Source: an optimization exercise on an open RTL-to-GDS flow (aim: small area and a short achievable clock period). Production flows keep margins and buffers that such runs may drop. At most, simulation tests tie the RTL to the original design; equivalence was not proved. Not every run is shown, and edits may drop behaviour that the tests do not exercise. No functional check of the RTL was part of runs 3 to 12. Power figures rest on the tool's default switching activity, not on a simulated workload.

==> design/flow/design.v <==
module max_c(input [31:0] i1, 
            input [31:0] i2,
            output [31:0] max); 
    assign max = (i1 > i2) ? i1 : i2;
endmodule
module max_relu( input [31:0] i1, 
            input [31:0] i2,
            output [31:0] max); 
    assign max = (~i1[31]) ? 
                        ((~i2[31]) ? 
                                ((i1[30:0] > i2[30:0]) ? 
                                        i1 
                                        : i2) 
                                : i1) 
                        : ((~i2[31]) ? 
                                i2 
                                : 0);
endmodule
module max_pool_3x3 (
    input [31:0] v1,
    input [31:0] v2,
    input [31:0] v3,
    input [31:0] v4,
    input [31:0] v5,
    input [31:0] v6,
    input [31:0] v7,
    input [31:0] v8,
    input [31:0] v9,
    input en, 
    input clk,
    output reg [31:0]selected );  
    wire [31:0] max12;
    wire [31:0] max34;
    wire [31:0] max56;
    wire [31:0] max78;
    wire [31:0] max14;
    wire [31:0] max58;
    wire [31:0] max18;
    wire [31:0] max19;
    max_relu m12 (v1, v2, max12);
    max_relu m34 (v3, v4, max34);
    max_relu m56 (v5, v6, max56);
    max_relu m78 (v7, v8, max78);
    max_c m14 (max12, max34, max14);
    max_c m58 (max56, max78, max58);
    max_c m18 (max14, max58, max18);
    max_relu m19(max18, v9, max19);
    always @ (posedge clk)
    begin
        if (en) begin
            selected <= max19;
        end
    end
endmodule
==> design/flow/flow/run.sh <==
#!/bin/bash
# Standard ORFS layout, with the smallest buffer cell on every port.
set -euo pipefail
export BUFFER_PORTS_ARGS="-buffer_cell sky130_fd_sc_hd__buf_1"
bash standard.sh > standard_flow.log 2>&1
==> design/flow/standard.sh <==
#!/bin/bash
# synth_recipe.tcl (not shown) runs the flow's synth.tcl, then flattens the netlist and writes it again
# the make line also repeats each setting of config.mk as NAME=value (left out here)
make -C /OpenROAD-flow-scripts/flow DESIGN_CONFIG=/design/flow/config.mk WORK_HOME=/design/flow/orfs CLKGATE_MAP_FILE= SYNTH_SCRIPT=/design/flow/synth_recipe.tcl "${@:-finish}"
==> design/flow/config.mk <==
export PLATFORM = sky130hd
export DESIGN_NAME = max_pool_3x3
export DESIGN_NICKNAME = max_pool_3x3
export VERILOG_FILES = /design/flow/design.v
export SDC_FILE = /design/flow/constraint.sdc
export NUM_CORES = 4
export LEC_CHECK = 0
export CAP_MARGIN = 20
export CORE_MARGIN = 2
export CORE_UTILIZATION = 40
export SLEW_MARGIN = 20
==> design/flow/constraint.sdc <==
create_clock -name core_clock -period 12.0 [get_ports {clk}]
set_input_delay 2.4000 -clock core_clock [delete_from_list [all_inputs] [get_ports {clk}]]
set_output_delay 2.4000 -clock core_clock [all_outputs]
set_load 0.01 [all_outputs]
Fig. 1: run 1, supply voltage drop heat map
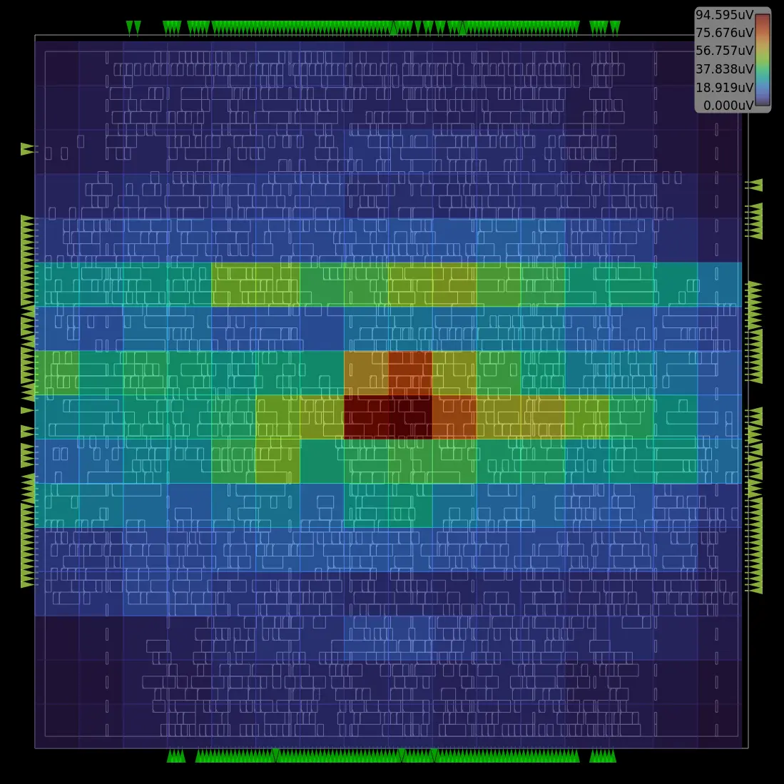
post-layout total power: 1440 uW
power density normalized to cell area: 121 mW/mm2
net switching power of the design: 721 uW

Fig. 2: run 1, selected gate families
Scale bar: 50 um.
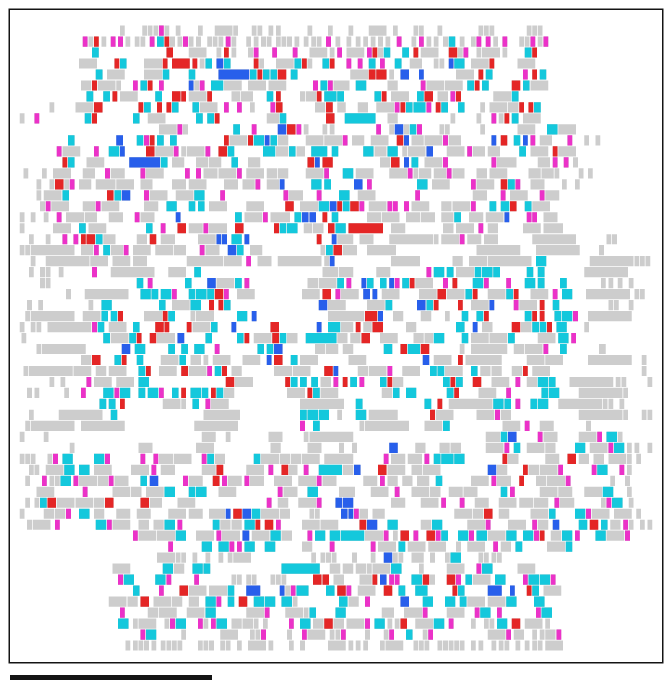
Key: cyan = inverting AOI/OAI gates [cells 334, most used o21ai_0, where widely spread]; magenta = inverters [cells 231, most used inv_1, where widely spread]; red = NAND gates [cells 170, most used nand2_1]; blue = NOR gates [cells 72, most used nor2_1]
leading cell type in the layout, fill and taps excluded: sky130_fd_sc_hd__buf_1
fraction of area in multi-input gates: 0.673
post-layout instance count excluding filler cells: 1965

Fig. 3: run 1, clock wires, drivers and flops
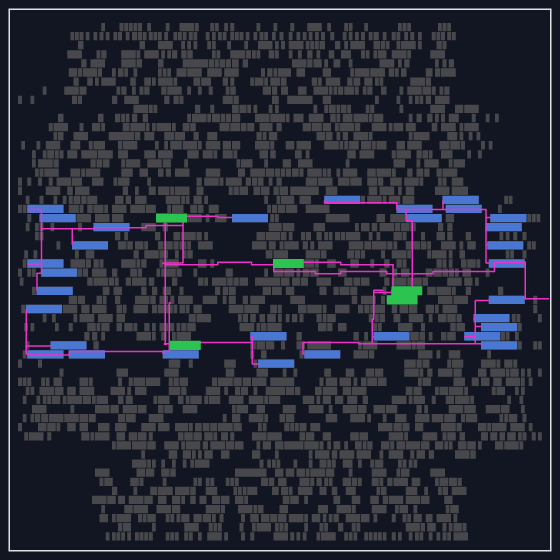
Key: blue = flip-flops [count 31]; magenta = clock wires [length 673 um]; green = cells driving clock nets [count 5]
There are 6 routed clock nets.

==> impl_metrics.xml, run 1 <==
<?xml version="1.0" encoding="UTF-8"?>
<metrics>
  <group name="run_status">
    <metric name="outcome" unit="">complete, no violations</metric>
  </group>
  <group name="route">
    <metric name="avgViaCountPerCell" unit="">5.51</metric>
    <metric name="num_vias" unit="">10800</metric>
    <metric name="drc" unit="">0</metric>
    <metric name="detail_route.wl_per_cell" unit="um">17.1</metric>
  </group>
  <group name="timing">
    <metric name="max_slew_margin" unit="">0.413</metric>
    <metric name="hold_slack" unit="ps">2460</metric>
    <metric name="timing_worst_slew_pin_value" unit="ps">880</metric>
  </group>
  <group name="critical_path">
    <metric name="cp_max_fo" unit="">19</metric>
    <metric name="cp_slowest_cell" unit="">sky130_fd_sc_hd__mux2i_1</metric>
    <metric name="worstSetupStartpoint" unit="">v6[8]</metric>
    <metric name="cp-start-kind" unit="">input port</metric>
  </group>
  <group name="global_route">
    <metric name="grt.overflow.total" unit="">0</metric>
  </group>
  <group name="power_and_ir_drop">
    <metric name="vdd_ir_drop_max" unit="mV">0.0852</metric>
  </group>
  <group name="finish">
    <metric name="n_antenna_cell" unit="">2</metric>
    <metric name="most-common-layout-cells" unit="">sky130_fd_sc_hd__buf_1, sky130_fd_sc_hd__ha_1, sky130_fd_sc_hd__inv_1</metric>
    <metric name="fin_util" unit="">0.491</metric>
    <metric name="area_dominant_class" unit="">multi-input combinational cells</metric>
    <metric name="post_route_cells_drive_above_1_share" unit="">0.0445</metric>
    <metric name="final-seq-area" unit="um2">931</metric>
  </group>
  <group name="place">
    <metric name="dpl.cell_count" unit="">1949</metric>
  </group>
  <group name="clocking">
    <metric name="clk_pin_slew" unit="ps">60</metric>
    <metric name="cts_tree" unit="">yes</metric>
    <metric name="cts.hold.buffers_added" unit="">0</metric>
    <metric name="root_buffer" unit="">sky130_fd_sc_hd__clkbuf_16</metric>
    <metric name="cts_max_level" unit="">2</metric>
  </group>
  <group name="floorplanning">
    <metric name="die_w" unit="um">161</metric>
    <metric name="die_height" unit="um">161</metric>
  </group>
  <group name="logic_synthesis">
    <metric name="synth-seq-cells" unit="">31</metric>
    <metric name="synth_top_cells_by_count" unit="">sky130_fd_sc_hd__ha_1, sky130_fd_sc_hd__inv_1, sky130_fd_sc_hd__o21ai_0, sky130_fd_sc_hd__a22oi_1, sky130_fd_sc_hd__nand2_1</metric>
  </group>
</metrics>
==> run 1: cells by family (layout without fill, tap and decap cells) <==
| group | Yosys count | count (layout) | synth area share |
|---|---|---|---|
| AOI/OAI and AO/OA | 439 | 439 | 0.289 |
| adders and majority gates | 247 | 247 | 0.311 |
| buffers and inverters | 278 | 600 | 0.108 |
| DFF | 31 | 31 | 0.0938 |
| muxes | 63 | 63 | 0.0637 |
| other | 1 | 3 | 0.000378 |
| and+or+nand+nor | 258 | 258 | 0.134 |
==> run 1: where the power goes <==
group | switching [uW] | leakage (uW) | internal [uW] | total, uW
Clock | 50.8 | 0.0000659 | 75.6 | 126
Combinational | 655 | 0.00572 | 455 | 1110
Sequential | 14.9 | 0.000301 | 188 | 203
Total | 721 | 0.00608 | 719 | 1440
==> run 1: routing by layer <==
metal	share of wire	global-route usage	wire [um]	vias up
met2	0.46	0.412	15500	384
met4	0.018	0.0491	619	0
met3	0.063	0.0293	2120	41
met1	0.46	0.344	15500	4906
li1	-	-	-	5487
met5	0	0	0	-
==> run 1: repair_timing <==
item | CTS | global route
setup buffers | 0 | 6
endpoints found under the setup margin | 0 | 31
resized for setup | 0 | 13
hold endpoints to repair | 0 | 0
==> run 1 -> run 2 <==
==> design/flow/run.sh (new file) <==
#!/bin/bash
# synth_recipe.tcl (not shown) runs the flow's synth.tcl, then flattens the netlist and writes it again
# the make line also repeats each setting of config.mk as NAME=value (left out here)
make -C /OpenROAD-flow-scripts/flow DESIGN_CONFIG=/design/flow/config.mk WORK_HOME=/design/flow/orfs CLKGATE_MAP_FILE= SYNTH_SCRIPT=/design/flow/synth_recipe.tcl finish
removed: design/flow/flow/run.sh
removed: design/flow/standard.sh
==> impl_metrics.xml, run 2 <==
<?xml version="1.0" encoding="UTF-8"?>
<metrics>
  <group name="floorplanning">
    <metric name="die_height" unit="um">161</metric>
  </group>
  <group name="critical_path">
    <metric name="cp_slowest_cell" unit="">sky130_fd_sc_hd__or4_1</metric>
    <metric name="cp_max_fo" unit="">31</metric>
    <metric name="cp_peak_stage_delay" unit="ps">490</metric>
    <metric name="cp-start-kind" unit="">input port</metric>
    <metric name="worstSetupStartpoint" unit="">v4[12]</metric>
  </group>
  <group name="logic_synthesis">
    <metric name="synth_top_cells_by_count" unit="">sky130_fd_sc_hd__ha_1, sky130_fd_sc_hd__inv_1, sky130_fd_sc_hd__o21ai_0, sky130_fd_sc_hd__a22oi_1, sky130_fd_sc_hd__nand2_1</metric>
    <metric name="yosys.area_share.adder" unit="">0.311</metric>
    <metric name="synth-compound-area-share" unit="">0.289</metric>
    <metric name="synthMuxAreaShare" unit="">0.0637</metric>
    <metric name="syn-cell-area" unit="mm2">0.00992</metric>
    <metric name="synth-seq-cells" unit="">31</metric>
    <metric name="synth_top_family_by_area" unit="">adder cells</metric>
    <metric name="yosys.area_share.xor_xnor" unit="">0</metric>
    <metric name="ys_types" unit="">63</metric>
    <metric name="synth-simple-area-share" unit="">0.134</metric>
  </group>
  <group name="global_route">
    <metric name="grt.overflow.total" unit="">0</metric>
  </group>
  <group name="finish">
    <metric name="layoutNonFillerInstCount" unit="">1963</metric>
    <metric name="area_dominant_class" unit="">multi-input combinational cells</metric>
    <metric name="most-common-layout-cells" unit="">sky130_fd_sc_hd__clkdlybuf4s50_1, sky130_fd_sc_hd__ha_1, sky130_fd_sc_hd__inv_1</metric>
    <metric name="layout.cells.most_common" unit="">sky130_fd_sc_hd__clkdlybuf4s50_1</metric>
    <metric name="n_antenna_cell" unit="">1</metric>
    <metric name="area.growth.synth_to_final" unit="%">41.7</metric>
    <metric name="final-seq-area" unit="um2">931</metric>
    <metric name="post_route_cells_drive_above_1_share" unit="">0.0513</metric>
    <metric name="reg_with_most_ffs" unit="">selected</metric>
  </group>
  <group name="worst_hold_path">
    <metric name="hold_crit_path_type" unit="">in2reg</metric>
  </group>
  <group name="route">
    <metric name="drc" unit="">0</metric>
    <metric name="avgViaCountPerCell" unit="">5.53</metric>
    <metric name="num_vias" unit="">10800</metric>
  </group>
  <group name="place">
    <metric name="dpl.cell_count" unit="">1952</metric>
  </group>
  <group name="power_and_ir_drop">
    <metric name="power.share.switching" unit="">0.461</metric>
    <metric name="p_int" unit="uW">845</metric>
    <metric name="comb_power_share" unit="">0.785</metric>
    <metric name="power_frac_seq" unit="">0.136</metric>
    <metric name="finalPower" unit="uW">1570</metric>
    <metric name="share_clk_of_total_power" unit="">0.079</metric>
  </group>
  <group name="clocking">
    <metric name="root_buffer" unit="">sky130_fd_sc_hd__clkbuf_16</metric>
    <metric name="clk_pin_slew" unit="ps">50</metric>
    <metric name="cts_tree" unit="">yes</metric>
    <metric name="cts_max_level" unit="">2</metric>
  </group>
  <group name="timing">
    <metric name="timing_hold_violations_final" unit="">0</metric>
    <metric name="hold_slack" unit="ps">2850</metric>
    <metric name="max_slew_margin" unit="">0.638</metric>
  </group>
  <group name="run_status">
    <metric name="outcome" unit="">complete, no violations</metric>
  </group>
</metrics>
-- run 2: cell types whose count changed in the layout (fill, tap and decap cells not counted), moves of 3 or more --
cell / change
sky130_fd_sc_hd__o21ai_0: -5
sky130_fd_sc_hd__buf_1: -319
sky130_fd_sc_hd__clkdlybuf4s50_1: +320
sky130_fd_sc_hd__buf_4: -6
sky130_fd_sc_hd__mux2i_2: +3
sky130_fd_sc_hd__buf_12: +4
sky130_fd_sc_hd__o21ai_1: +5
sky130_fd_sc_hd__mux2i_1: -5
-- run 2: routing by layer --
| layer | track usage | wire length [um] | vias to the layer above |
|---|---|---|---|
| li1 | - | - | 5475 |
| met1 | 0.362 | 16700 | 5004 |
| met2 | 0.443 | 17000 | 337 |
| met3 | 0.0326 | 1860 | 30 |
| met4 | 0.0475 | 569 | 0 |
| met5 | 0 | 0 | - |
-- run 2: timing repair --
item	CTS	global route
setup endpoints to repair	0	31
buffers inserted	0	2
gates resized for setup	0	34
hold buffers	0	0
-- run 2: power groups by stage --
stage	clock network, uW	registers (uW)	logic (uW)
after floorplan	0	226	701
after global placement	0	216	1180
after detailed placement	0	212	1200
after CTS	126	213	1210
after global routing	132	216	1370
final	124	213	1230
Fig. 4: run 2, supply voltage drop heat map
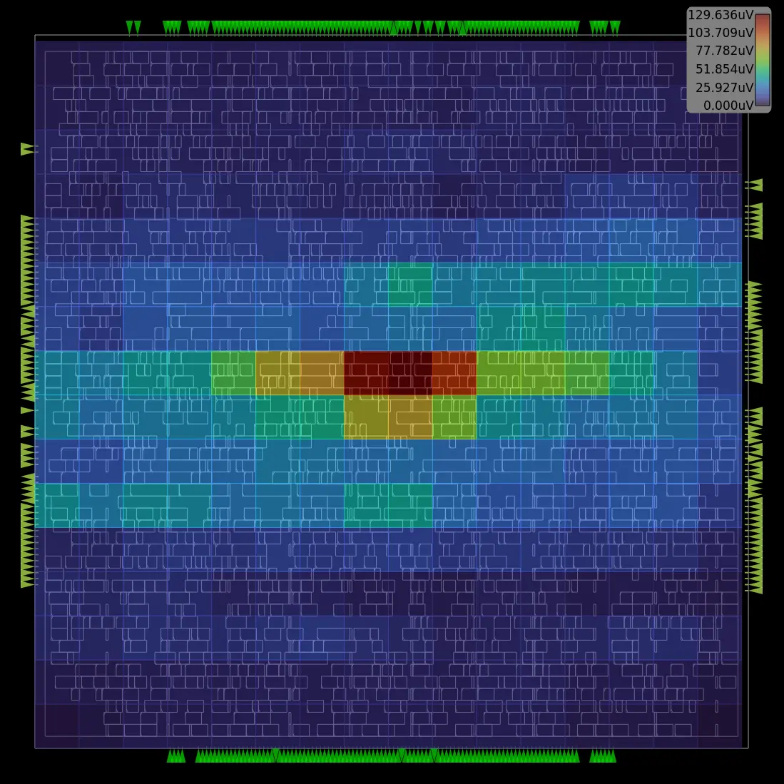
net switching power of the design: 724 uW
power density normalized to cell area: 112 mW/mm2

Fig. 5: run 2, clock wires, drivers and flops
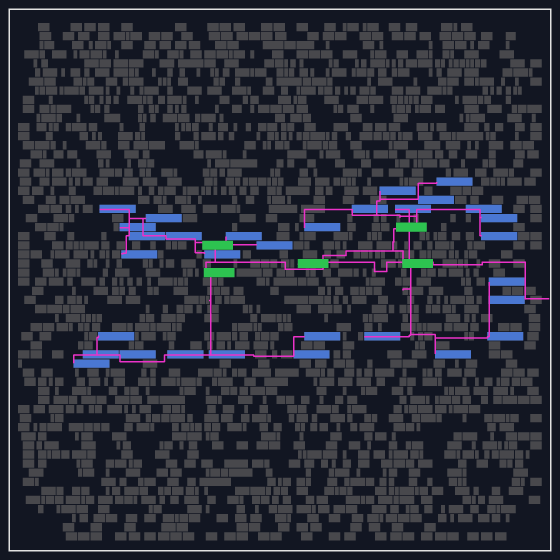
Key: green = cells driving clock nets [count 5]; magenta = clock wires [length 593 um]; blue = flip-flops [count 31]
There are 6 routed clock nets.

Fig. 6: run 2, close-up of the layout
Scale bar: 20 um. Region (96, 15) to (146, 65) um. Cells in gray, sequential cells in the stronger gray; small squares are vias.
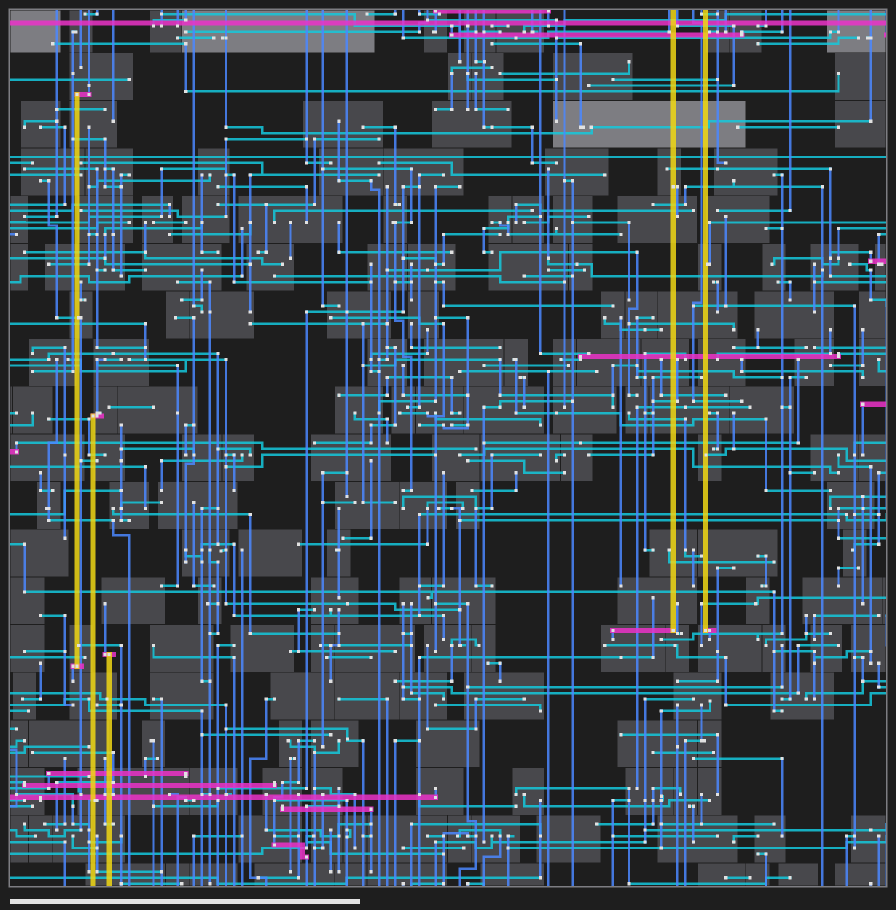
Key: cyan = met1; magenta = met3; blue = met2; yellow = met4
Most frequent: inv_1 (31), ha_1 (28). Sequential cells in the window: 2. Netlist names of flops here include selected (2). 165 logic cells have their middle in the window.

==> run 2 -> run 3 <==
==> design/flow/design.v (replaced) <==
module max_c #(parameter W = 32) (
    input  [W-1:0] a,
    input  [W-1:0] b,
    output         gt);
    localparam L = $clog2(W);
    wire [2*W-2:0] g;
    wire [2*W-2:0] p;
    assign g[W-1:0] = a & ~b;
    assign p[W-1:0] = a | ~b;
    genvar l, i;
    generate
        for (l = 0; l < L; l = l + 1) begin : lvl
            localparam N   = W >> l;               
            localparam IN  = 2*W - 2*N;            
            localparam OUT = 2*W - N;              
            for (i = 0; i < N/2; i = i + 1) begin : node
                assign g[OUT+i] = g[IN+2*i+1] | (p[IN+2*i+1] & g[IN+2*i]);
                assign p[OUT+i] = p[IN+2*i+1] & p[IN+2*i];
            end
        end
    endgenerate
    assign gt = g[2*W-2];
endmodule
module max_relu (
    input  [31:0] a,
    input  [31:0] b,
    input  [31:0] c,
    output        sa,
    output        sb,
    output        sc);
    wire ab, ac, bc;
    max_c #(32) cab ({~a[31], a[30:0]}, {~b[31], b[30:0]}, ab);
    max_c #(32) cac ({~a[31], a[30:0]}, {~c[31], c[30:0]}, ac);
    max_c #(32) cbc ({~b[31], b[30:0]}, {~c[31], c[30:0]}, bc);
    assign sa = ab & ac;
    assign sb = ~ab & bc;
    assign sc = ~ac & ~bc;
endmodule
module max_pool_3x3 (
    input [31:0] v1,
    input [31:0] v2,
    input [31:0] v3,
    input [31:0] v4,
    input [31:0] v5,
    input [31:0] v6,
    input [31:0] v7,
    input [31:0] v8,
    input [31:0] v9,
    input en,
    input clk,
    output [31:0] selected);
    wire s1, s2, s3, s4, s5, s6, s7, s8, s9;
    max_relu g0 (v1, v2, v3, s1, s2, s3);
    max_relu g1 (v4, v5, v6, s4, s5, s6);
    max_relu g2 (v7, v8, v9, s7, s8, s9);
    wire [31:0] m0 = ({32{s1}} & v1) | ({32{s2}} & v2) | ({32{s3}} & v3);
    wire [31:0] m1 = ({32{s4}} & v4) | ({32{s5}} & v5) | ({32{s6}} & v6);
    wire [31:0] m2 = ({32{s7}} & v7) | ({32{s8}} & v8) | ({32{s9}} & v9);
    wire t0, t1, t2;
    max_relu gf (m0, m1, m2, t0, t1, t2);
    wire u0 = t0 & ~m0[31];
    wire u1 = t1 & ~m1[31];
    wire u2 = t2 & ~m2[31];
    wire [30:0] mx = ({31{u0}} & m0[30:0]) | ({31{u1}} & m1[30:0]) | ({31{u2}} & m2[30:0]);
    reg [30:0] q;
    always @(posedge clk)
        if (en) q <= mx;
    assign selected = {1'b0, q};
endmodule
==> design/flow/flow/run.sh (new file) <==
#!/bin/bash
# Standard ORFS layout, with the smallest buffer cell on every port.
set -euo pipefail
export BUFFER_PORTS_ARGS="-buffer_cell sky130_fd_sc_hd__buf_1"
bash standard.sh > standard_flow.log 2>&1
==> design/flow/standard.sh (new file) <==
#!/bin/bash
# synth_recipe.tcl (not shown) runs the flow's synth.tcl, then flattens the netlist and writes it again
# the make line also repeats each setting of config.mk as NAME=value (left out here)
make -C /OpenROAD-flow-scripts/flow DESIGN_CONFIG=/design/flow/config.mk WORK_HOME=/design/flow/orfs CLKGATE_MAP_FILE= SYNTH_SCRIPT=/design/flow/synth_recipe.tcl "${@:-finish}"
removed: design/flow/run.sh
==> impl_metrics.xml, run 3 <==
<?xml version="1.0" encoding="UTF-8"?>
<metrics>
  <group name="global_route">
    <metric name="grtUsageMet2" unit="">0.518</metric>
    <metric name="grt.overflow.total" unit="">0</metric>
    <metric name="busiest_grt_layer" unit="">met2</metric>
    <metric name="use_met1" unit="">0.437</metric>
  </group>
  <group name="route">
    <metric name="wl_met3" unit="um">4530</metric>
    <metric name="routed-wl-met2" unit="um">18800</metric>
    <metric name="drc" unit="">0</metric>
    <metric name="num_vias" unit="">13100</metric>
  </group>
  <group name="logic_synthesis">
    <metric name="syn-cell-area" unit="mm2">0.00939</metric>
    <metric name="synth-seq-cells" unit="">31</metric>
    <metric name="synth-compound-area-share" unit="">0.483</metric>
    <metric name="synth_top_family_by_area" unit="">compound AO/OA/AOI/OAI gates</metric>
    <metric name="ys_types" unit="">77</metric>
  </group>
  <group name="critical_path">
    <metric name="cp_max_fo" unit="">31</metric>
    <metric name="cp-start-kind" unit="">input port</metric>
    <metric name="cp_slowest_cell" unit="">sky130_fd_sc_hd__a222oi_1</metric>
  </group>
  <group name="timing">
    <metric name="hold_slack" unit="ps">2660</metric>
  </group>
  <group name="power_and_ir_drop">
    <metric name="p_int" unit="uW">541</metric>
    <metric name="largestPowerGroup" unit="">combinational cells</metric>
    <metric name="powerClk" unit="uW">123</metric>
    <metric name="share_clk_of_total_power" unit="">0.106</metric>
    <metric name="finalPower" unit="uW">1150</metric>
    <metric name="comb_power_share" unit="">0.735</metric>
    <metric name="p_sw" unit="uW">611</metric>
    <metric name="power_frac_seq" unit="">0.159</metric>
  </group>
  <group name="clocking">
    <metric name="cts.hold.buffers_added" unit="">0</metric>
    <metric name="post_cts_buffers" unit="">0</metric>
    <metric name="cts_max_level" unit="">2</metric>
    <metric name="cts_tree" unit="">yes</metric>
  </group>
  <group name="worst_hold_path">
    <metric name="hold_crit_path_type" unit="">in2reg</metric>
  </group>
  <group name="finish">
    <metric name="layoutNonFillerInstCount" unit="">1968</metric>
    <metric name="n_antenna_cell" unit="">0</metric>
    <metric name="reg_with_most_ffs" unit="">q</metric>
    <metric name="area.growth.synth_to_final" unit="%">17.2</metric>
    <metric name="most-common-layout-cells" unit="">sky130_fd_sc_hd__buf_1, sky130_fd_sc_hd__inv_1, sky130_fd_sc_hd__a222oi_1</metric>
    <metric name="layout.cells.most_common" unit="">sky130_fd_sc_hd__buf_1</metric>
  </group>
  <group name="place">
    <metric name="dpl.cell_count" unit="">1959</metric>
  </group>
  <group name="run_status">
    <metric name="outcome" unit="">complete, no violations</metric>
  </group>
  <group name="floorplanning">
    <metric name="die_height" unit="um">157</metric>
  </group>
</metrics>
==> run 3: cell types whose count changed after synthesis, moves of 37 or more <==
cell,previous run,this run
sky130_fd_sc_hd__nand4_1,42,4
sky130_fd_sc_hd__nor2b_1,14,59
sky130_fd_sc_hd__nand2b_1,8,74
sky130_fd_sc_hd__a21o_1,50,4
sky130_fd_sc_hd__maj3_1,0,68
sky130_fd_sc_hd__a221o_1,1,38
sky130_fd_sc_hd__o221ai_1,1,63
sky130_fd_sc_hd__ha_1,247,0
sky130_fd_sc_hd__a22oi_1,91,36
sky130_fd_sc_hd__o22ai_1,3,51
sky130_fd_sc_hd__mux2i_1,62,0
sky130_fd_sc_hd__o21ai_0,122,67
sky130_fd_sc_hd__a222oi_1,0,98
==> run 3: worst min-delay path by stage <==
stage	end	slack [ps]	depth (start not counted)
2_1_floorplan	q[0]$_DFFE_PP_	2510	0
3_3_place_gp	selected[27]	2860	1
3_5_place_dp	selected[24]	2860	1
4_1_cts	q[25]$_DFFE_PP_	2670	3
5_1_grt	q[1]$_DFFE_PP_	2690	3
6_report	q[25]$_DFFE_PP_	2660	3
Fig. 7: run 3, selected gate families
Scale bar: 50 um.
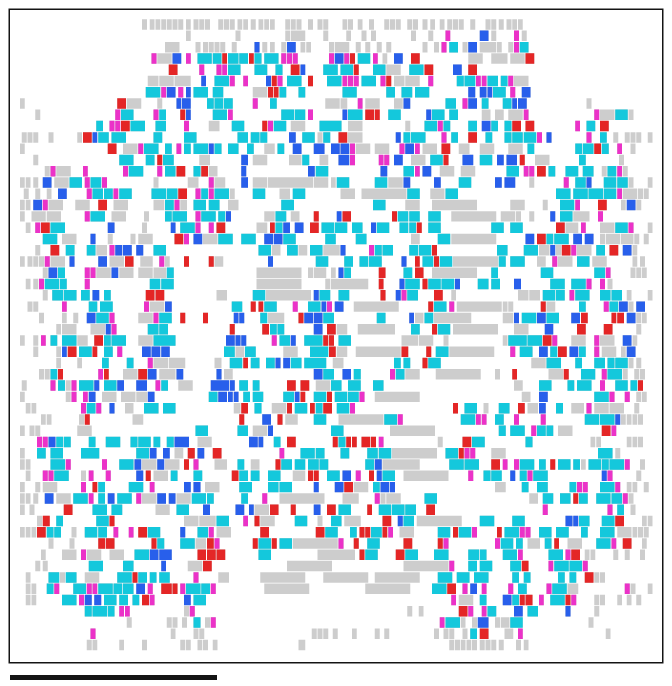
Key: blue = NOR gates [cells 190, most used nor2_1, where widely spread]; magenta = inverters [cells 217, most used inv_1, where widely spread]; cyan = inverting AOI/OAI gates [cells 503, most used a222oi_1, where widely spread]; red = NAND gates [cells 187, most used nand2_1, where widely spread]

Fig. 8: run 3, clock wires, drivers and flops
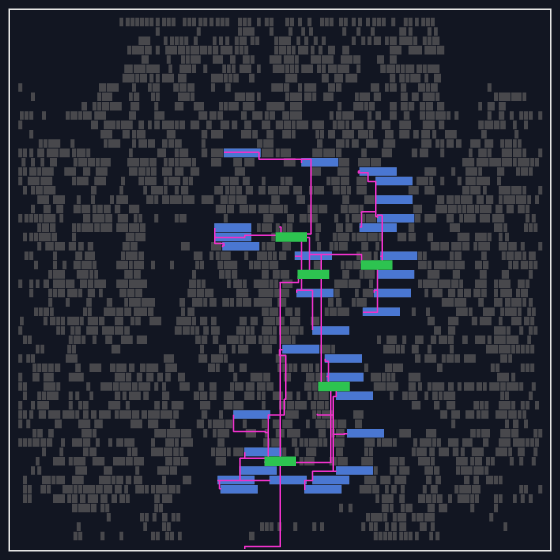
Key: blue = flip-flops [count 31]; magenta = clock wires [length 570 um]; green = cells driving clock nets [count 5]
There are 6 routed clock nets.

Fig. 9: run 3, close-up of the layout
Scale bar: 20 um. Region (93, 14) to (143, 64) um. Cells in gray, sequential cells in the stronger gray; small squares are vias.
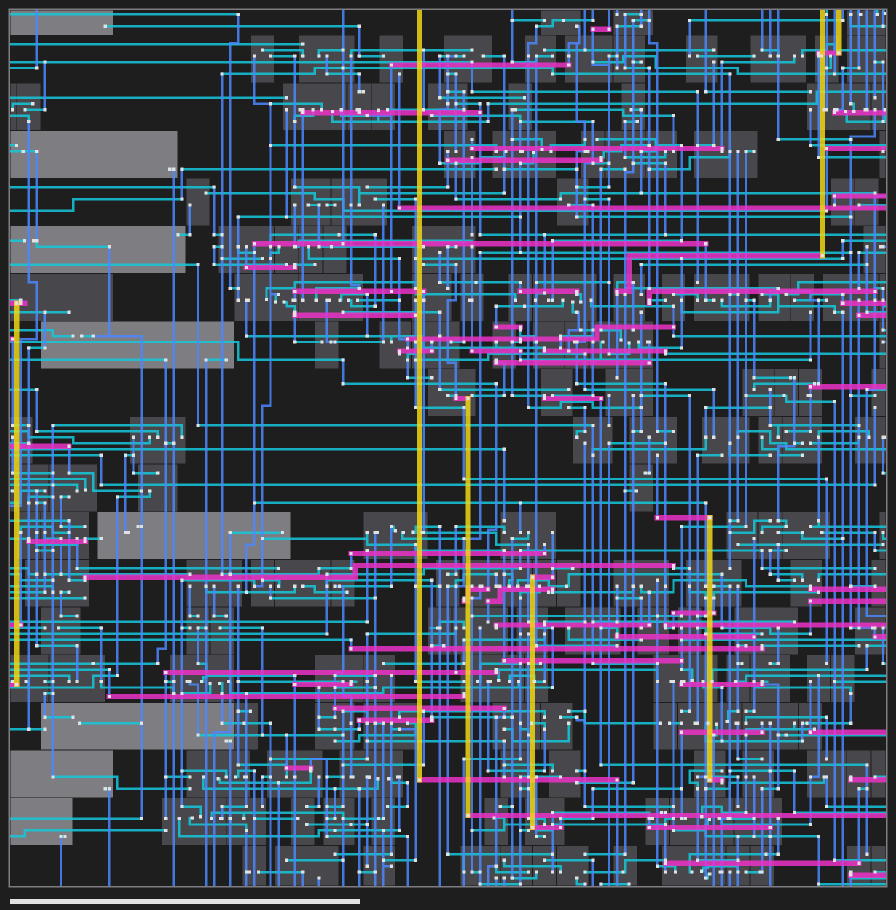
Key: cyan = met1; yellow = met4; magenta = met3; blue = met2
Netlist names of flops here include q (7). 165 logic cells have their middle in the window. Sequential cells in the window: 7. Most frequent: inv_1 (33), a222oi_1 (19), o21ai_0 (16).

==> run 3 -> run 4 <==
--- a/design/flow/config.mk
+++ b/design/flow/config.mk
@@ -9,3 +9,4 @@
 export CORE_MARGIN = 2
 export CORE_UTILIZATION = 40
+export SETUP_SLACK_MARGIN = 5
 export SLEW_MARGIN = 20
==> impl_metrics.xml, run 4 <==
<?xml version="1.0" encoding="UTF-8"?>
<metrics>
  <group name="critical_path">
    <metric name="cp_max_fo" unit="">6</metric>
    <metric name="cp-end-kind" unit="">flip-flop</metric>
    <metric name="cp-start-kind" unit="">input port</metric>
  </group>
  <group name="clocking">
    <metric name="post_cts_buffers" unit="">58</metric>
    <metric name="cts_tree" unit="">yes</metric>
    <metric name="cts_max_level" unit="">2</metric>
  </group>
  <group name="route">
    <metric name="drc" unit="">0</metric>
    <metric name="num_vias" unit="">14200</metric>
  </group>
  <group name="worst_hold_path">
    <metric name="hold_crit_path_type" unit="">in2reg</metric>
  </group>
  <group name="logic_synthesis">
    <metric name="synth-seq-cells" unit="">31</metric>
    <metric name="ys_types" unit="">77</metric>
    <metric name="syn-cell-area" unit="mm2">0.00939</metric>
  </group>
  <group name="finish">
    <metric name="reg_with_most_ffs" unit="">q</metric>
    <metric name="most-common-layout-cells" unit="">sky130_fd_sc_hd__buf_1, sky130_fd_sc_hd__inv_1, sky130_fd_sc_hd__buf_4</metric>
    <metric name="layout.cells.most_common" unit="">sky130_fd_sc_hd__buf_1</metric>
    <metric name="area_share_clock_buf_inv" unit="">0.0105</metric>
    <metric name="area.growth.synth_to_final" unit="%">38.1</metric>
    <metric name="n_antenna_cell" unit="">0</metric>
  </group>
  <group name="timing">
    <metric name="hold_slack" unit="ps">2680</metric>
  </group>
  <group name="global_route">
    <metric name="grt.overflow.total" unit="">0</metric>
  </group>
  <group name="floorplanning">
    <metric name="die_height" unit="um">157</metric>
  </group>
  <group name="place">
    <metric name="dpl.cell_count" unit="">1959</metric>
  </group>
  <group name="run_status">
    <metric name="outcome" unit="">complete, no violations</metric>
  </group>
  <group name="power_and_ir_drop">
    <metric name="share_clk_of_total_power" unit="">0.085</metric>
    <metric name="power_frac_seq" unit="">0.126</metric>
    <metric name="p_int" unit="uW">720</metric>
  </group>
</metrics>
[run 4: cell counts after synthesis]
No cell type changed its count.
[run 4: cell families after synthesis]
kind of cell | Yosys count | synth area share
other | 1 | 0.000399
flip-flops | 31 | 0.0992
buffers and inverters | 261 | 0.118
AO/OA/AOI/OAI | 573 | 0.483
adder cells (fa/ha/maj) | 71 | 0.0761
AND/OR/NAND/NOR | 406 | 0.224
[run 4: power by group through the flow]
stage	clock network (uW)	logic [uW]	registers [uW]
global placement	0	813	185
floorplan	0	533	197
CTS	122	926	184
global route	127	1200	185
finish	124	1150	183
detailed placement	0	818	186
[run 4: metal layers]
| metal | track usage | vias to the layer above | wire (um) |
|---|---|---|---|
| met5 | 0 | - | 0 |
| met2 | 0.540 | 1085 | 21200 |
| met3 | 0.0504 | 134 | 5810 |
| met1 | 0.444 | 6663 | 18300 |
| li1 | - | 6332 | - |
| met4 | 0.0879 | 0 | 1610 |
[run 4: worst min-delay path, stage by stage]
cell and delay, ps:
sky130_fd_sc_hd__buf_1 120, sky130_fd_sc_hd__a222oi_1 140, sky130_fd_sc_hd__o221ai_2 190
Fig. 10: run 4, supply voltage drop heat map
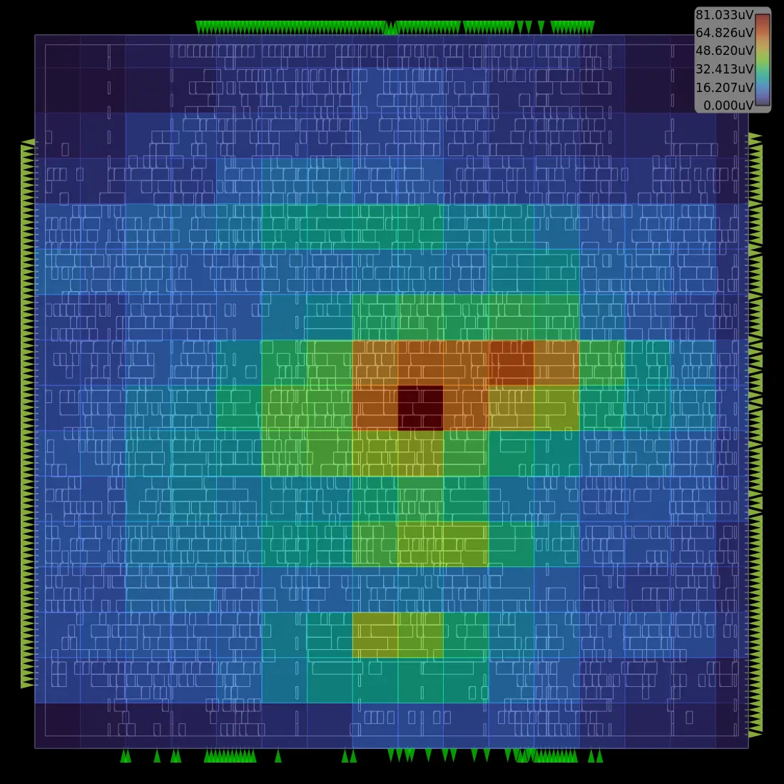
net switching power of the design: 736 uW
post-layout total power: 1460 uW

Fig. 11: run 4, drive-strength map
Scale bar: 50 um.
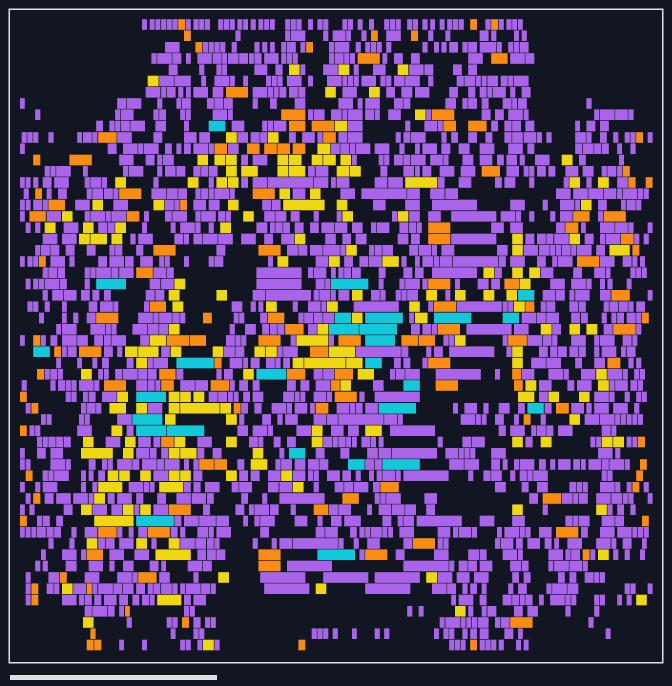
Key: orange = drive 2 [cells 134]; cyan = drive 6 and up [cells 27]; yellow = drive 3 to 4 [cells 172]; purple = drive 1 or less [cells 1463]

Fig. 12: run 4, close-up of the layout
Scale bar: 20 um. Region (93, 14) to (143, 64) um. Cells in gray, sequential cells in the stronger gray; small squares are vias.
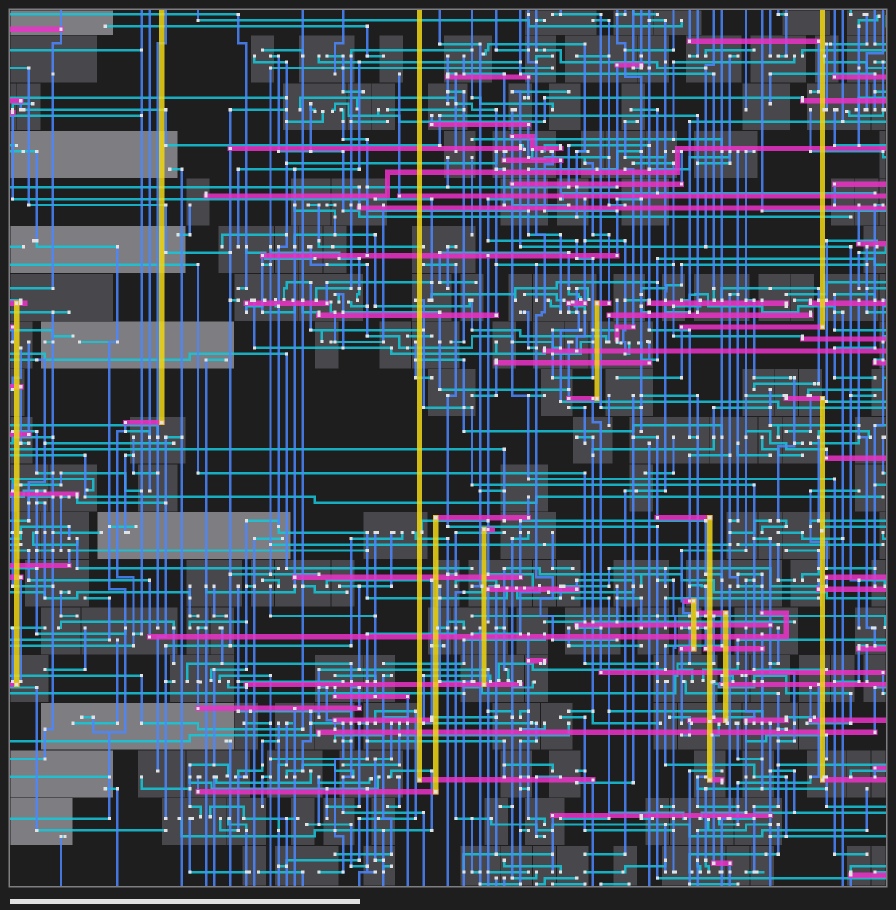
Key: blue = met2; yellow = met4; magenta = met3; cyan = met1
177 logic cells have their middle in the window. Netlist names of flops here include q (7). Sequential cells in the window: 7. Most frequent: inv_1 (33), a222oi_1 (19), o21ai_0 (12).

==> run 4 -> run 5 <==
--- a/design/flow/config.mk
+++ b/design/flow/config.mk
@@ -9,4 +9,4 @@
 export CORE_MARGIN = 2
 export CORE_UTILIZATION = 40
-export SETUP_SLACK_MARGIN = 5
+export SETUP_SLACK_MARGIN = 3
 export SLEW_MARGIN = 20
==> impl_metrics.xml, run 5 <==
<?xml version="1.0" encoding="UTF-8"?>
<metrics>
  <group name="logic_synthesis">
    <metric name="synth-seq-cells" unit="">31</metric>
    <metric name="postSynthCellCount" unit="">1343</metric>
    <metric name="syn-cell-area" unit="mm2">0.00939</metric>
    <metric name="synth_top_cells_by_count" unit="">sky130_fd_sc_hd__inv_1, sky130_fd_sc_hd__a222oi_1, sky130_fd_sc_hd__nand2_1, sky130_fd_sc_hd__nand2b_1, sky130_fd_sc_hd__maj3_1</metric>
    <metric name="ys_types" unit="">77</metric>
  </group>
  <group name="route">
    <metric name="routed-wl-met2" unit="um">18800</metric>
    <metric name="met1Wirelength" unit="um">17900</metric>
    <metric name="highest-signal-layer" unit="">met4</metric>
    <metric name="num_vias" unit="">13100</metric>
    <metric name="wl" unit="um">42100</metric>
    <metric name="drc" unit="">0</metric>
    <metric name="wl_met3" unit="um">4530</metric>
  </group>
  <group name="critical_path">
    <metric name="critical-path-top-delay-family" unit="">compound AO/OA/AOI/OAI gates</metric>
    <metric name="cp_max_fo" unit="">31</metric>
    <metric name="setup.worst_path.class" unit="">in2reg</metric>
    <metric name="cp-end-kind" unit="">flip-flop</metric>
    <metric name="cp-start-kind" unit="">input port</metric>
    <metric name="required" unit="ps">12110</metric>
  </group>
  <group name="finish">
    <metric name="area.growth.synth_to_final" unit="%">17.2</metric>
    <metric name="most-common-layout-cells" unit="">sky130_fd_sc_hd__buf_1, sky130_fd_sc_hd__inv_1, sky130_fd_sc_hd__a222oi_1</metric>
    <metric name="largest_registers_ranked_by_flip_flop_count" unit="">q (31)</metric>
    <metric name="fin_util" unit="">0.473</metric>
    <metric name="layout.cells.most_common" unit="">sky130_fd_sc_hd__buf_1</metric>
    <metric name="reg_with_most_ffs" unit="">q</metric>
    <metric name="n_antenna_cell" unit="">0</metric>
    <metric name="fill_cells" unit="">2523</metric>
  </group>
  <group name="power_and_ir_drop">
    <metric name="seq-power" unit="uW">183</metric>
    <metric name="share_clk_of_total_power" unit="">0.106</metric>
    <metric name="largestPowerGroup" unit="">combinational cells</metric>
    <metric name="power_frac_seq" unit="">0.159</metric>
    <metric name="power_combinational" unit="uW">846</metric>
    <metric name="powerClk" unit="uW">123</metric>
  </group>
  <group name="worst_hold_path">
    <metric name="hold_crit_path_type" unit="">in2reg</metric>
    <metric name="timing.hold.worst_endpoint" unit="">q[25]$_DFFE_PP_</metric>
  </group>
  <group name="global_route">
    <metric name="grt.overflow.total" unit="">0</metric>
    <metric name="busiest_grt_layer" unit="">met2</metric>
    <metric name="grtUsageMet2" unit="">0.518</metric>
    <metric name="grt_util_met3" unit="">0.0465</metric>
    <metric name="use_met1" unit="">0.437</metric>
  </group>
  <group name="floorplanning">
    <metric name="floorplan.die_area" unit="mm2">0.0247</metric>
    <metric name="die_height" unit="um">157</metric>
    <metric name="die_w" unit="um">157</metric>
  </group>
  <group name="timing">
    <metric name="final.setup.tns" unit="ps">0</metric>
    <metric name="hold_slack" unit="ps">2660</metric>
    <metric name="max_freq" unit="MHz">118</metric>
    <metric name="layout_setup_ws" unit="ps">3520</metric>
  </group>
  <group name="clocking">
    <metric name="cts_buffer_depth" unit="">2</metric>
    <metric name="cts_tree" unit="">yes</metric>
    <metric name="cts.hold.buffers_added" unit="">0</metric>
    <metric name="post_cts_buffers" unit="">0</metric>
    <metric name="cts_max_level" unit="">2</metric>
  </group>
  <group name="place">
    <metric name="dpl.cell_count" unit="">1959</metric>
    <metric name="pre_cts_slack" unit="ps">3320</metric>
  </group>
  <group name="run_status">
    <metric name="outcome" unit="">complete, no violations</metric>
  </group>
</metrics>
==> run 5: cell counts after synthesis <==
No cell type changed its count.
==> run 5: cells by family (layout without fill, tap and decap cells) <==
group	Yosys count	after routing	synth area share
AO/OA/AOI/OAI	573	573	0.483
AND/OR/NAND/NOR	406	406	0.224
buffers and inverters	261	567	0.118
adder cells (fa/ha/maj)	71	71	0.0761
flip-flops	31	31	0.0992
other	1	1	0.000399
==> run 5: worst max path at each step <==
stage	slack, ps	depth (start not counted)	endpoint	start
global route	3150	18	q[22]$_DFFE_PP_	v2[26]
CTS	3560	18	q[7]$_DFFE_PP_	v2[26]
finish	3520	18	q[7]$_DFFE_PP_	v2[26]
detailed placement	3320	18	q[7]$_DFFE_PP_	v2[26]
global placement	3290	18	q[22]$_DFFE_PP_	v2[27]
floorplan	5190	22	q[18]$_DFFE_PP_	v7[12]
==> run 5: cell type report <==
class | instances | area [um2] | area share
repair buffers | 342 | 1360 | 0.123
clock inverters | 2 | 7.51 | 0.000682
multi-input cells | 1051 | 7360 | 0.669
flip-flops and latches | 31 | 931 | 0.0846
well taps | 319 | 399 | 0.0363
inverters | 217 | 815 | 0.0740
clock buffers | 6 | 129 | 0.0117
Fig. 13: run 5, supply voltage drop heat map
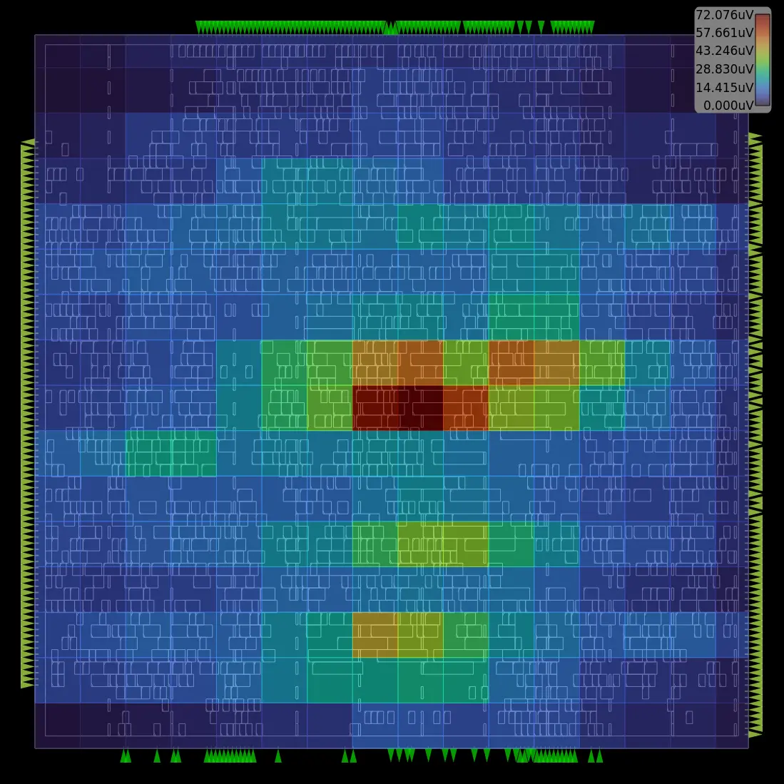
cell internal power dissipation: 541 uW
net switching power of the design: 611 uW
post-layout total power: 1150 uW
power density normalized to cell area: 105 mW/mm2

Fig. 14: run 5, drive-strength map
Scale bar: 50 um.
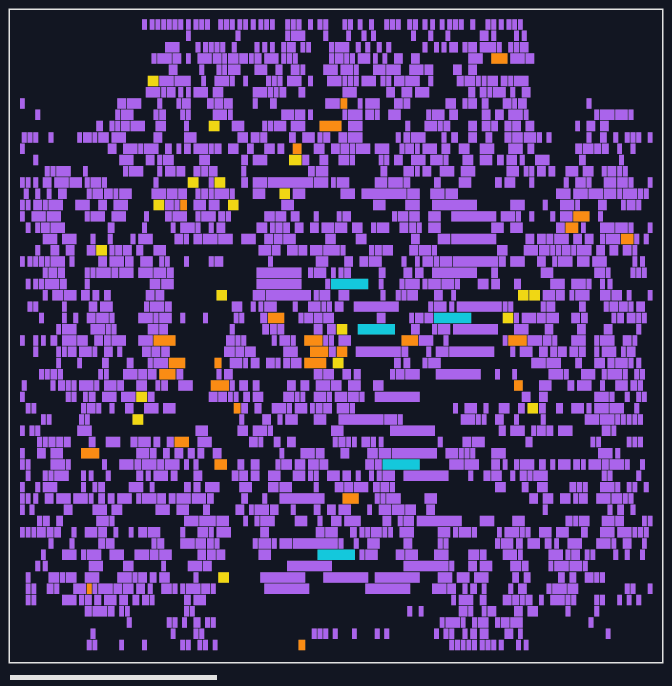
Key: orange = drive 2 [cells 28]; yellow = drive 3 to 4 [cells 19]; cyan = drive 6 and up [cells 5]; purple = drive 1 or less [cells 1597]

==> run 5 -> run 6 <==
==> design/flow/flow/run.sh (replaced) <==
#!/bin/bash
# The standard layout, with two changes: ABC maps the logic with flow/map.abc
# (delay-targeted mapping) and every port gets the smallest buffer cell.
set -euo pipefail
here=$(pwd)
export BUFFER_PORTS_ARGS="-buffer_cell sky130_fd_sc_hd__buf_1"
export FLOW_ABC_SCRIPT=$here/flow/map.abc
sed "s|SYNTH_SCRIPT=[^ ]*|SYNTH_SCRIPT=$here/flow/synth.tcl|" standard.sh > flow_standard.sh
bash flow_standard.sh > standard_flow.log 2>&1
==> design/flow/flow/map.abc (new file) <==
strash
dch
map -D 2500
buffer
upsize -D 2500
dnsize -D 2500
==> design/flow/flow/synth.tcl (new file) <==
# The standard synthesis script, with ABC's mapping script replaced by flow/map.abc
proc synth {args} { yosys synth -nofsm -noshare {*}$args }
proc abc {args} {
  set i [lsearch -exact $args -script]
  if { $i >= 0 } { lset args [expr {$i + 1}] $::env(FLOW_ABC_SCRIPT) }
  yosys abc {*}$args
}
source $::env(SCRIPTS_DIR)/synth.tcl
# left out here: clear keep_hierarchy, flatten, clean up, hide names made inside functions, write 1_2_yosys.v
--- a/design/flow/config.mk
+++ b/design/flow/config.mk
@@ -9,4 +9,3 @@
 export CORE_MARGIN = 2
 export CORE_UTILIZATION = 40
-export SETUP_SLACK_MARGIN = 3
 export SLEW_MARGIN = 20
==> impl_metrics.xml, run 6 <==
<?xml version="1.0" encoding="UTF-8"?>
<metrics>
  <group name="global_route">
    <metric name="antenna_found_initial" unit="">0</metric>
    <metric name="grtUsageMet2" unit="">0.538</metric>
    <metric name="grt.overflow.total" unit="">0</metric>
    <metric name="busiest_grt_layer" unit="">met2</metric>
    <metric name="use_met1" unit="">0.463</metric>
  </group>
  <group name="run_status">
    <metric name="outcome" unit="">complete, no violations</metric>
  </group>
  <group name="finish">
    <metric name="nFlopsAndLatches" unit="">31</metric>
    <metric name="layout.cells.most_common" unit="">sky130_fd_sc_hd__buf_1</metric>
    <metric name="area_dominant_class" unit="">multi-input combinational cells</metric>
    <metric name="multi_input_area" unit="mm2">0.00698</metric>
    <metric name="seq_share" unit="">0.0852</metric>
    <metric name="multi_input_cells" unit="">1261</metric>
    <metric name="fill_cells" unit="">2509</metric>
    <metric name="nNonClkInverters" unit="">314</metric>
    <metric name="final-seq-area" unit="um2">931</metric>
    <metric name="reg_with_most_ffs" unit="">q</metric>
    <metric name="fraction_of_area_in_multi_input_gates" unit="">0.638</metric>
  </group>
  <group name="worst_hold_path">
    <metric name="hold_crit_path_type" unit="">in2reg</metric>
  </group>
  <group name="route">
    <metric name="drc" unit="">0</metric>
    <metric name="num_vias" unit="">14100</metric>
    <metric name="wl" unit="um">43600</metric>
  </group>
  <group name="critical_path">
    <metric name="setup.worst_path.class" unit="">in2reg</metric>
    <metric name="cp-end-kind" unit="">flip-flop</metric>
    <metric name="required" unit="ps">12110</metric>
    <metric name="cp_max_fo" unit="">33</metric>
    <metric name="cp-start-kind" unit="">input port</metric>
  </group>
  <group name="place">
    <metric name="dpl.cell_count" unit="">2248</metric>
  </group>
  <group name="floorplanning">
    <metric name="die_w" unit="um">157</metric>
    <metric name="die_height" unit="um">157</metric>
  </group>
  <group name="logic_synthesis">
    <metric name="synth-seq-cells" unit="">31</metric>
    <metric name="syn-cell-area" unit="mm2">0.00931</metric>
    <metric name="postSynthCellCount" unit="">1652</metric>
    <metric name="synth_top_cells_by_count" unit="">sky130_fd_sc_hd__inv_1, sky130_fd_sc_hd__nand2_1, sky130_fd_sc_hd__nor2_1, sky130_fd_sc_hd__a21oi_1, sky130_fd_sc_hd__o22ai_1</metric>
    <metric name="ys_types" unit="">62</metric>
  </group>
  <group name="clocking">
    <metric name="post_cts_buffers" unit="">0</metric>
    <metric name="cts_max_level" unit="">2</metric>
    <metric name="cts_tree" unit="">yes</metric>
    <metric name="cts_buffer_depth" unit="">2</metric>
    <metric name="cts.hold.buffers_added" unit="">0</metric>
  </group>
  <group name="timing">
    <metric name="layout_setup_ws" unit="ps">3920</metric>
    <metric name="max_freq" unit="MHz">124</metric>
    <metric name="final.setup.tns" unit="ps">0</metric>
  </group>
</metrics>
run 6: logic make-up after synthesis:
logic type,count (synthesis),synth area share
buf+inv,360,0.152
other cells,1,0.000403
simple gates,645,0.307
compound gates,615,0.441
flops,31,0.100
run 6: report_power, final:
| part | switching [uW] | internal, uW | total, uW |
|---|---|---|---|
| registers | 15.3 | 173 | 188 |
| clock network | 47.1 | 96.7 | 144 |
| logic | 685 | 293 | 978 |
| total | 747 | 562 | 1310 |
run 6: path summary, 6_finish.rpt:
check             startpoint               to  cells past startpoint
hold / removal        v3[11]  q[11]$_DFFE_PP_                      5
setup / recovery      v5[17]  q[24]$_DFFE_PP_                     21
run 6: through the flow:
| stage | hold slack (ps) | cell area, um2 | utilization |
|---|---|---|---|
| finish | 2750 | 10900 | 0.480 |
| detailed placement | 2850 | 10700 | 0.472 |
| global placement | 2870 | 10700 | 0.472 |
| floorplan | 2510 | 9310 | - |
| CTS | 2730 | 10900 | 0.479 |
| global route | 2810 | 10900 | 0.480 |
run 6: metal layers:
layer  share of wire  wire length (um)
met5               0                 0
met4           0.030              1310
met3            0.12              5140
met2            0.44             19100
met1            0.41             18000
Fig. 15: run 6, supply voltage drop heat map
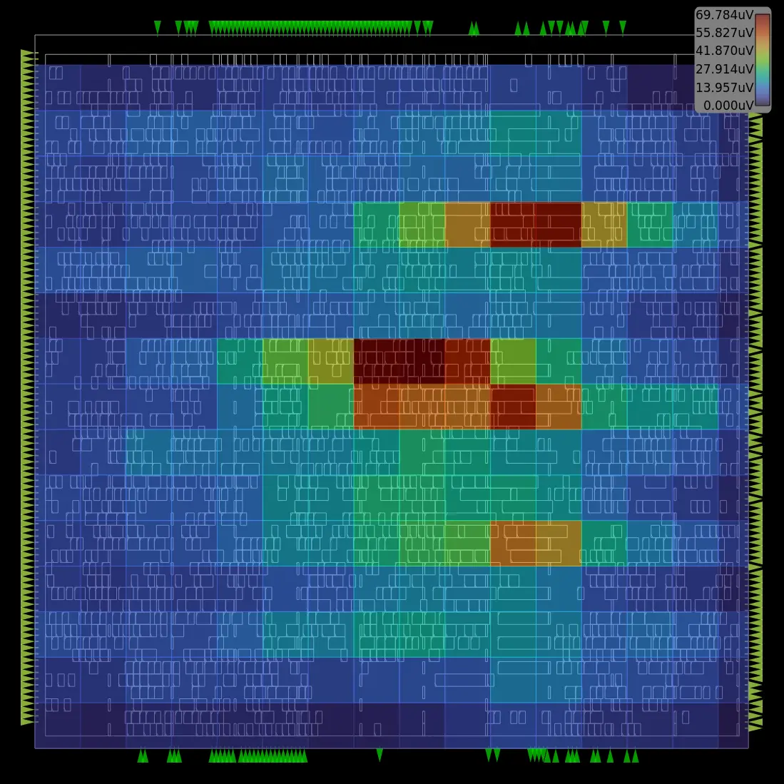
post-layout total power: 1310 uW
net switching power of the design: 747 uW
power density normalized to cell area: 120 mW/mm2
cell internal power dissipation: 562 uW

Fig. 16: run 6, close-up of the layout
Scale bar: 20 um. Region (92, 14) to (142, 64) um. Cells in gray, sequential cells in the stronger gray; small squares are vias.
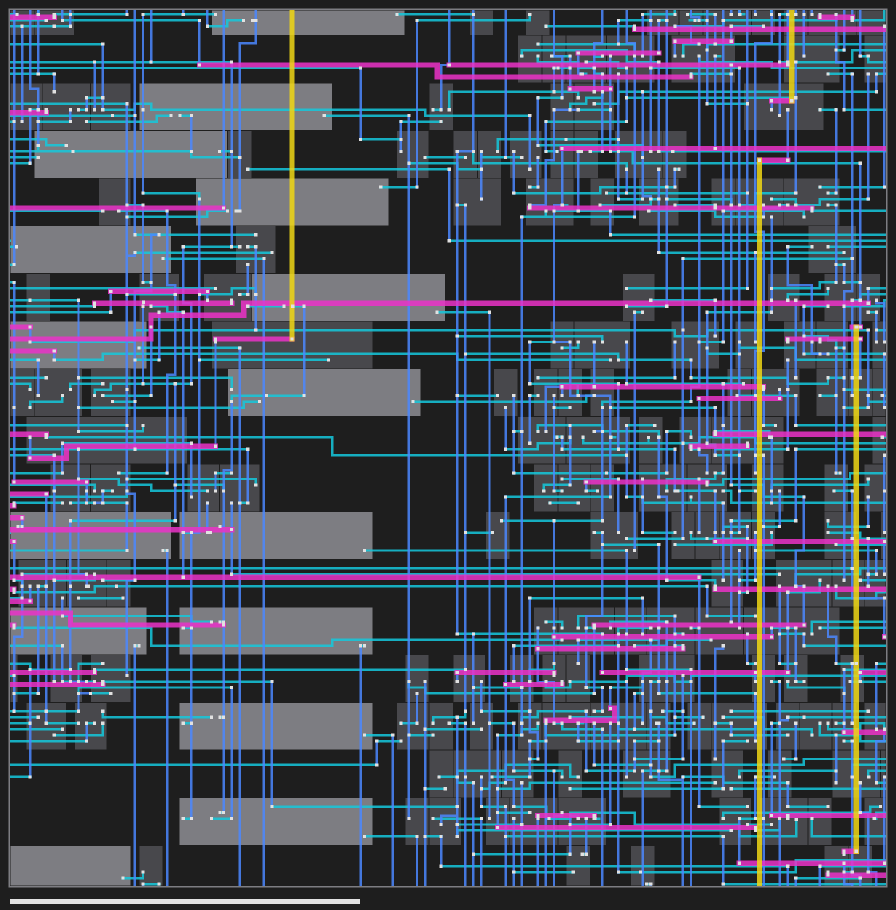
Key: magenta = met3; blue = met2; yellow = met4; cyan = met1
Sequential cells in the window: 15. 171 logic cells have their middle in the window. Most frequent: inv_1 (25), nor2_1 (18), edfxtp_1 (15). Netlist names of flops here include q (15).

Fig. 17: run 6, clock wires, drivers and flops
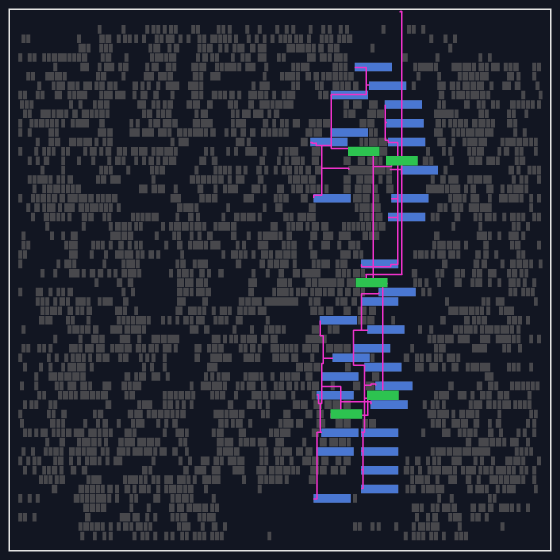
Key: magenta = clock wires [length 531 um]; green = cells driving clock nets [count 5]; blue = flip-flops [count 31]
There are 6 routed clock nets.
clock network power share: 0.110
power consumed by the clock network: 144 uW

==> run 6 -> run 7 <==
--- a/design/flow/config.mk
+++ b/design/flow/config.mk
@@ -9,3 +9,4 @@
 export CORE_MARGIN = 2
 export CORE_UTILIZATION = 40
+export GPL_TIMING_DRIVEN = 0
 export SLEW_MARGIN = 20
==> impl_metrics.xml, run 7 <==
<?xml version="1.0" encoding="UTF-8"?>
<metrics>
  <group name="logic_synthesis">
    <metric name="synth-seq-cells" unit="">31</metric>
    <metric name="yosys.area_share.adder" unit="">0</metric>
    <metric name="synth_top_family_by_area" unit="">compound AO/OA/AOI/OAI gates</metric>
    <metric name="yosys.area_share.xor_xnor" unit="">0</metric>
    <metric name="postSynthCellCount" unit="">1652</metric>
    <metric name="synth_top_cells_by_count" unit="">sky130_fd_sc_hd__inv_1, sky130_fd_sc_hd__nand2_1, sky130_fd_sc_hd__nor2_1, sky130_fd_sc_hd__a21oi_1, sky130_fd_sc_hd__o22ai_1</metric>
    <metric name="synthMuxAreaShare" unit="">0</metric>
    <metric name="syn-cell-area" unit="mm2">0.00931</metric>
  </group>
  <group name="critical_path">
    <metric name="timing.critical_path.arrival" unit="ps">7260</metric>
    <metric name="worst-path-stages" unit="">20</metric>
    <metric name="setup.worst_path.class" unit="">in2reg</metric>
    <metric name="cp-end-kind" unit="">flip-flop</metric>
    <metric name="cp_max_fo" unit="">10</metric>
    <metric name="required" unit="ps">11980</metric>
    <metric name="worstSetupStartpoint" unit="">v7[6]</metric>
    <metric name="cp-start-kind" unit="">input port</metric>
    <metric name="worstSetupEndpoint" unit="">q[22]$_DFFE_PP_</metric>
  </group>
  <group name="power_and_ir_drop">
    <metric name="power_frac_seq" unit="">0.140</metric>
    <metric name="power.share.switching" unit="">0.576</metric>
    <metric name="p_int" unit="uW">562</metric>
    <metric name="comb_power_share" unit="">0.764</metric>
    <metric name="power.density_cell_area" unit="mW/mm2">120</metric>
    <metric name="share_clk_of_total_power" unit="">0.096</metric>
    <metric name="total_leakage_power" unit="uW">0.00483</metric>
    <metric name="finalPower" unit="uW">1320</metric>
  </group>
  <group name="floorplanning">
    <metric name="die_w" unit="um">157</metric>
  </group>
  <group name="global_route">
    <metric name="antenna_found_initial" unit="">3</metric>
    <metric name="busiest_grt_layer" unit="">met2</metric>
    <metric name="use_met1" unit="">0.448</metric>
    <metric name="grtUsageMet2" unit="">0.554</metric>
    <metric name="grt.overflow.total" unit="">0</metric>
  </group>
  <group name="route">
    <metric name="drc" unit="">0</metric>
    <metric name="wl" unit="um">44400</metric>
    <metric name="met1Wirelength" unit="um">18200</metric>
    <metric name="num_vias" unit="">14000</metric>
    <metric name="highest-signal-layer" unit="">met4</metric>
    <metric name="wl_met3" unit="um">4920</metric>
  </group>
  <group name="run_status">
    <metric name="outcome" unit="">complete, no violations</metric>
  </group>
  <group name="clocking">
    <metric name="cts_tree" unit="">yes</metric>
    <metric name="cts.hold.buffers_added" unit="">0</metric>
    <metric name="post_cts_buffers" unit="">0</metric>
    <metric name="cts_buffer_depth" unit="">2</metric>
  </group>
  <group name="timing">
    <metric name="hold_slack" unit="ps">2700</metric>
    <metric name="timing_hold_violations_final" unit="">0</metric>
    <metric name="finalMaxSlewViolations" unit="">0</metric>
    <metric name="layout_setup_ws" unit="ps">4720</metric>
    <metric name="max_freq" unit="MHz">137</metric>
  </group>
  <group name="finish">
    <metric name="fin_util" unit="">0.486</metric>
    <metric name="layout.cells.most_common" unit="">sky130_fd_sc_hd__buf_1</metric>
    <metric name="finish.instance_area" unit="mm2">0.0111</metric>
  </group>
  <group name="worst_hold_path">
    <metric name="hold_crit_path_type" unit="">in2reg</metric>
  </group>
  <group name="place">
    <metric name="dpl_cell_area" unit="mm2">0.0109</metric>
  </group>
</metrics>
[run 7: cell counts after synthesis]
Identical to the previous run, type by type.
[run 7: area by class of cell]
cell class	count	area, um2
Antenna cell	3	7.51
Clock buffer	5	125
Multi-Input combinational cell	1261	6970
Sequential cell	31	931
Tap cell	313	392
Fill cell	2567	11700
Clock inverter	3	23.8
Timing Repair Buffer	322	1210
Inverter	314	1180
Buffer	46	235
[run 7: power groups by stage]
stage / combinational (uW) / clock, uW / sequential [uW]
floorplan: 628 / 0 / 202
global placement: 978 / 0 / 187
detailed placement: 983 / 0 / 188
CTS: 986 / 128 / 186
global route: 1100 / 131 / 188
finish: 1010 / 127 / 185
[run 7: worst min-delay path by stage]
| stage | from | cells after the start | slack [ps] | endpoint |
|---|---|---|---|---|
| 2_1_floorplan | en | 0 | 2510 | q[0]$_DFFE_PP_ |
| 3_3_place_gp | q[6]$_DFFE_PP_ | 1 | 2840 | selected[6] |
| 3_5_place_dp | q[27]$_DFFE_PP_ | 1 | 2850 | selected[27] |
| 4_1_cts | en | 1 | 2720 | q[28]$_DFFE_PP_ |
| 5_1_grt | en | 1 | 2740 | q[28]$_DFFE_PP_ |
| 6_report | en | 1 | 2700 | q[28]$_DFFE_PP_ |
Fig. 18: run 7, close-up of the layout
Scale bar: 20 um. Region (92, 14) to (142, 64) um. Cells in gray, sequential cells in the stronger gray; small squares are vias.
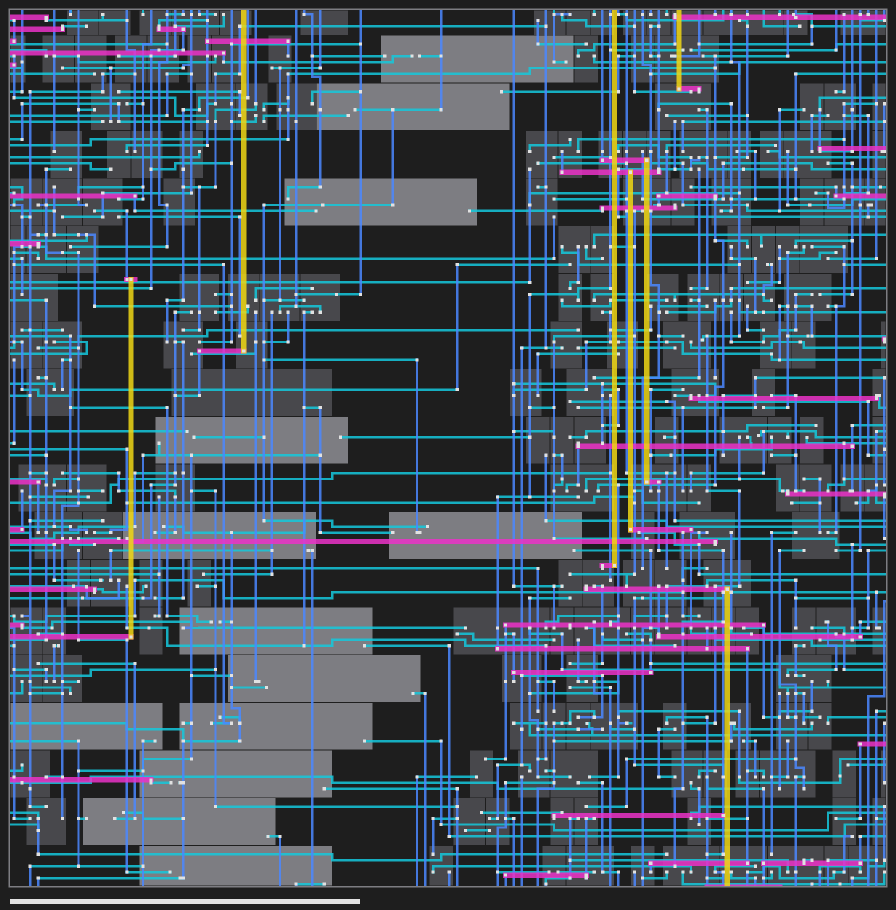
Key: blue = met2; yellow = met4; magenta = met3; cyan = met1
Most frequent: inv_1 (26), nand2_1 (20), nand4_1 (19). 189 logic cells have their middle in the window. Netlist names of flops here include q (13). Sequential cells in the window: 13.

Fig. 19: run 7, clock wires, drivers and flops
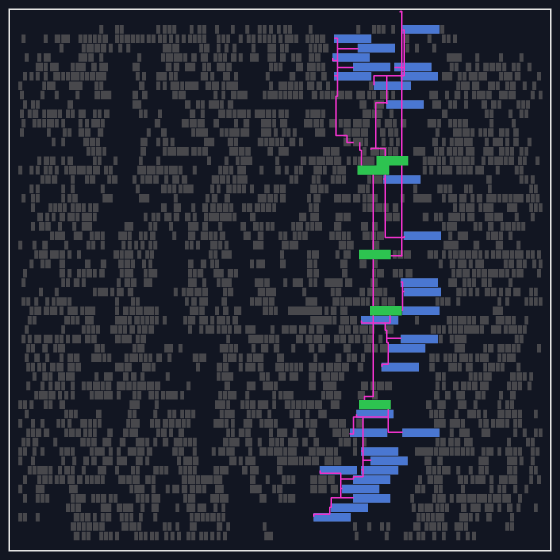
Key: blue = flip-flops [count 31]; green = cells driving clock nets [count 5]; magenta = clock wires [length 475 um]
There are 6 routed clock nets.

Fig. 20: run 7, selected gate families
Scale bar: 50 um.
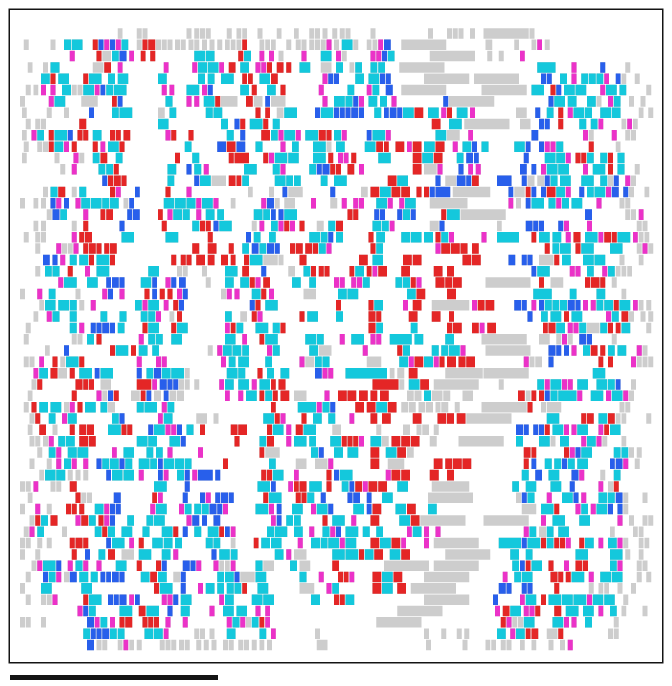
Key: cyan = inverting AOI/OAI gates [cells 584, most used a21oi_1, where widely spread]; magenta = inverters [cells 314, most used inv_1, where widely spread]; red = NAND gates [cells 395, most used nand2_1, where widely spread]; blue = NOR gates [cells 243, most used nor2_1, where widely spread]

==> run 7 -> run 8 <==
--- a/design/flow/config.mk
+++ b/design/flow/config.mk
@@ -9,4 +9,4 @@
 export CORE_MARGIN = 2
 export CORE_UTILIZATION = 40
-export GPL_TIMING_DRIVEN = 0
+export SETUP_SLACK_MARGIN = 5
 export SLEW_MARGIN = 20
==> impl_metrics.xml, run 8 <==
<?xml version="1.0" encoding="UTF-8"?>
<metrics>
  <group name="worst_hold_path">
    <metric name="timing.hold.worst_endpoint" unit="">q[22]$_DFFE_PP_</metric>
    <metric name="holdPathStages" unit="">3</metric>
    <metric name="hold_crit_path_type" unit="">in2reg</metric>
    <metric name="worstHoldStart" unit="">v7[22]</metric>
  </group>
  <group name="logic_synthesis">
    <metric name="syn-cell-area" unit="mm2">0.00931</metric>
    <metric name="synth_top_cells_by_count" unit="">sky130_fd_sc_hd__inv_1, sky130_fd_sc_hd__nand2_1, sky130_fd_sc_hd__nor2_1, sky130_fd_sc_hd__a21oi_1, sky130_fd_sc_hd__o22ai_1</metric>
    <metric name="synthMuxAreaShare" unit="">0</metric>
    <metric name="synth-simple-area-share" unit="">0.307</metric>
    <metric name="post-synth-top-count-cell" unit="">sky130_fd_sc_hd__inv_1</metric>
    <metric name="postSynthCellCount" unit="">1652</metric>
    <metric name="synth-seq-cells" unit="">31</metric>
    <metric name="synth_top_family_by_area" unit="">compound AO/OA/AOI/OAI gates</metric>
  </group>
  <group name="power_and_ir_drop">
    <metric name="finalPower" unit="uW">1400</metric>
    <metric name="p_int" unit="uW">601</metric>
    <metric name="power.share.switching" unit="">0.569</metric>
    <metric name="power_frac_seq" unit="">0.135</metric>
    <metric name="total_leakage_power" unit="uW">0.00484</metric>
    <metric name="power.density_cell_area" unit="mW/mm2">124</metric>
  </group>
  <group name="finish">
    <metric name="fin_util" unit="">0.494</metric>
    <metric name="fill_cells" unit="">2485</metric>
    <metric name="largest_registers_ranked_by_flip_flop_count" unit="">q (31)</metric>
    <metric name="finish.instance_area" unit="mm2">0.0113</metric>
  </group>
  <group name="critical_path">
    <metric name="cp_max_fo" unit="">19</metric>
    <metric name="setup.worst_path.class" unit="">in2reg</metric>
    <metric name="cp-start-kind" unit="">input port</metric>
    <metric name="timing.critical_path.arrival" unit="ps">6860</metric>
    <metric name="worstSetupEndpoint" unit="">q[24]$_DFFE_PP_</metric>
    <metric name="worstSetupStartpoint" unit="">v9[1]</metric>
    <metric name="required" unit="ps">12110</metric>
    <metric name="cp-end-kind" unit="">flip-flop</metric>
    <metric name="worst-path-stages" unit="">23</metric>
  </group>
  <group name="global_route">
    <metric name="busiest_grt_layer" unit="">met2</metric>
    <metric name="use_met1" unit="">0.466</metric>
    <metric name="grt.overflow.total" unit="">0</metric>
    <metric name="antenna_found_initial" unit="">0</metric>
  </group>
  <group name="route">
    <metric name="highest-signal-layer" unit="">met4</metric>
    <metric name="wl_met3" unit="um">5280</metric>
    <metric name="wl" unit="um">44600</metric>
    <metric name="met1Wirelength" unit="um">18300</metric>
    <metric name="drc" unit="">0</metric>
  </group>
  <group name="timing">
    <metric name="finalMaxSlewViolations" unit="">0</metric>
    <metric name="max_freq" unit="MHz">148</metric>
    <metric name="hold_slack" unit="ps">2700</metric>
  </group>
  <group name="run_status">
    <metric name="outcome" unit="">complete, no violations</metric>
  </group>
  <group name="clocking">
    <metric name="cts_tree" unit="">yes</metric>
    <metric name="post_cts_buffers" unit="">1</metric>
  </group>
  <group name="place">
    <metric name="dpl_cell_area" unit="mm2">0.0107</metric>
  </group>
</metrics>
-- run 8: changes by cell type in the layout (fill, tap and decap cells not counted), moves of 3 or more --
| cell | previous run | this run |
|---|---|---|
| sky130_fd_sc_hd__a21oi_1 | 131 | 128 |
| sky130_fd_sc_hd__nand2_4 | 0 | 3 |
| sky130_fd_sc_hd__a221oi_1 | 12 | 8 |
| sky130_fd_sc_hd__buf_2 | 31 | 0 |
| sky130_fd_sc_hd__clkbuf_1 | 10 | 0 |
| sky130_fd_sc_hd__buf_4 | 5 | 20 |
-- run 8: final cells by class --
class	instances	area [um2]	area share
multi-input cells	1263	7200	0.639
repair buffers	342	1380	0.122
inverters	314	1190	0.106
flip-flops and latches	31	931	0.0827
well taps	313	392	0.0348
clock buffers	5	125	0.0111
clock inverters	3	38.8	0.00345
repair inverters	1	5.00	0.000445
diodes	1	2.50	0.000222
-- run 8: power by group through the flow --
stage	clock, uW	sequential (uW)	combinational, uW
4_1_cts	145	189	960
2_1_floorplan	0	202	628
5_1_grt	151	191	1140
3_5_place_dp	0	192	939
6_report	144	188	1060
3_3_place_gp	0	191	931
Fig. 21: run 8, drive-strength map
Scale bar: 50 um.
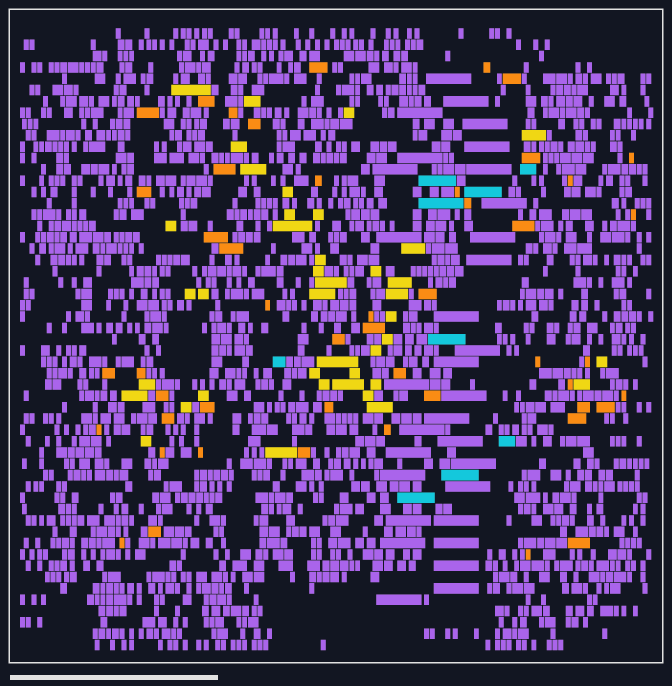
Key: orange = drive 2 [cells 48]; cyan = drive 6 and up [cells 9]; yellow = drive 3 to 4 [cells 40]; purple = drive 1 or less [cells 1862]

Fig. 22: run 8, clock wires, drivers and flops
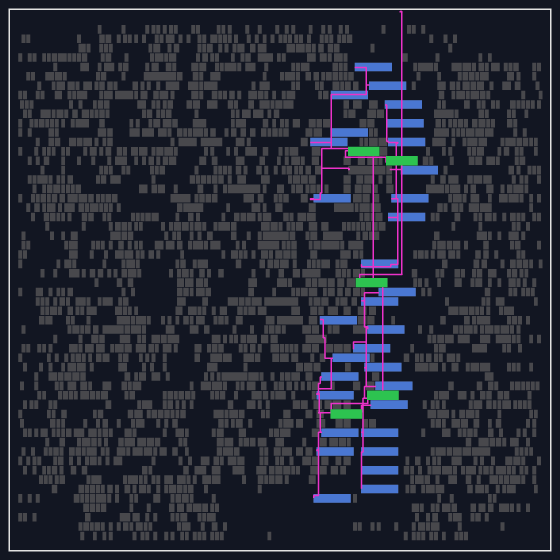
Key: magenta = clock wires [length 527 um]; blue = flip-flops [count 31]; green = cells driving clock nets [count 5]
There are 6 routed clock nets.
clock network power share: 0.103

Fig. 23: run 8, selected gate families
Scale bar: 50 um.
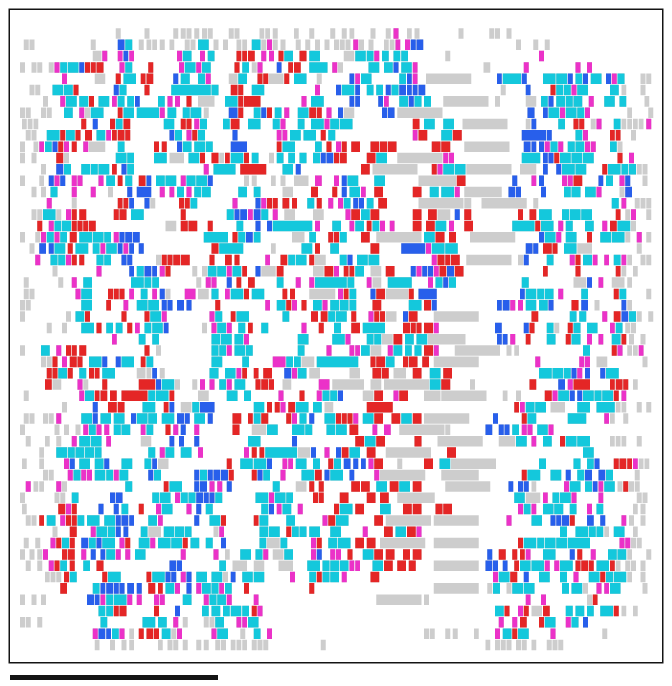
Key: magenta = inverters [cells 315, most used inv_1, where widely spread]; blue = NOR gates [cells 243, most used nor2_1, where widely spread]; cyan = inverting AOI/OAI gates [cells 584, most used a21oi_1, where widely spread]; red = NAND gates [cells 395, most used nand2_1, where widely spread]

==> run 8 -> run 9 <==
--- a/design/flow/flow/run.sh
+++ b/design/flow/flow/run.sh
@@ -5,4 +5,5 @@
 here=$(pwd)
 export BUFFER_PORTS_ARGS="-buffer_cell sky130_fd_sc_hd__buf_1"
+export SETUP_SLACK_MARGIN=6.5
 export FLOW_ABC_SCRIPT=$here/flow/map.abc
 sed "s|SYNTH_SCRIPT=[^ ]*|SYNTH_SCRIPT=$here/flow/synth.tcl|" standard.sh > flow_standard.sh
--- a/design/flow/config.mk
+++ b/design/flow/config.mk
@@ -9,4 +9,3 @@
 export CORE_MARGIN = 2
 export CORE_UTILIZATION = 40
-export SETUP_SLACK_MARGIN = 5
 export SLEW_MARGIN = 20
==> impl_metrics.xml, run 9 <==
<?xml version="1.0" encoding="UTF-8"?>
<metrics>
  <group name="worst_hold_path">
    <metric name="holdPathStages" unit="">3</metric>
    <metric name="timing.hold.worst_endpoint" unit="">q[30]$_DFFE_PP_</metric>
    <metric name="hold_crit_path_type" unit="">in2reg</metric>
  </group>
  <group name="critical_path">
    <metric name="timing.critical_path.arrival" unit="ps">6180</metric>
    <metric name="worstSetupEndpoint" unit="">q[0]$_DFFE_PP_</metric>
    <metric name="worstSetupStartpoint" unit="">v3[15]</metric>
    <metric name="worst-path-stages" unit="">23</metric>
    <metric name="cp-start-kind" unit="">input port</metric>
    <metric name="cp-end-kind" unit="">flip-flop</metric>
    <metric name="setup.worst_path.class" unit="">in2reg</metric>
    <metric name="required" unit="ps">12020</metric>
  </group>
  <group name="timing">
    <metric name="hold_slack" unit="ps">2680</metric>
    <metric name="max_freq" unit="MHz">162</metric>
  </group>
  <group name="logic_synthesis">
    <metric name="post-synth-top-count-cell" unit="">sky130_fd_sc_hd__inv_1</metric>
    <metric name="syn-cell-area" unit="mm2">0.00931</metric>
    <metric name="postSynthCellCount" unit="">1652</metric>
    <metric name="synth_top_cells_by_count" unit="">sky130_fd_sc_hd__inv_1, sky130_fd_sc_hd__nand2_1, sky130_fd_sc_hd__nor2_1, sky130_fd_sc_hd__a21oi_1, sky130_fd_sc_hd__o22ai_1</metric>
  </group>
  <group name="power_and_ir_drop">
    <metric name="total_leakage_power" unit="uW">0.00604</metric>
  </group>
  <group name="run_status">
    <metric name="outcome" unit="">complete, no violations</metric>
  </group>
  <group name="finish">
    <metric name="finish.instance_area" unit="mm2">0.0142</metric>
    <metric name="n_antenna_cell" unit="">0</metric>
    <metric name="fin_util" unit="">0.622</metric>
    <metric name="largest_registers_ranked_by_flip_flop_count" unit="">q (31)</metric>
  </group>
  <group name="route">
    <metric name="wl" unit="um">50800</metric>
    <metric name="drc" unit="">0</metric>
  </group>
  <group name="global_route">
    <metric name="busiest_grt_layer" unit="">met2</metric>
  </group>
  <group name="clocking">
    <metric name="cts_tree" unit="">yes</metric>
  </group>
</metrics>
## run 9: cell type report
type | instances | area [um2] | share of cell area
Clock buffer | 5 | 125 | 0.00883
Clock inverter | 3 | 43.8 | 0.00309
Inverter | 314 | 1250 | 0.0886
Multi-Input combinational cell | 1276 | 8660 | 0.611
Sequential cell | 31 | 931 | 0.0657
Tap cell | 313 | 392 | 0.0276
Timing Repair Buffer | 472 | 2750 | 0.194
Timing Repair inverter | 2 | 13.8 | 0.000971
## run 9: worst min-delay path: cells and delay by family
kind            cells  cell delay, ps
compound gates      2             300
buf+inv             1             130
## run 9: per-layer routing
layer  vias up  wire length (um)
met5         -                 0
met4         0              3180
met3       245              6210
met2      1215             22300
met1      6980             19100
li1       6999                 -
## run 9: cell families after synthesis
kind of cell,synth area share
DFF,0.100
AOI/OAI and AO/OA,0.441
buffers and inverters,0.152
other,0.000403
and+or+nand+nor,0.307
## run 9: power by group
| part | total [uW] | leakage [uW] | internal (uW) | switching (uW) |
|---|---|---|---|---|
| clock | 150 | 0.0000838 | 97.9 | 52.0 |
| sequential | 187 | 0.000297 | 173 | 14.9 |
| combinational | 1530 | 0.00566 | 585 | 946 |
| total | 1870 | 0.00604 | 856 | 1010 |
Fig. 24: run 9, close-up of the layout
Scale bar: 20 um. Region (92, 14) to (142, 64) um. Cells in gray, sequential cells in the stronger gray; small squares are vias.
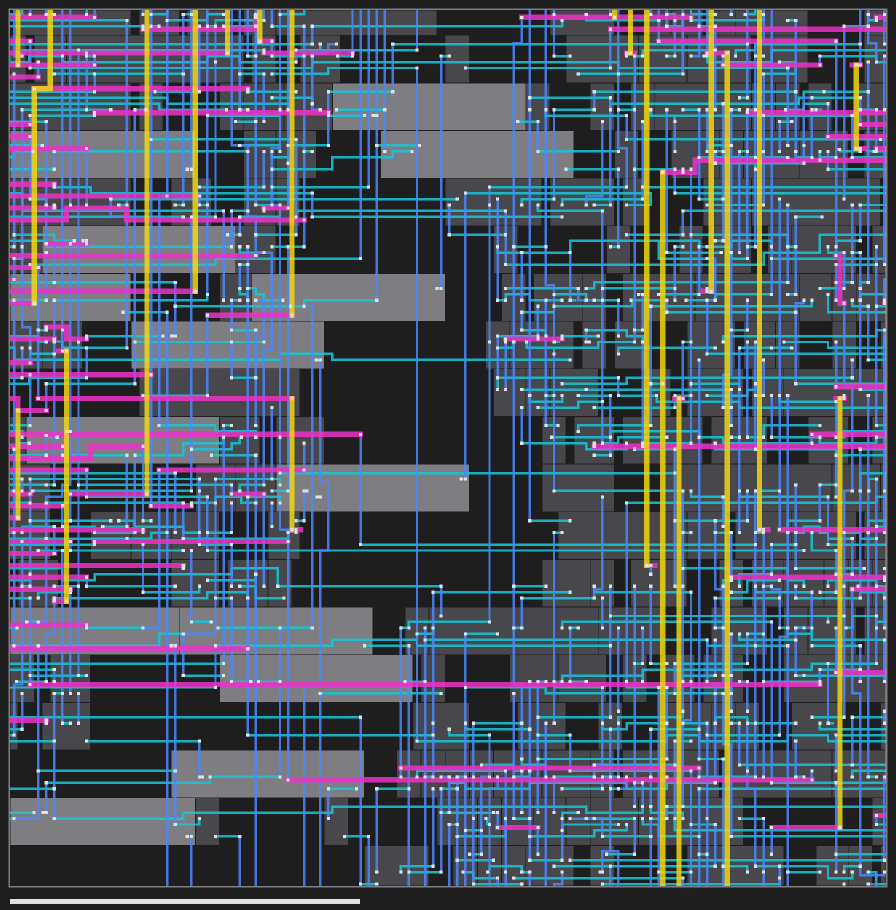
Key: yellow = met4; blue = met2; magenta = met3; cyan = met1
Netlist names of flops here include q (14). Sequential cells in the window: 14. 189 logic cells have their middle in the window. Most frequent: nand4_1 (19), inv_1 (17), nor2_1 (16).

Fig. 25: run 9, supply voltage drop heat map
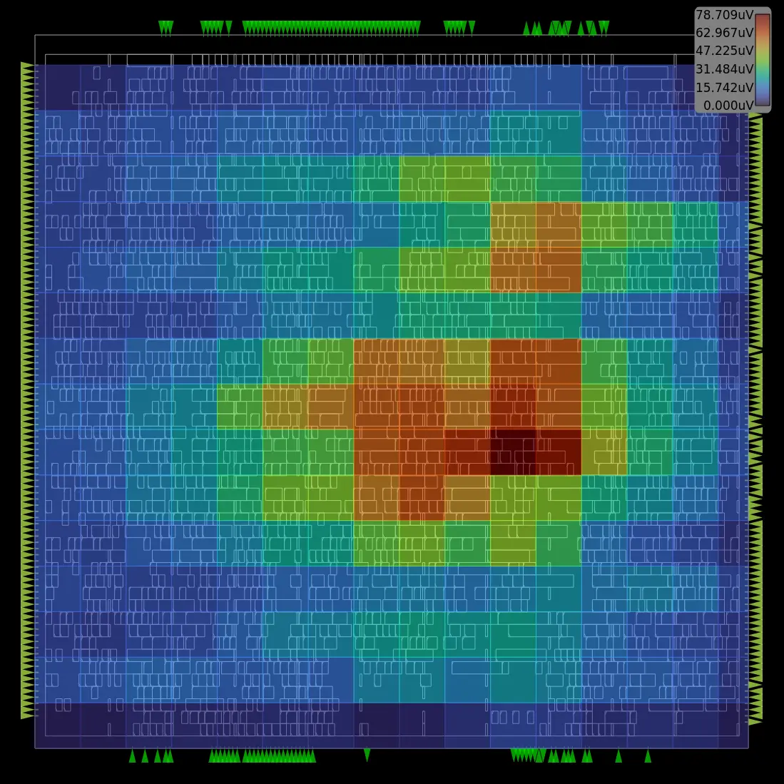
post-layout total power: 1870 uW
net switching power of the design: 1010 uW
cell internal power dissipation: 856 uW
power density normalized to cell area: 132 mW/mm2

Fig. 26: run 9, selected gate families
Scale bar: 50 um.
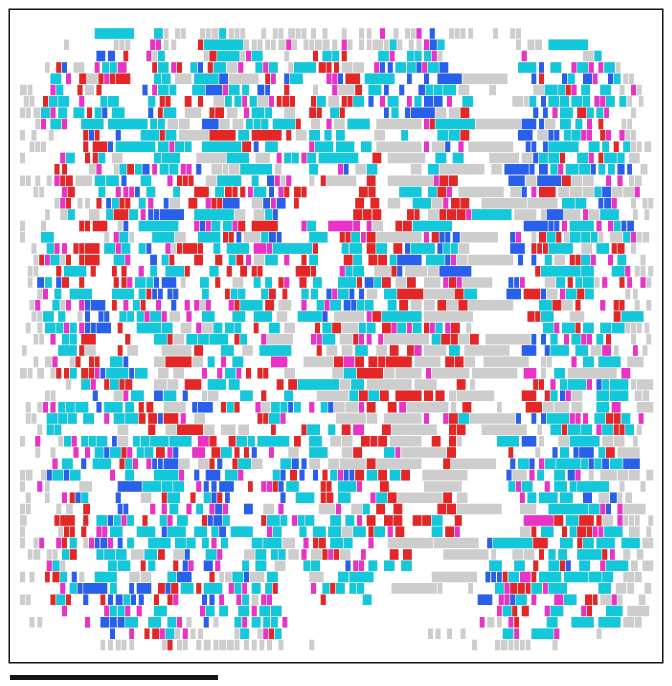
Key: cyan = inverting AOI/OAI gates [cells 584, most used a21oi_1, where widely spread]; magenta = inverters [cells 316, most used inv_1, where widely spread]; blue = NOR gates [cells 244, most used nor2_1, where widely spread]; red = NAND gates [cells 404, most used nand2_1, where widely spread]

==> run 9 -> run 10 <==
--- a/design/flow/flow/run.sh
+++ b/design/flow/flow/run.sh
@@ -5,5 +5,4 @@
 here=$(pwd)
 export BUFFER_PORTS_ARGS="-buffer_cell sky130_fd_sc_hd__buf_1"
-export SETUP_SLACK_MARGIN=6.5
 export FLOW_ABC_SCRIPT=$here/flow/map.abc
 sed "s|SYNTH_SCRIPT=[^ ]*|SYNTH_SCRIPT=$here/flow/synth.tcl|" standard.sh > flow_standard.sh
--- a/design/flow/config.mk
+++ b/design/flow/config.mk
@@ -9,3 +9,5 @@
 export CORE_MARGIN = 2
 export CORE_UTILIZATION = 40
+export GPL_TIMING_DRIVEN = 0
+export SETUP_SLACK_MARGIN = 5
 export SLEW_MARGIN = 20
==> impl_metrics.xml, run 10 <==
<?xml version="1.0" encoding="UTF-8"?>
<metrics>
  <group name="run_status">
    <metric name="outcome" unit="">complete, no violations</metric>
  </group>
  <group name="place">
    <metric name="dpl_cell_area" unit="mm2">0.0109</metric>
    <metric name="pre_cts_slack" unit="ps">4650</metric>
  </group>
  <group name="global_route">
    <metric name="use_met1" unit="">0.448</metric>
    <metric name="busiest_grt_layer" unit="">met2</metric>
    <metric name="grt_pass1_wl" unit="um">66200</metric>
  </group>
  <group name="logic_synthesis">
    <metric name="postSynthCellCount" unit="">1652</metric>
    <metric name="synth_top_family_by_area" unit="">compound AO/OA/AOI/OAI gates</metric>
    <metric name="synth-simple-area-share" unit="">0.307</metric>
    <metric name="post-synth-top-count-cell" unit="">sky130_fd_sc_hd__inv_1</metric>
    <metric name="yosys.area_share.adder" unit="">0</metric>
    <metric name="yosys.area_share.xor_xnor" unit="">0</metric>
    <metric name="synthMuxAreaShare" unit="">0</metric>
    <metric name="synth-compound-area-share" unit="">0.441</metric>
    <metric name="synth_top_cells_by_count" unit="">sky130_fd_sc_hd__inv_1, sky130_fd_sc_hd__nand2_1, sky130_fd_sc_hd__nor2_1, sky130_fd_sc_hd__a21oi_1, sky130_fd_sc_hd__o22ai_1</metric>
  </group>
  <group name="route">
    <metric name="routed-wl-met2" unit="um">19900</metric>
    <metric name="highest-signal-layer" unit="">met4</metric>
    <metric name="avgViaCountPerCell" unit="">6.11</metric>
    <metric name="met1Wirelength" unit="um">18300</metric>
    <metric name="wl_met3" unit="um">4930</metric>
    <metric name="drc" unit="">0</metric>
    <metric name="wl" unit="um">44600</metric>
  </group>
  <group name="critical_path">
    <metric name="required" unit="ps">12080</metric>
    <metric name="timing.critical_path.arrival" unit="ps">6910</metric>
    <metric name="setup.worst_path.class" unit="">in2reg</metric>
    <metric name="timing.critical_path.cells" unit="">buf_1 &gt; inv_1 &gt; a21oi_1 &gt; nand2_1 &gt; o311ai_1 &gt; nand3_1 &gt; o2111ai_1 &gt; a21oi_1 &gt; nand2_2 &gt; buf_2 &gt; o221ai_1 &gt; a21boi_0 &gt; o211a_1 &gt; nand2_1 &gt; o31ai_1 &gt; a31o_2 &gt; buf_2 &gt; nand4_1 &gt; o211ai_1</metric>
    <metric name="cp-end-kind" unit="">flip-flop</metric>
    <metric name="cp-start-kind" unit="">input port</metric>
  </group>
  <group name="floorplanning">
    <metric name="die_height" unit="um">157</metric>
    <metric name="placement_rows" unit="">55</metric>
  </group>
  <group name="timing">
    <metric name="max_freq" unit="MHz">146</metric>
    <metric name="finalMaxSlewViolations" unit="">0</metric>
    <metric name="hold_slack" unit="ps">2700</metric>
    <metric name="final.setup.tns" unit="ps">0</metric>
  </group>
  <group name="finish">
    <metric name="post_route_cells_drive_above_1_share" unit="">0.0575</metric>
    <metric name="largest_registers_ranked_by_flip_flop_count" unit="">q (31)</metric>
  </group>
  <group name="clocking">
    <metric name="cts_tree" unit="">yes</metric>
  </group>
  <group name="worst_hold_path">
    <metric name="hold_crit_path_type" unit="">in2reg</metric>
  </group>
  <group name="power_and_ir_drop">
    <metric name="total_leakage_power" unit="uW">0.00490</metric>
  </group>
</metrics>
run 10: area by class of cell:
cell class | instances | area [um2] | share of cell area
buffer | 46 | 243 | 0.0216
sequential | 31 | 931 | 0.0827
antenna | 4 | 10.0 | 0.000889
clock buffer | 5 | 125 | 0.0111
inverter | 314 | 1180 | 0.105
tap | 313 | 392 | 0.0348
multi-input combinational | 1261 | 7120 | 0.633
clock inverter | 3 | 23.8 | 0.00211
timing repair buffer | 324 | 1230 | 0.109
run 10: report_power, final:
| group | total (uW) | leakage (uW) | internal (uW) | switching, uW |
|---|---|---|---|---|
| logic | 1030 | 0.00453 | 323 | 710 |
| registers | 185 | 0.000297 | 172 | 12.8 |
| clock network | 127 | 0.0000665 | 77.4 | 49.8 |
| total | 1340 | 0.00490 | 572 | 772 |
run 10: final timing paths:
kind / start / slack (ps) / depth (start not counted) / to
min: en / 2700 / 1 / q[28]$_DFFE_PP_
max: v7[6] / 5170 / 19 / q[22]$_DFFE_PP_
run 10: stage by stage:
stage	util	instances
6_report	0.494	2301
5_1_grt	0.494	2298
4_1_cts	0.486	2294
3_5_place_dp	0.479	2286
3_3_place_gp	0.479	2285
2_1_floorplan	-	1652
Fig. 27: run 10, drive-strength map
Scale bar: 50 um.
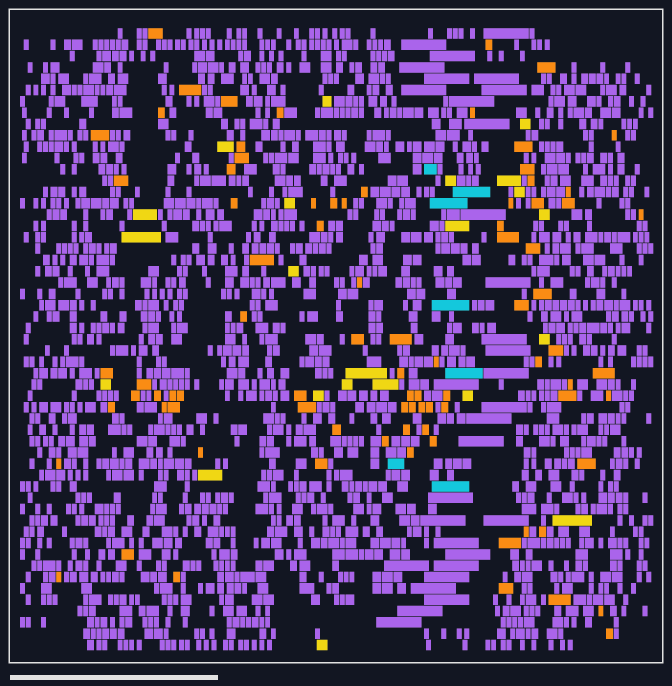
Key: purple = drive 1 or less [cells 1870]; cyan = drive 6 and up [cells 7]; yellow = drive 3 to 4 [cells 22]; orange = drive 2 [cells 85]
layout overhead on the synthesized area: 20.9%
final instance area: 0.0113 mm2
Final Worst Setup Slack: 5170 ps
Plain + repair buffers: 370

Fig. 28: run 10, close-up of the layout
Scale bar: 20 um. Region (92, 14) to (142, 64) um. Cells in gray, sequential cells in the stronger gray; small squares are vias.
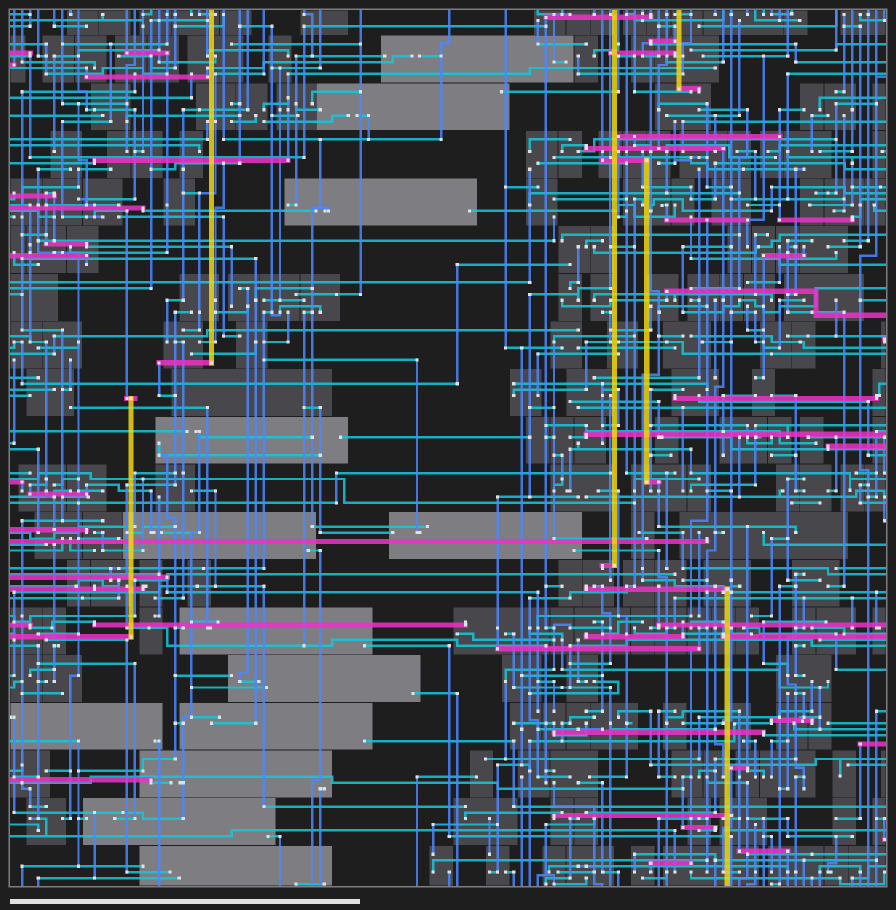
Key: cyan = met1; magenta = met3; yellow = met4; blue = met2
Netlist names of flops here include q (13). 189 logic cells have their middle in the window. Sequential cells in the window: 13. Most frequent: inv_1 (26), nand2_1 (20), nand4_1 (19).

Fig. 29: run 10, supply voltage drop heat map
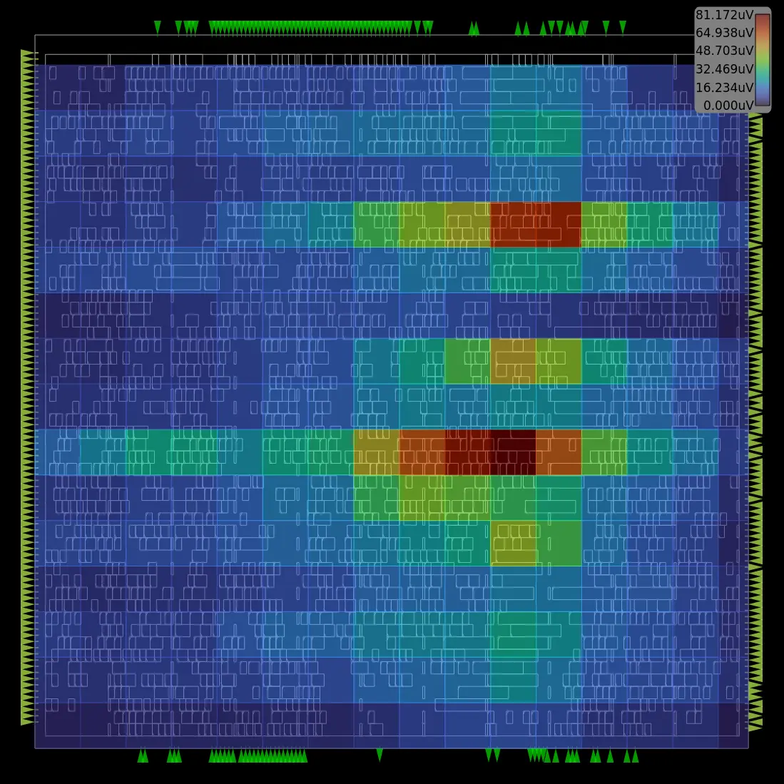
post-layout total power: 1340 uW
power density normalized to cell area: 119 mW/mm2
net switching power of the design: 772 uW
cell internal power dissipation: 572 uW

==> run 10 -> run 11 <==
--- a/design/flow/design.v
+++ b/design/flow/design.v
@@ -29,11 +29,14 @@
     output        sb,
     output        sc);
-    wire ab, ac, bc;
-    max_c #(32) cab ({~a[31], a[30:0]}, {~b[31], b[30:0]}, ab);
-    max_c #(32) cac ({~a[31], a[30:0]}, {~c[31], c[30:0]}, ac);
-    max_c #(32) cbc ({~b[31], b[30:0]}, {~c[31], c[30:0]}, bc);
+    wire lab, lac, lbc;
+    max_c #(32) cab ({1'b0, a[30:0]}, {1'b0, b[30:0]}, lab);
+    max_c #(32) cac ({1'b0, a[30:0]}, {1'b0, c[30:0]}, lac);
+    max_c #(32) cbc ({1'b0, b[30:0]}, {1'b0, c[30:0]}, lbc);
+    wire ab = ~a[31] & (b[31] | lab);
+    wire ac = ~a[31] & (c[31] | lac);
+    wire bc = ~b[31] & (c[31] | lbc);
     assign sa = ab & ac;
-    assign sb = ~ab & bc;
-    assign sc = ~ac & ~bc;
+    assign sb = ~ab & bc & ~b[31];
+    assign sc = ~ac & ~bc & ~c[31];
 endmodule
 module max_pool_3x3 (
@@ -54,16 +57,14 @@
     max_relu g1 (v4, v5, v6, s4, s5, s6);
     max_relu g2 (v7, v8, v9, s7, s8, s9);
-    wire [31:0] m0 = ({32{s1}} & v1) | ({32{s2}} & v2) | ({32{s3}} & v3);
-    wire [31:0] m1 = ({32{s4}} & v4) | ({32{s5}} & v5) | ({32{s6}} & v6);
-    wire [31:0] m2 = ({32{s7}} & v7) | ({32{s8}} & v8) | ({32{s9}} & v9);
+    wire [30:0] m0 = ({31{s1}} & v1[30:0]) | ({31{s2}} & v2[30:0]) | ({31{s3}} & v3[30:0]);
+    wire [30:0] m1 = ({31{s4}} & v4[30:0]) | ({31{s5}} & v5[30:0]) | ({31{s6}} & v6[30:0]);
+    wire [30:0] m2 = ({31{s7}} & v7[30:0]) | ({31{s8}} & v8[30:0]) | ({31{s9}} & v9[30:0]);
     wire t0, t1, t2;
-    max_relu gf (m0, m1, m2, t0, t1, t2);
-    wire u0 = t0 & ~m0[31];
-    wire u1 = t1 & ~m1[31];
-    wire u2 = t2 & ~m2[31];
-    wire [30:0] mx = ({31{u0}} & m0[30:0]) | ({31{u1}} & m1[30:0]) | ({31{u2}} & m2[30:0]);
+    max_relu gf ({1'b0, m0}, {1'b0, m1}, {1'b0, m2}, t0, t1, t2);
     reg [30:0] q;
+    wire [30:0] d = ({31{t0 & en}} & m0) | ({31{t1 & en}} & m1) | ({31{t2 & en}} & m2)
+                  | ({31{~en}} & q);
     always @(posedge clk)
-        if (en) q <= mx;
+        q <= d;
     assign selected = {1'b0, q};
 endmodule
--- a/design/flow/config.mk
+++ b/design/flow/config.mk
@@ -9,5 +9,4 @@
 export CORE_MARGIN = 2
 export CORE_UTILIZATION = 40
-export GPL_TIMING_DRIVEN = 0
 export SETUP_SLACK_MARGIN = 5
 export SLEW_MARGIN = 20
==> impl_metrics.xml, run 11 <==
<?xml version="1.0" encoding="UTF-8"?>
<metrics>
  <group name="logic_synthesis">
    <metric name="synth-simple-area-share" unit="">0.317</metric>
    <metric name="synthMuxAreaShare" unit="">0</metric>
    <metric name="yosys.area_share.adder" unit="">0</metric>
    <metric name="post-synth-top-count-cell" unit="">sky130_fd_sc_hd__inv_1</metric>
    <metric name="synth-compound-area-share" unit="">0.452</metric>
    <metric name="synth_top_cells_by_count" unit="">sky130_fd_sc_hd__inv_1, sky130_fd_sc_hd__nand2_1, sky130_fd_sc_hd__nor2_1, sky130_fd_sc_hd__a21oi_1, sky130_fd_sc_hd__nand4_1</metric>
    <metric name="postSynthCellCount" unit="">1658</metric>
  </group>
  <group name="worst_hold_path">
    <metric name="hold_crit_path_type" unit="">reg2reg</metric>
  </group>
  <group name="timing">
    <metric name="layout_setup_ws" unit="ps">5310</metric>
    <metric name="max_freq" unit="MHz">149</metric>
    <metric name="timing_hold_violations_final" unit="">0</metric>
    <metric name="final.setup.tns" unit="ps">0</metric>
    <metric name="hold_slack" unit="ps">486</metric>
    <metric name="timing_worst_slew_pin_value" unit="ps">1010</metric>
    <metric name="finalMaxSlewViolations" unit="">0</metric>
  </group>
  <group name="place">
    <metric name="dpl.cell_count" unit="">2245</metric>
    <metric name="pre_cts_slack" unit="ps">4570</metric>
    <metric name="dpl_cell_area" unit="mm2">0.0107</metric>
  </group>
  <group name="critical_path">
    <metric name="cp-end-kind" unit="">flip-flop</metric>
    <metric name="timing.critical_path.arrival" unit="ps">6900</metric>
    <metric name="setup.worst_path.class" unit="">in2reg</metric>
    <metric name="cp-start-kind" unit="">input port</metric>
    <metric name="required" unit="ps">12210</metric>
  </group>
  <group name="finish">
    <metric name="post_route_cells_drive_above_1_share" unit="">0.0598</metric>
    <metric name="layoutNonFillerInstCount" unit="">2269</metric>
    <metric name="area.growth.synth_to_final" unit="%">18.5</metric>
    <metric name="fin_util" unit="">0.486</metric>
    <metric name="n_antenna_cell" unit="">0</metric>
    <metric name="finish.instance_area" unit="mm2">0.0111</metric>
    <metric name="largest_registers_ranked_by_flip_flop_count" unit="">q (31)</metric>
  </group>
  <group name="power_and_ir_drop">
    <metric name="total_leakage_power" unit="uW">0.00464</metric>
    <metric name="comb_power_share" unit="">0.722</metric>
    <metric name="power.density_cell_area" unit="mW/mm2">97.4</metric>
    <metric name="seq-power" unit="uW">167</metric>
    <metric name="power.share.switching" unit="">0.568</metric>
    <metric name="power_combinational" unit="uW">779</metric>
  </group>
  <group name="clocking">
    <metric name="cts.hold.buffers_added" unit="">0</metric>
  </group>
  <group name="global_route">
    <metric name="grt_pass1_wl" unit="um">62900</metric>
  </group>
  <group name="route">
    <metric name="wl" unit="um">41900</metric>
    <metric name="avgViaCountPerCell" unit="">6.06</metric>
  </group>
  <group name="run_status">
    <metric name="outcome" unit="">complete, no violations</metric>
  </group>
  <group name="floorplanning">
    <metric name="die_height" unit="um">157</metric>
  </group>
</metrics>
run 11: area by class of cell:
class / instances / area (um2) / area share
Clock inverter: 1 / 5.00 / 0.000452
Clock buffer: 6 / 139 / 0.0125
Sequential cell: 31 / 621 / 0.0560
Inverter: 311 / 1170 / 0.106
Tap cell: 313 / 392 / 0.0354
Timing Repair Buffer: 341 / 1380 / 0.125
Multi-Input combinational cell: 1266 / 7370 / 0.665
run 11: final timing paths:
path | startpoint | to | cells after the start | slack [ps]
worst max-delay path | v5[15] | q[22]$_DFF_P_ | 22 | 5310
worst min-delay path | q[6]$_DFF_P_ | q[6]$_DFF_P_ | 2 | 490
worst max register to register | q[20]$_DFF_P_ | q[20]$_DFF_P_ | 2 | 11340
worst min register to register | q[6]$_DFF_P_ | q[6]$_DFF_P_ | 2 | 490
run 11: metal layers:
metal / routed length [um] / vias up / share of wire / track usage
li1: - / 6673 / - / -
met1: 17300 / 6135 / 0.41 / 0.418
met2: 18300 / 853 / 0.44 / 0.507
met3: 4320 / 100 / 0.10 / 0.0419
met4: 1950 / 0 / 0.047 / 0.133
met5: 0 / - / 0 / 0
Fig. 30: run 11, supply voltage drop heat map
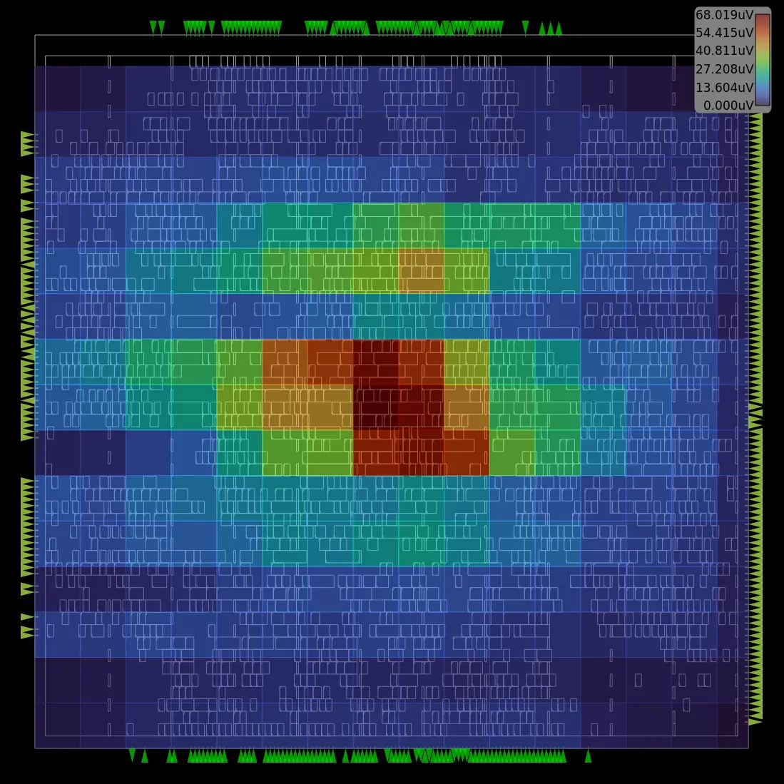
cell internal power dissipation: 466 uW
post-layout total power: 1080 uW
net switching power of the design: 612 uW

Fig. 31: run 11, drive-strength map
Scale bar: 50 um.
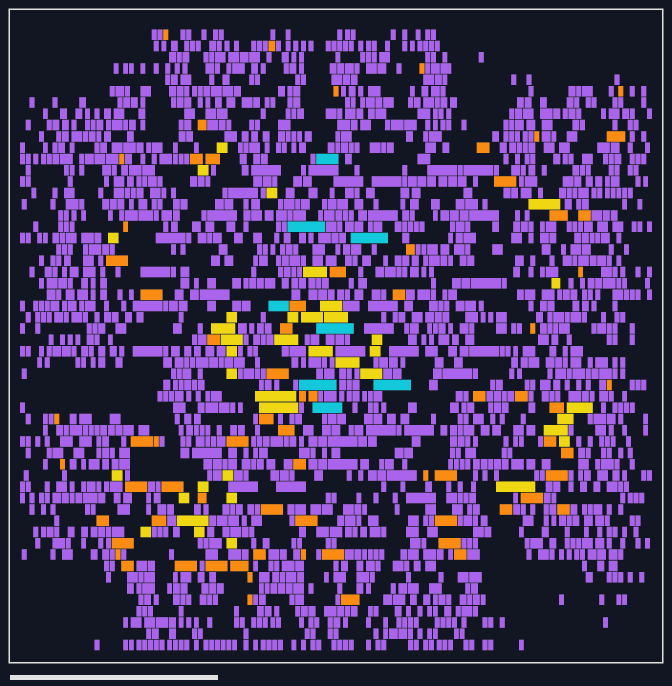
Key: orange = drive 2 [cells 71]; yellow = drive 3 to 4 [cells 38]; cyan = drive 6 and up [cells 8]; purple = drive 1 or less [cells 1839]

Fig. 32: run 11, clock wires, drivers and flops
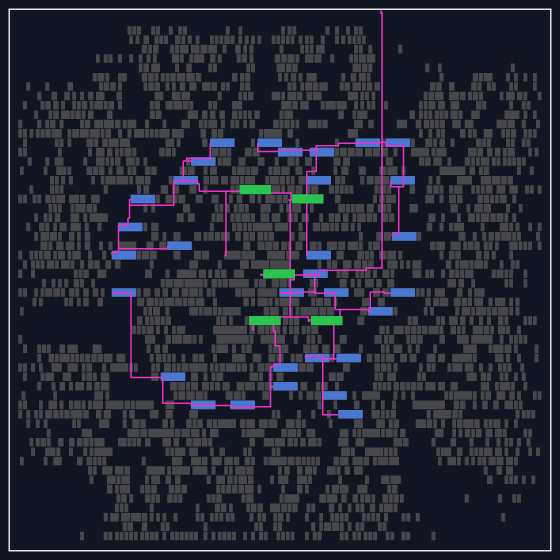
Key: green = cells driving clock nets [count 5]; magenta = clock wires [length 651 um]; blue = flip-flops [count 31]
There are 6 routed clock nets.
power consumed by the clock network: 132 uW
clock network power share: 0.123

==> run 11 -> run 12 <==
--- a/design/flow/config.mk
+++ b/design/flow/config.mk
@@ -8,5 +8,5 @@
 export CAP_MARGIN = 20
 export CORE_MARGIN = 2
-export CORE_UTILIZATION = 40
+export CORE_UTILIZATION = 60
 export SETUP_SLACK_MARGIN = 5
 export SLEW_MARGIN = 20
==> impl_metrics.xml, run 12 <==
<?xml version="1.0" encoding="UTF-8"?>
<metrics>
  <group name="run_status">
    <metric name="outcome" unit="">complete, no violations</metric>
  </group>
  <group name="logic_synthesis">
    <metric name="synth_top_cells_by_count" unit="">sky130_fd_sc_hd__inv_1, sky130_fd_sc_hd__nand2_1, sky130_fd_sc_hd__nor2_1, sky130_fd_sc_hd__a21oi_1, sky130_fd_sc_hd__nand4_1</metric>
    <metric name="synth-simple-area-share" unit="">0.317</metric>
    <metric name="yosys.area_share.adder" unit="">0</metric>
    <metric name="yosys_warnings" unit="">1</metric>
    <metric name="synth-compound-area-share" unit="">0.452</metric>
    <metric name="postSynthCellCount" unit="">1658</metric>
    <metric name="post-synth-top-count-cell" unit="">sky130_fd_sc_hd__inv_1</metric>
    <metric name="synthMuxAreaShare" unit="">0</metric>
    <metric name="post_synth_main_area_contributors" unit="">sky130_fd_sc_hd__inv_1, sky130_fd_sc_hd__nand4_1, sky130_fd_sc_hd__nand2_1, sky130_fd_sc_hd__a21oi_1, sky130_fd_sc_hd__nor2_1</metric>
    <metric name="ys_types" unit="">70</metric>
  </group>
  <group name="power_and_ir_drop">
    <metric name="power.share.switching" unit="">0.565</metric>
    <metric name="power_combinational" unit="uW">721</metric>
    <metric name="powerClk" unit="uW">127</metric>
    <metric name="seq-power" unit="uW">168</metric>
    <metric name="share_clk_of_total_power" unit="">0.125</metric>
    <metric name="total_leakage_power" unit="uW">0.00455</metric>
    <metric name="power.density_cell_area" unit="mW/mm2">94.7</metric>
  </group>
  <group name="timing">
    <metric name="final.setup.tns" unit="ps">0</metric>
    <metric name="hold_slack" unit="ps">479</metric>
    <metric name="layout_setup_ws" unit="ps">5170</metric>
    <metric name="timing_hold_violations_final" unit="">0</metric>
    <metric name="max_freq" unit="MHz">146</metric>
    <metric name="finalMaxSlewViolations" unit="">0</metric>
    <metric name="timing_worst_slew_pin_value" unit="ps">1140</metric>
  </group>
  <group name="route">
    <metric name="highest-signal-layer" unit="">met4</metric>
    <metric name="routed-wl-met2" unit="um">16300</metric>
    <metric name="avgViaCountPerCell" unit="">6.60</metric>
    <metric name="wl" unit="um">36900</metric>
  </group>
  <group name="finish">
    <metric name="final-seq-area" unit="um2">621</metric>
    <metric name="fin_util" unit="">0.705</metric>
    <metric name="area.growth.synth_to_final" unit="%">14.6</metric>
    <metric name="fill_cells" unit="">1490</metric>
    <metric name="largest_registers_ranked_by_flip_flop_count" unit="">q (31)</metric>
    <metric name="finish.instance_area" unit="mm2">0.0107</metric>
    <metric name="n_antenna_cell" unit="">0</metric>
    <metric name="multi_input_area" unit="mm2">0.00727</metric>
    <metric name="layout.cells.most_common" unit="">sky130_fd_sc_hd__buf_1</metric>
  </group>
  <group name="global_route">
    <metric name="grt_pass1_wl" unit="um">57000</metric>
  </group>
  <group name="critical_path">
    <metric name="cp-start-kind" unit="">input port</metric>
    <metric name="rrSetupSlack" unit="ps">11320</metric>
    <metric name="crit_buf_inv" unit="">4</metric>
    <metric name="timing.critical_path.arrival" unit="ps">7050</metric>
    <metric name="setup.worst_path.class" unit="">in2reg</metric>
    <metric name="required" unit="ps">12210</metric>
  </group>
  <group name="floorplanning">
    <metric name="die_w" unit="um">129</metric>
    <metric name="placement_rows" unit="">45</metric>
    <metric name="die_height" unit="um">129</metric>
  </group>
  <group name="place">
    <metric name="dpl_cell_area" unit="mm2">0.0105</metric>
    <metric name="pre_cts_slack" unit="ps">4650</metric>
    <metric name="dpl.cell_count" unit="">2120</metric>
  </group>
  <group name="clocking">
    <metric name="cts.hold.buffers_added" unit="">0</metric>
  </group>
  <group name="worst_hold_path">
    <metric name="hold_crit_path_type" unit="">reg2reg</metric>
  </group>
</metrics>
==> run 12: final timing paths <==
check                start             to  cells after the start
max                  v9[3]   q[1]$_DFF_P_                     20
max reg2reg  q[16]$_DFF_P_  q[16]$_DFF_P_                      2
min reg2reg  q[25]$_DFF_P_  q[25]$_DFF_P_                      2
min          q[25]$_DFF_P_  q[25]$_DFF_P_                      2
==> run 12: area by class of cell <==
type / instances / share of cell area
multi-input combinational: 1261 / 0.678
sequential: 31 / 0.0579
timing repair buffer: 331 / 0.120
clock inverter: 1 / 0.000467
inverter: 311 / 0.109
clock buffer: 7 / 0.0124
tap: 188 / 0.0219
==> run 12: timing repair <==
action	4_1_cts	5_1_grt
pin swaps	0	1
endpoints found under the hold margin	0	0
resized for setup	3	13
endpoints found under the setup margin	11	31
buffers inserted	0	2
==> run 12: metal layers <==
layer	vias to the layer above	GRT usage
met5	-	0
met4	0	0.234
met3	157	0.0649
met2	1028	0.674
met1	6244	0.522
li1	6637	-
==> run 12: cells by family after synthesis <==
logic type             after synthesis
AOI/OAI and AO/OA                  613
other                                1
and+or+nand+nor                    647
DFF                                 31
buffers and inverters              366
Fig. 33: run 12, selected gate families
Scale bar: 50 um.
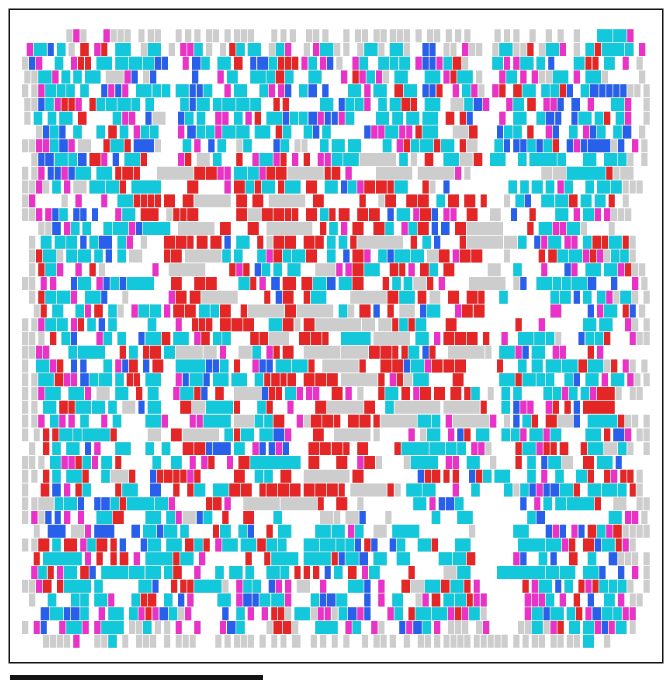
Key: cyan = inverting AOI/OAI gates [cells 581, most used a21oi_1, where widely spread]; red = NAND gates [cells 423, most used nand2_1, where widely spread]; magenta = inverters [cells 311, most used inv_1, where widely spread]; blue = NOR gates [cells 218, most used nor2_1, where widely spread]

Fig. 34: run 12, supply voltage drop heat map
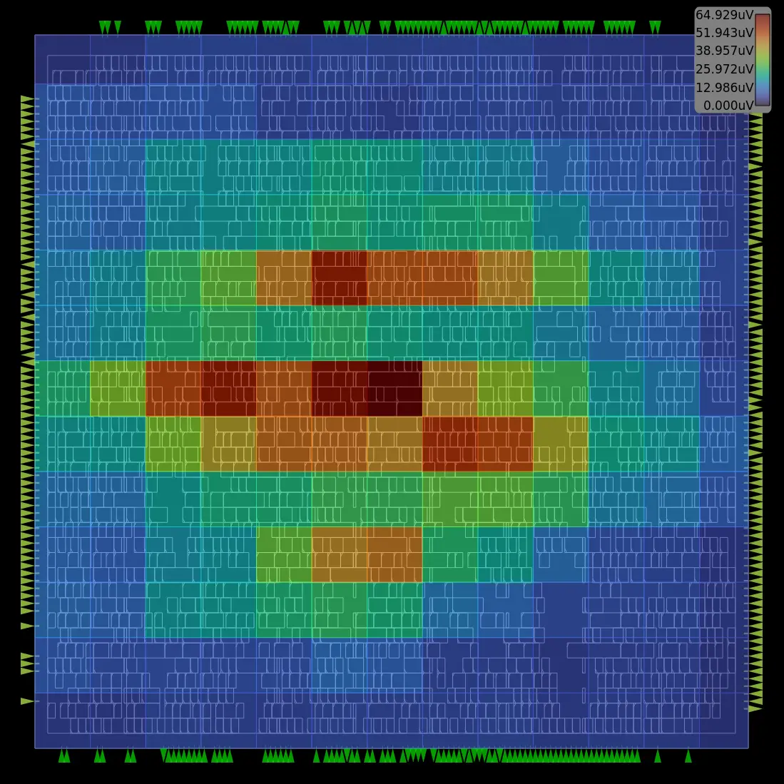
cell internal power dissipation: 442 uW
post-layout total power: 1010 uW
net switching power of the design: 573 uW

Fig. 35: run 12, clock wires, drivers and flops
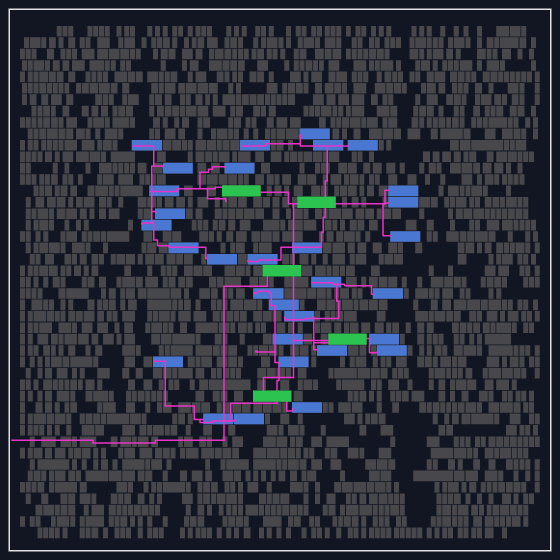
Key: green = cells driving clock nets [count 5]; blue = flip-flops [count 31]; magenta = clock wires [length 574 um]
There are 6 routed clock nets.


==> layout pictures side by side <==
Drive-strength map.
Scale bar: 50 um.
image #1
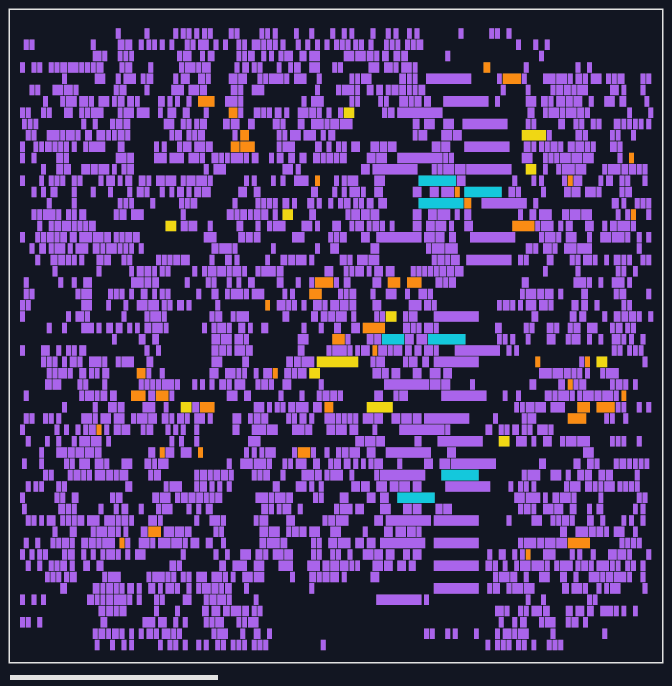
image #2
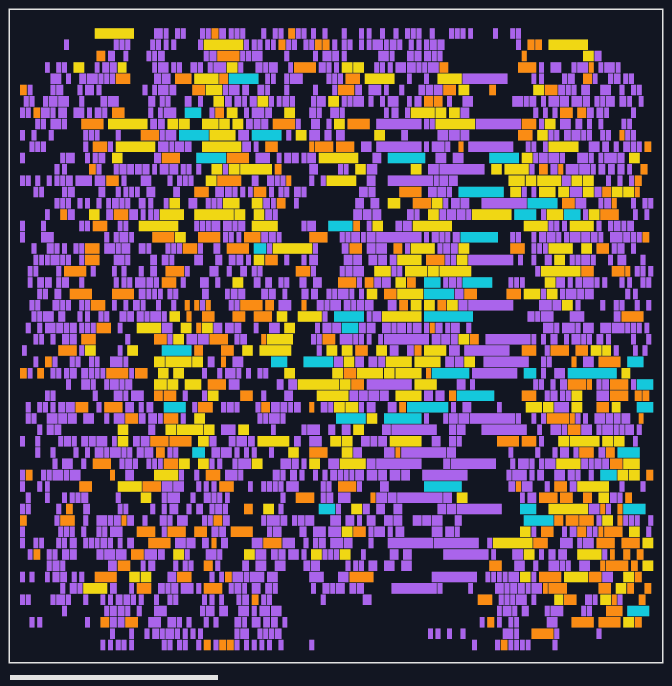
image #3
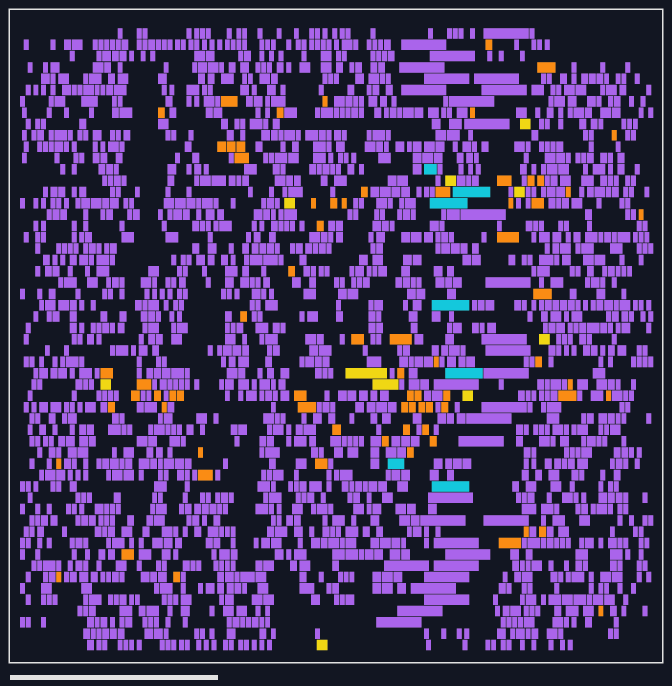
image #4
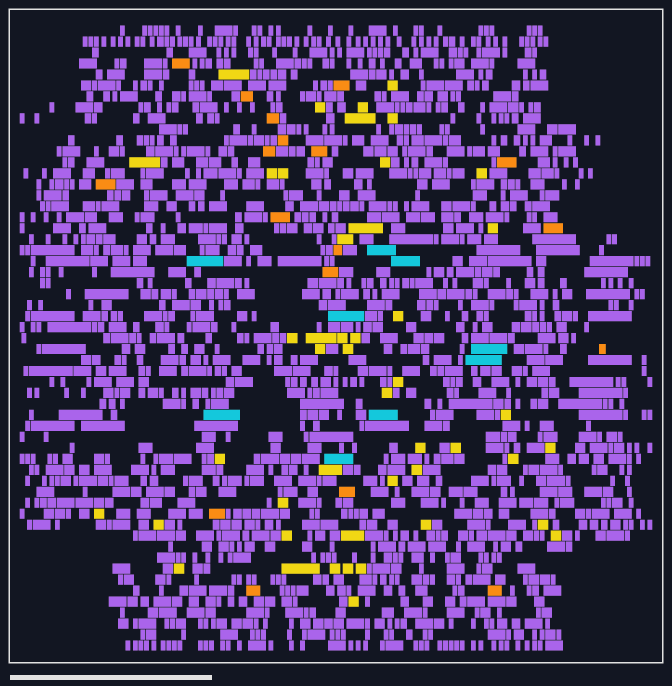
image #5
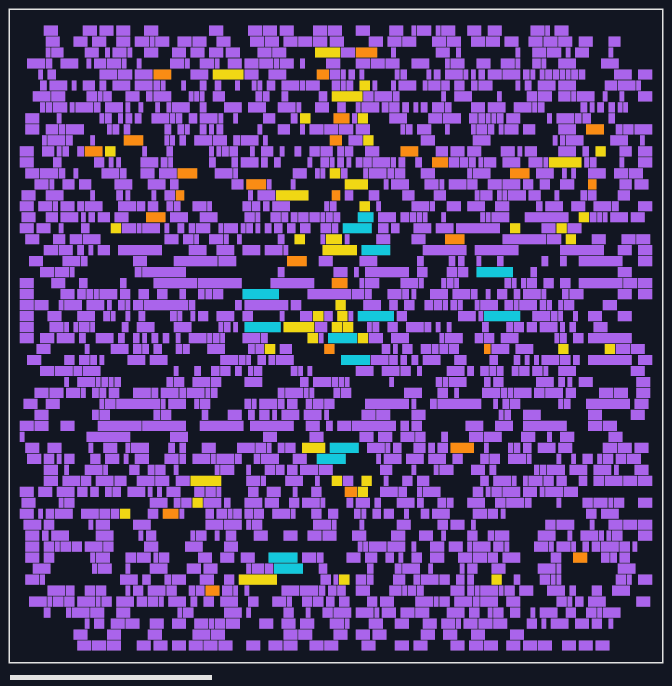
image #6
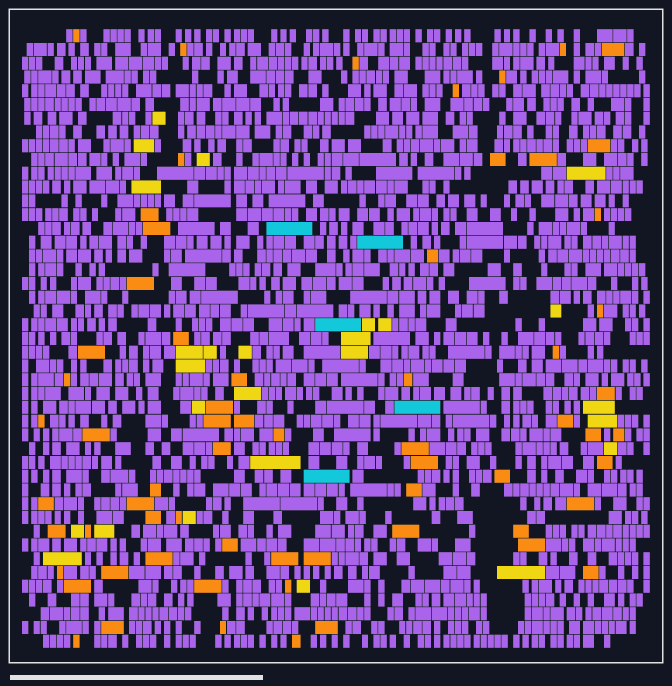
Of these, smallest die: image #6
Image #1 comes from run 6.
Image #5 comes from run 2.
Image #4 comes from run 1.
Image #2 comes from run 9.
Image #3 comes from run 7.
Image #6 comes from run 12.

Key to image #1:
Key: yellow = drive 3 to 4 [cells 12]; cyan = drive 6 and up [cells 7]; orange = drive 2 [cells 43]; purple = drive 1 or less [cells 1882]


==> screenshots <==
Clock wires, drivers and flops.
picture 1
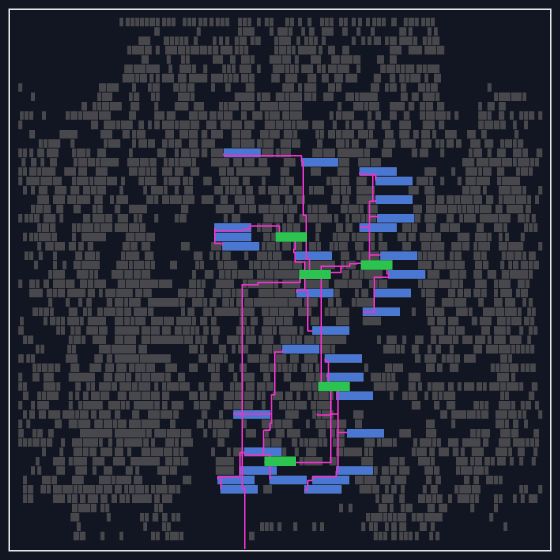
picture 2
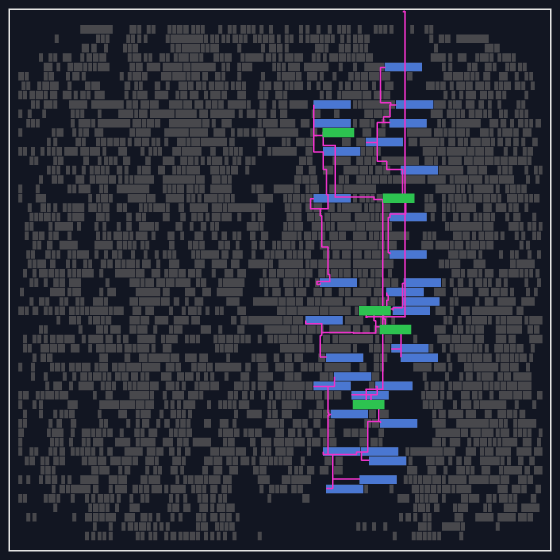
picture 2: run 9
picture 1: run 4

Key to picture 1:
Key: blue = flip-flops [count 31]; green = cells driving clock nets [count 5]; magenta = clock wires [length 563 um]
There are 6 routed clock nets.

Setup slack of run 12, layout unchanged: 5.165 ns with ideal ports, 5.168 ns with driving cells assumed (clock clkbuf_16, inputs buf_2), 4.845 ns with port delays also shifted by the 0.323 ns mid clock arrival.
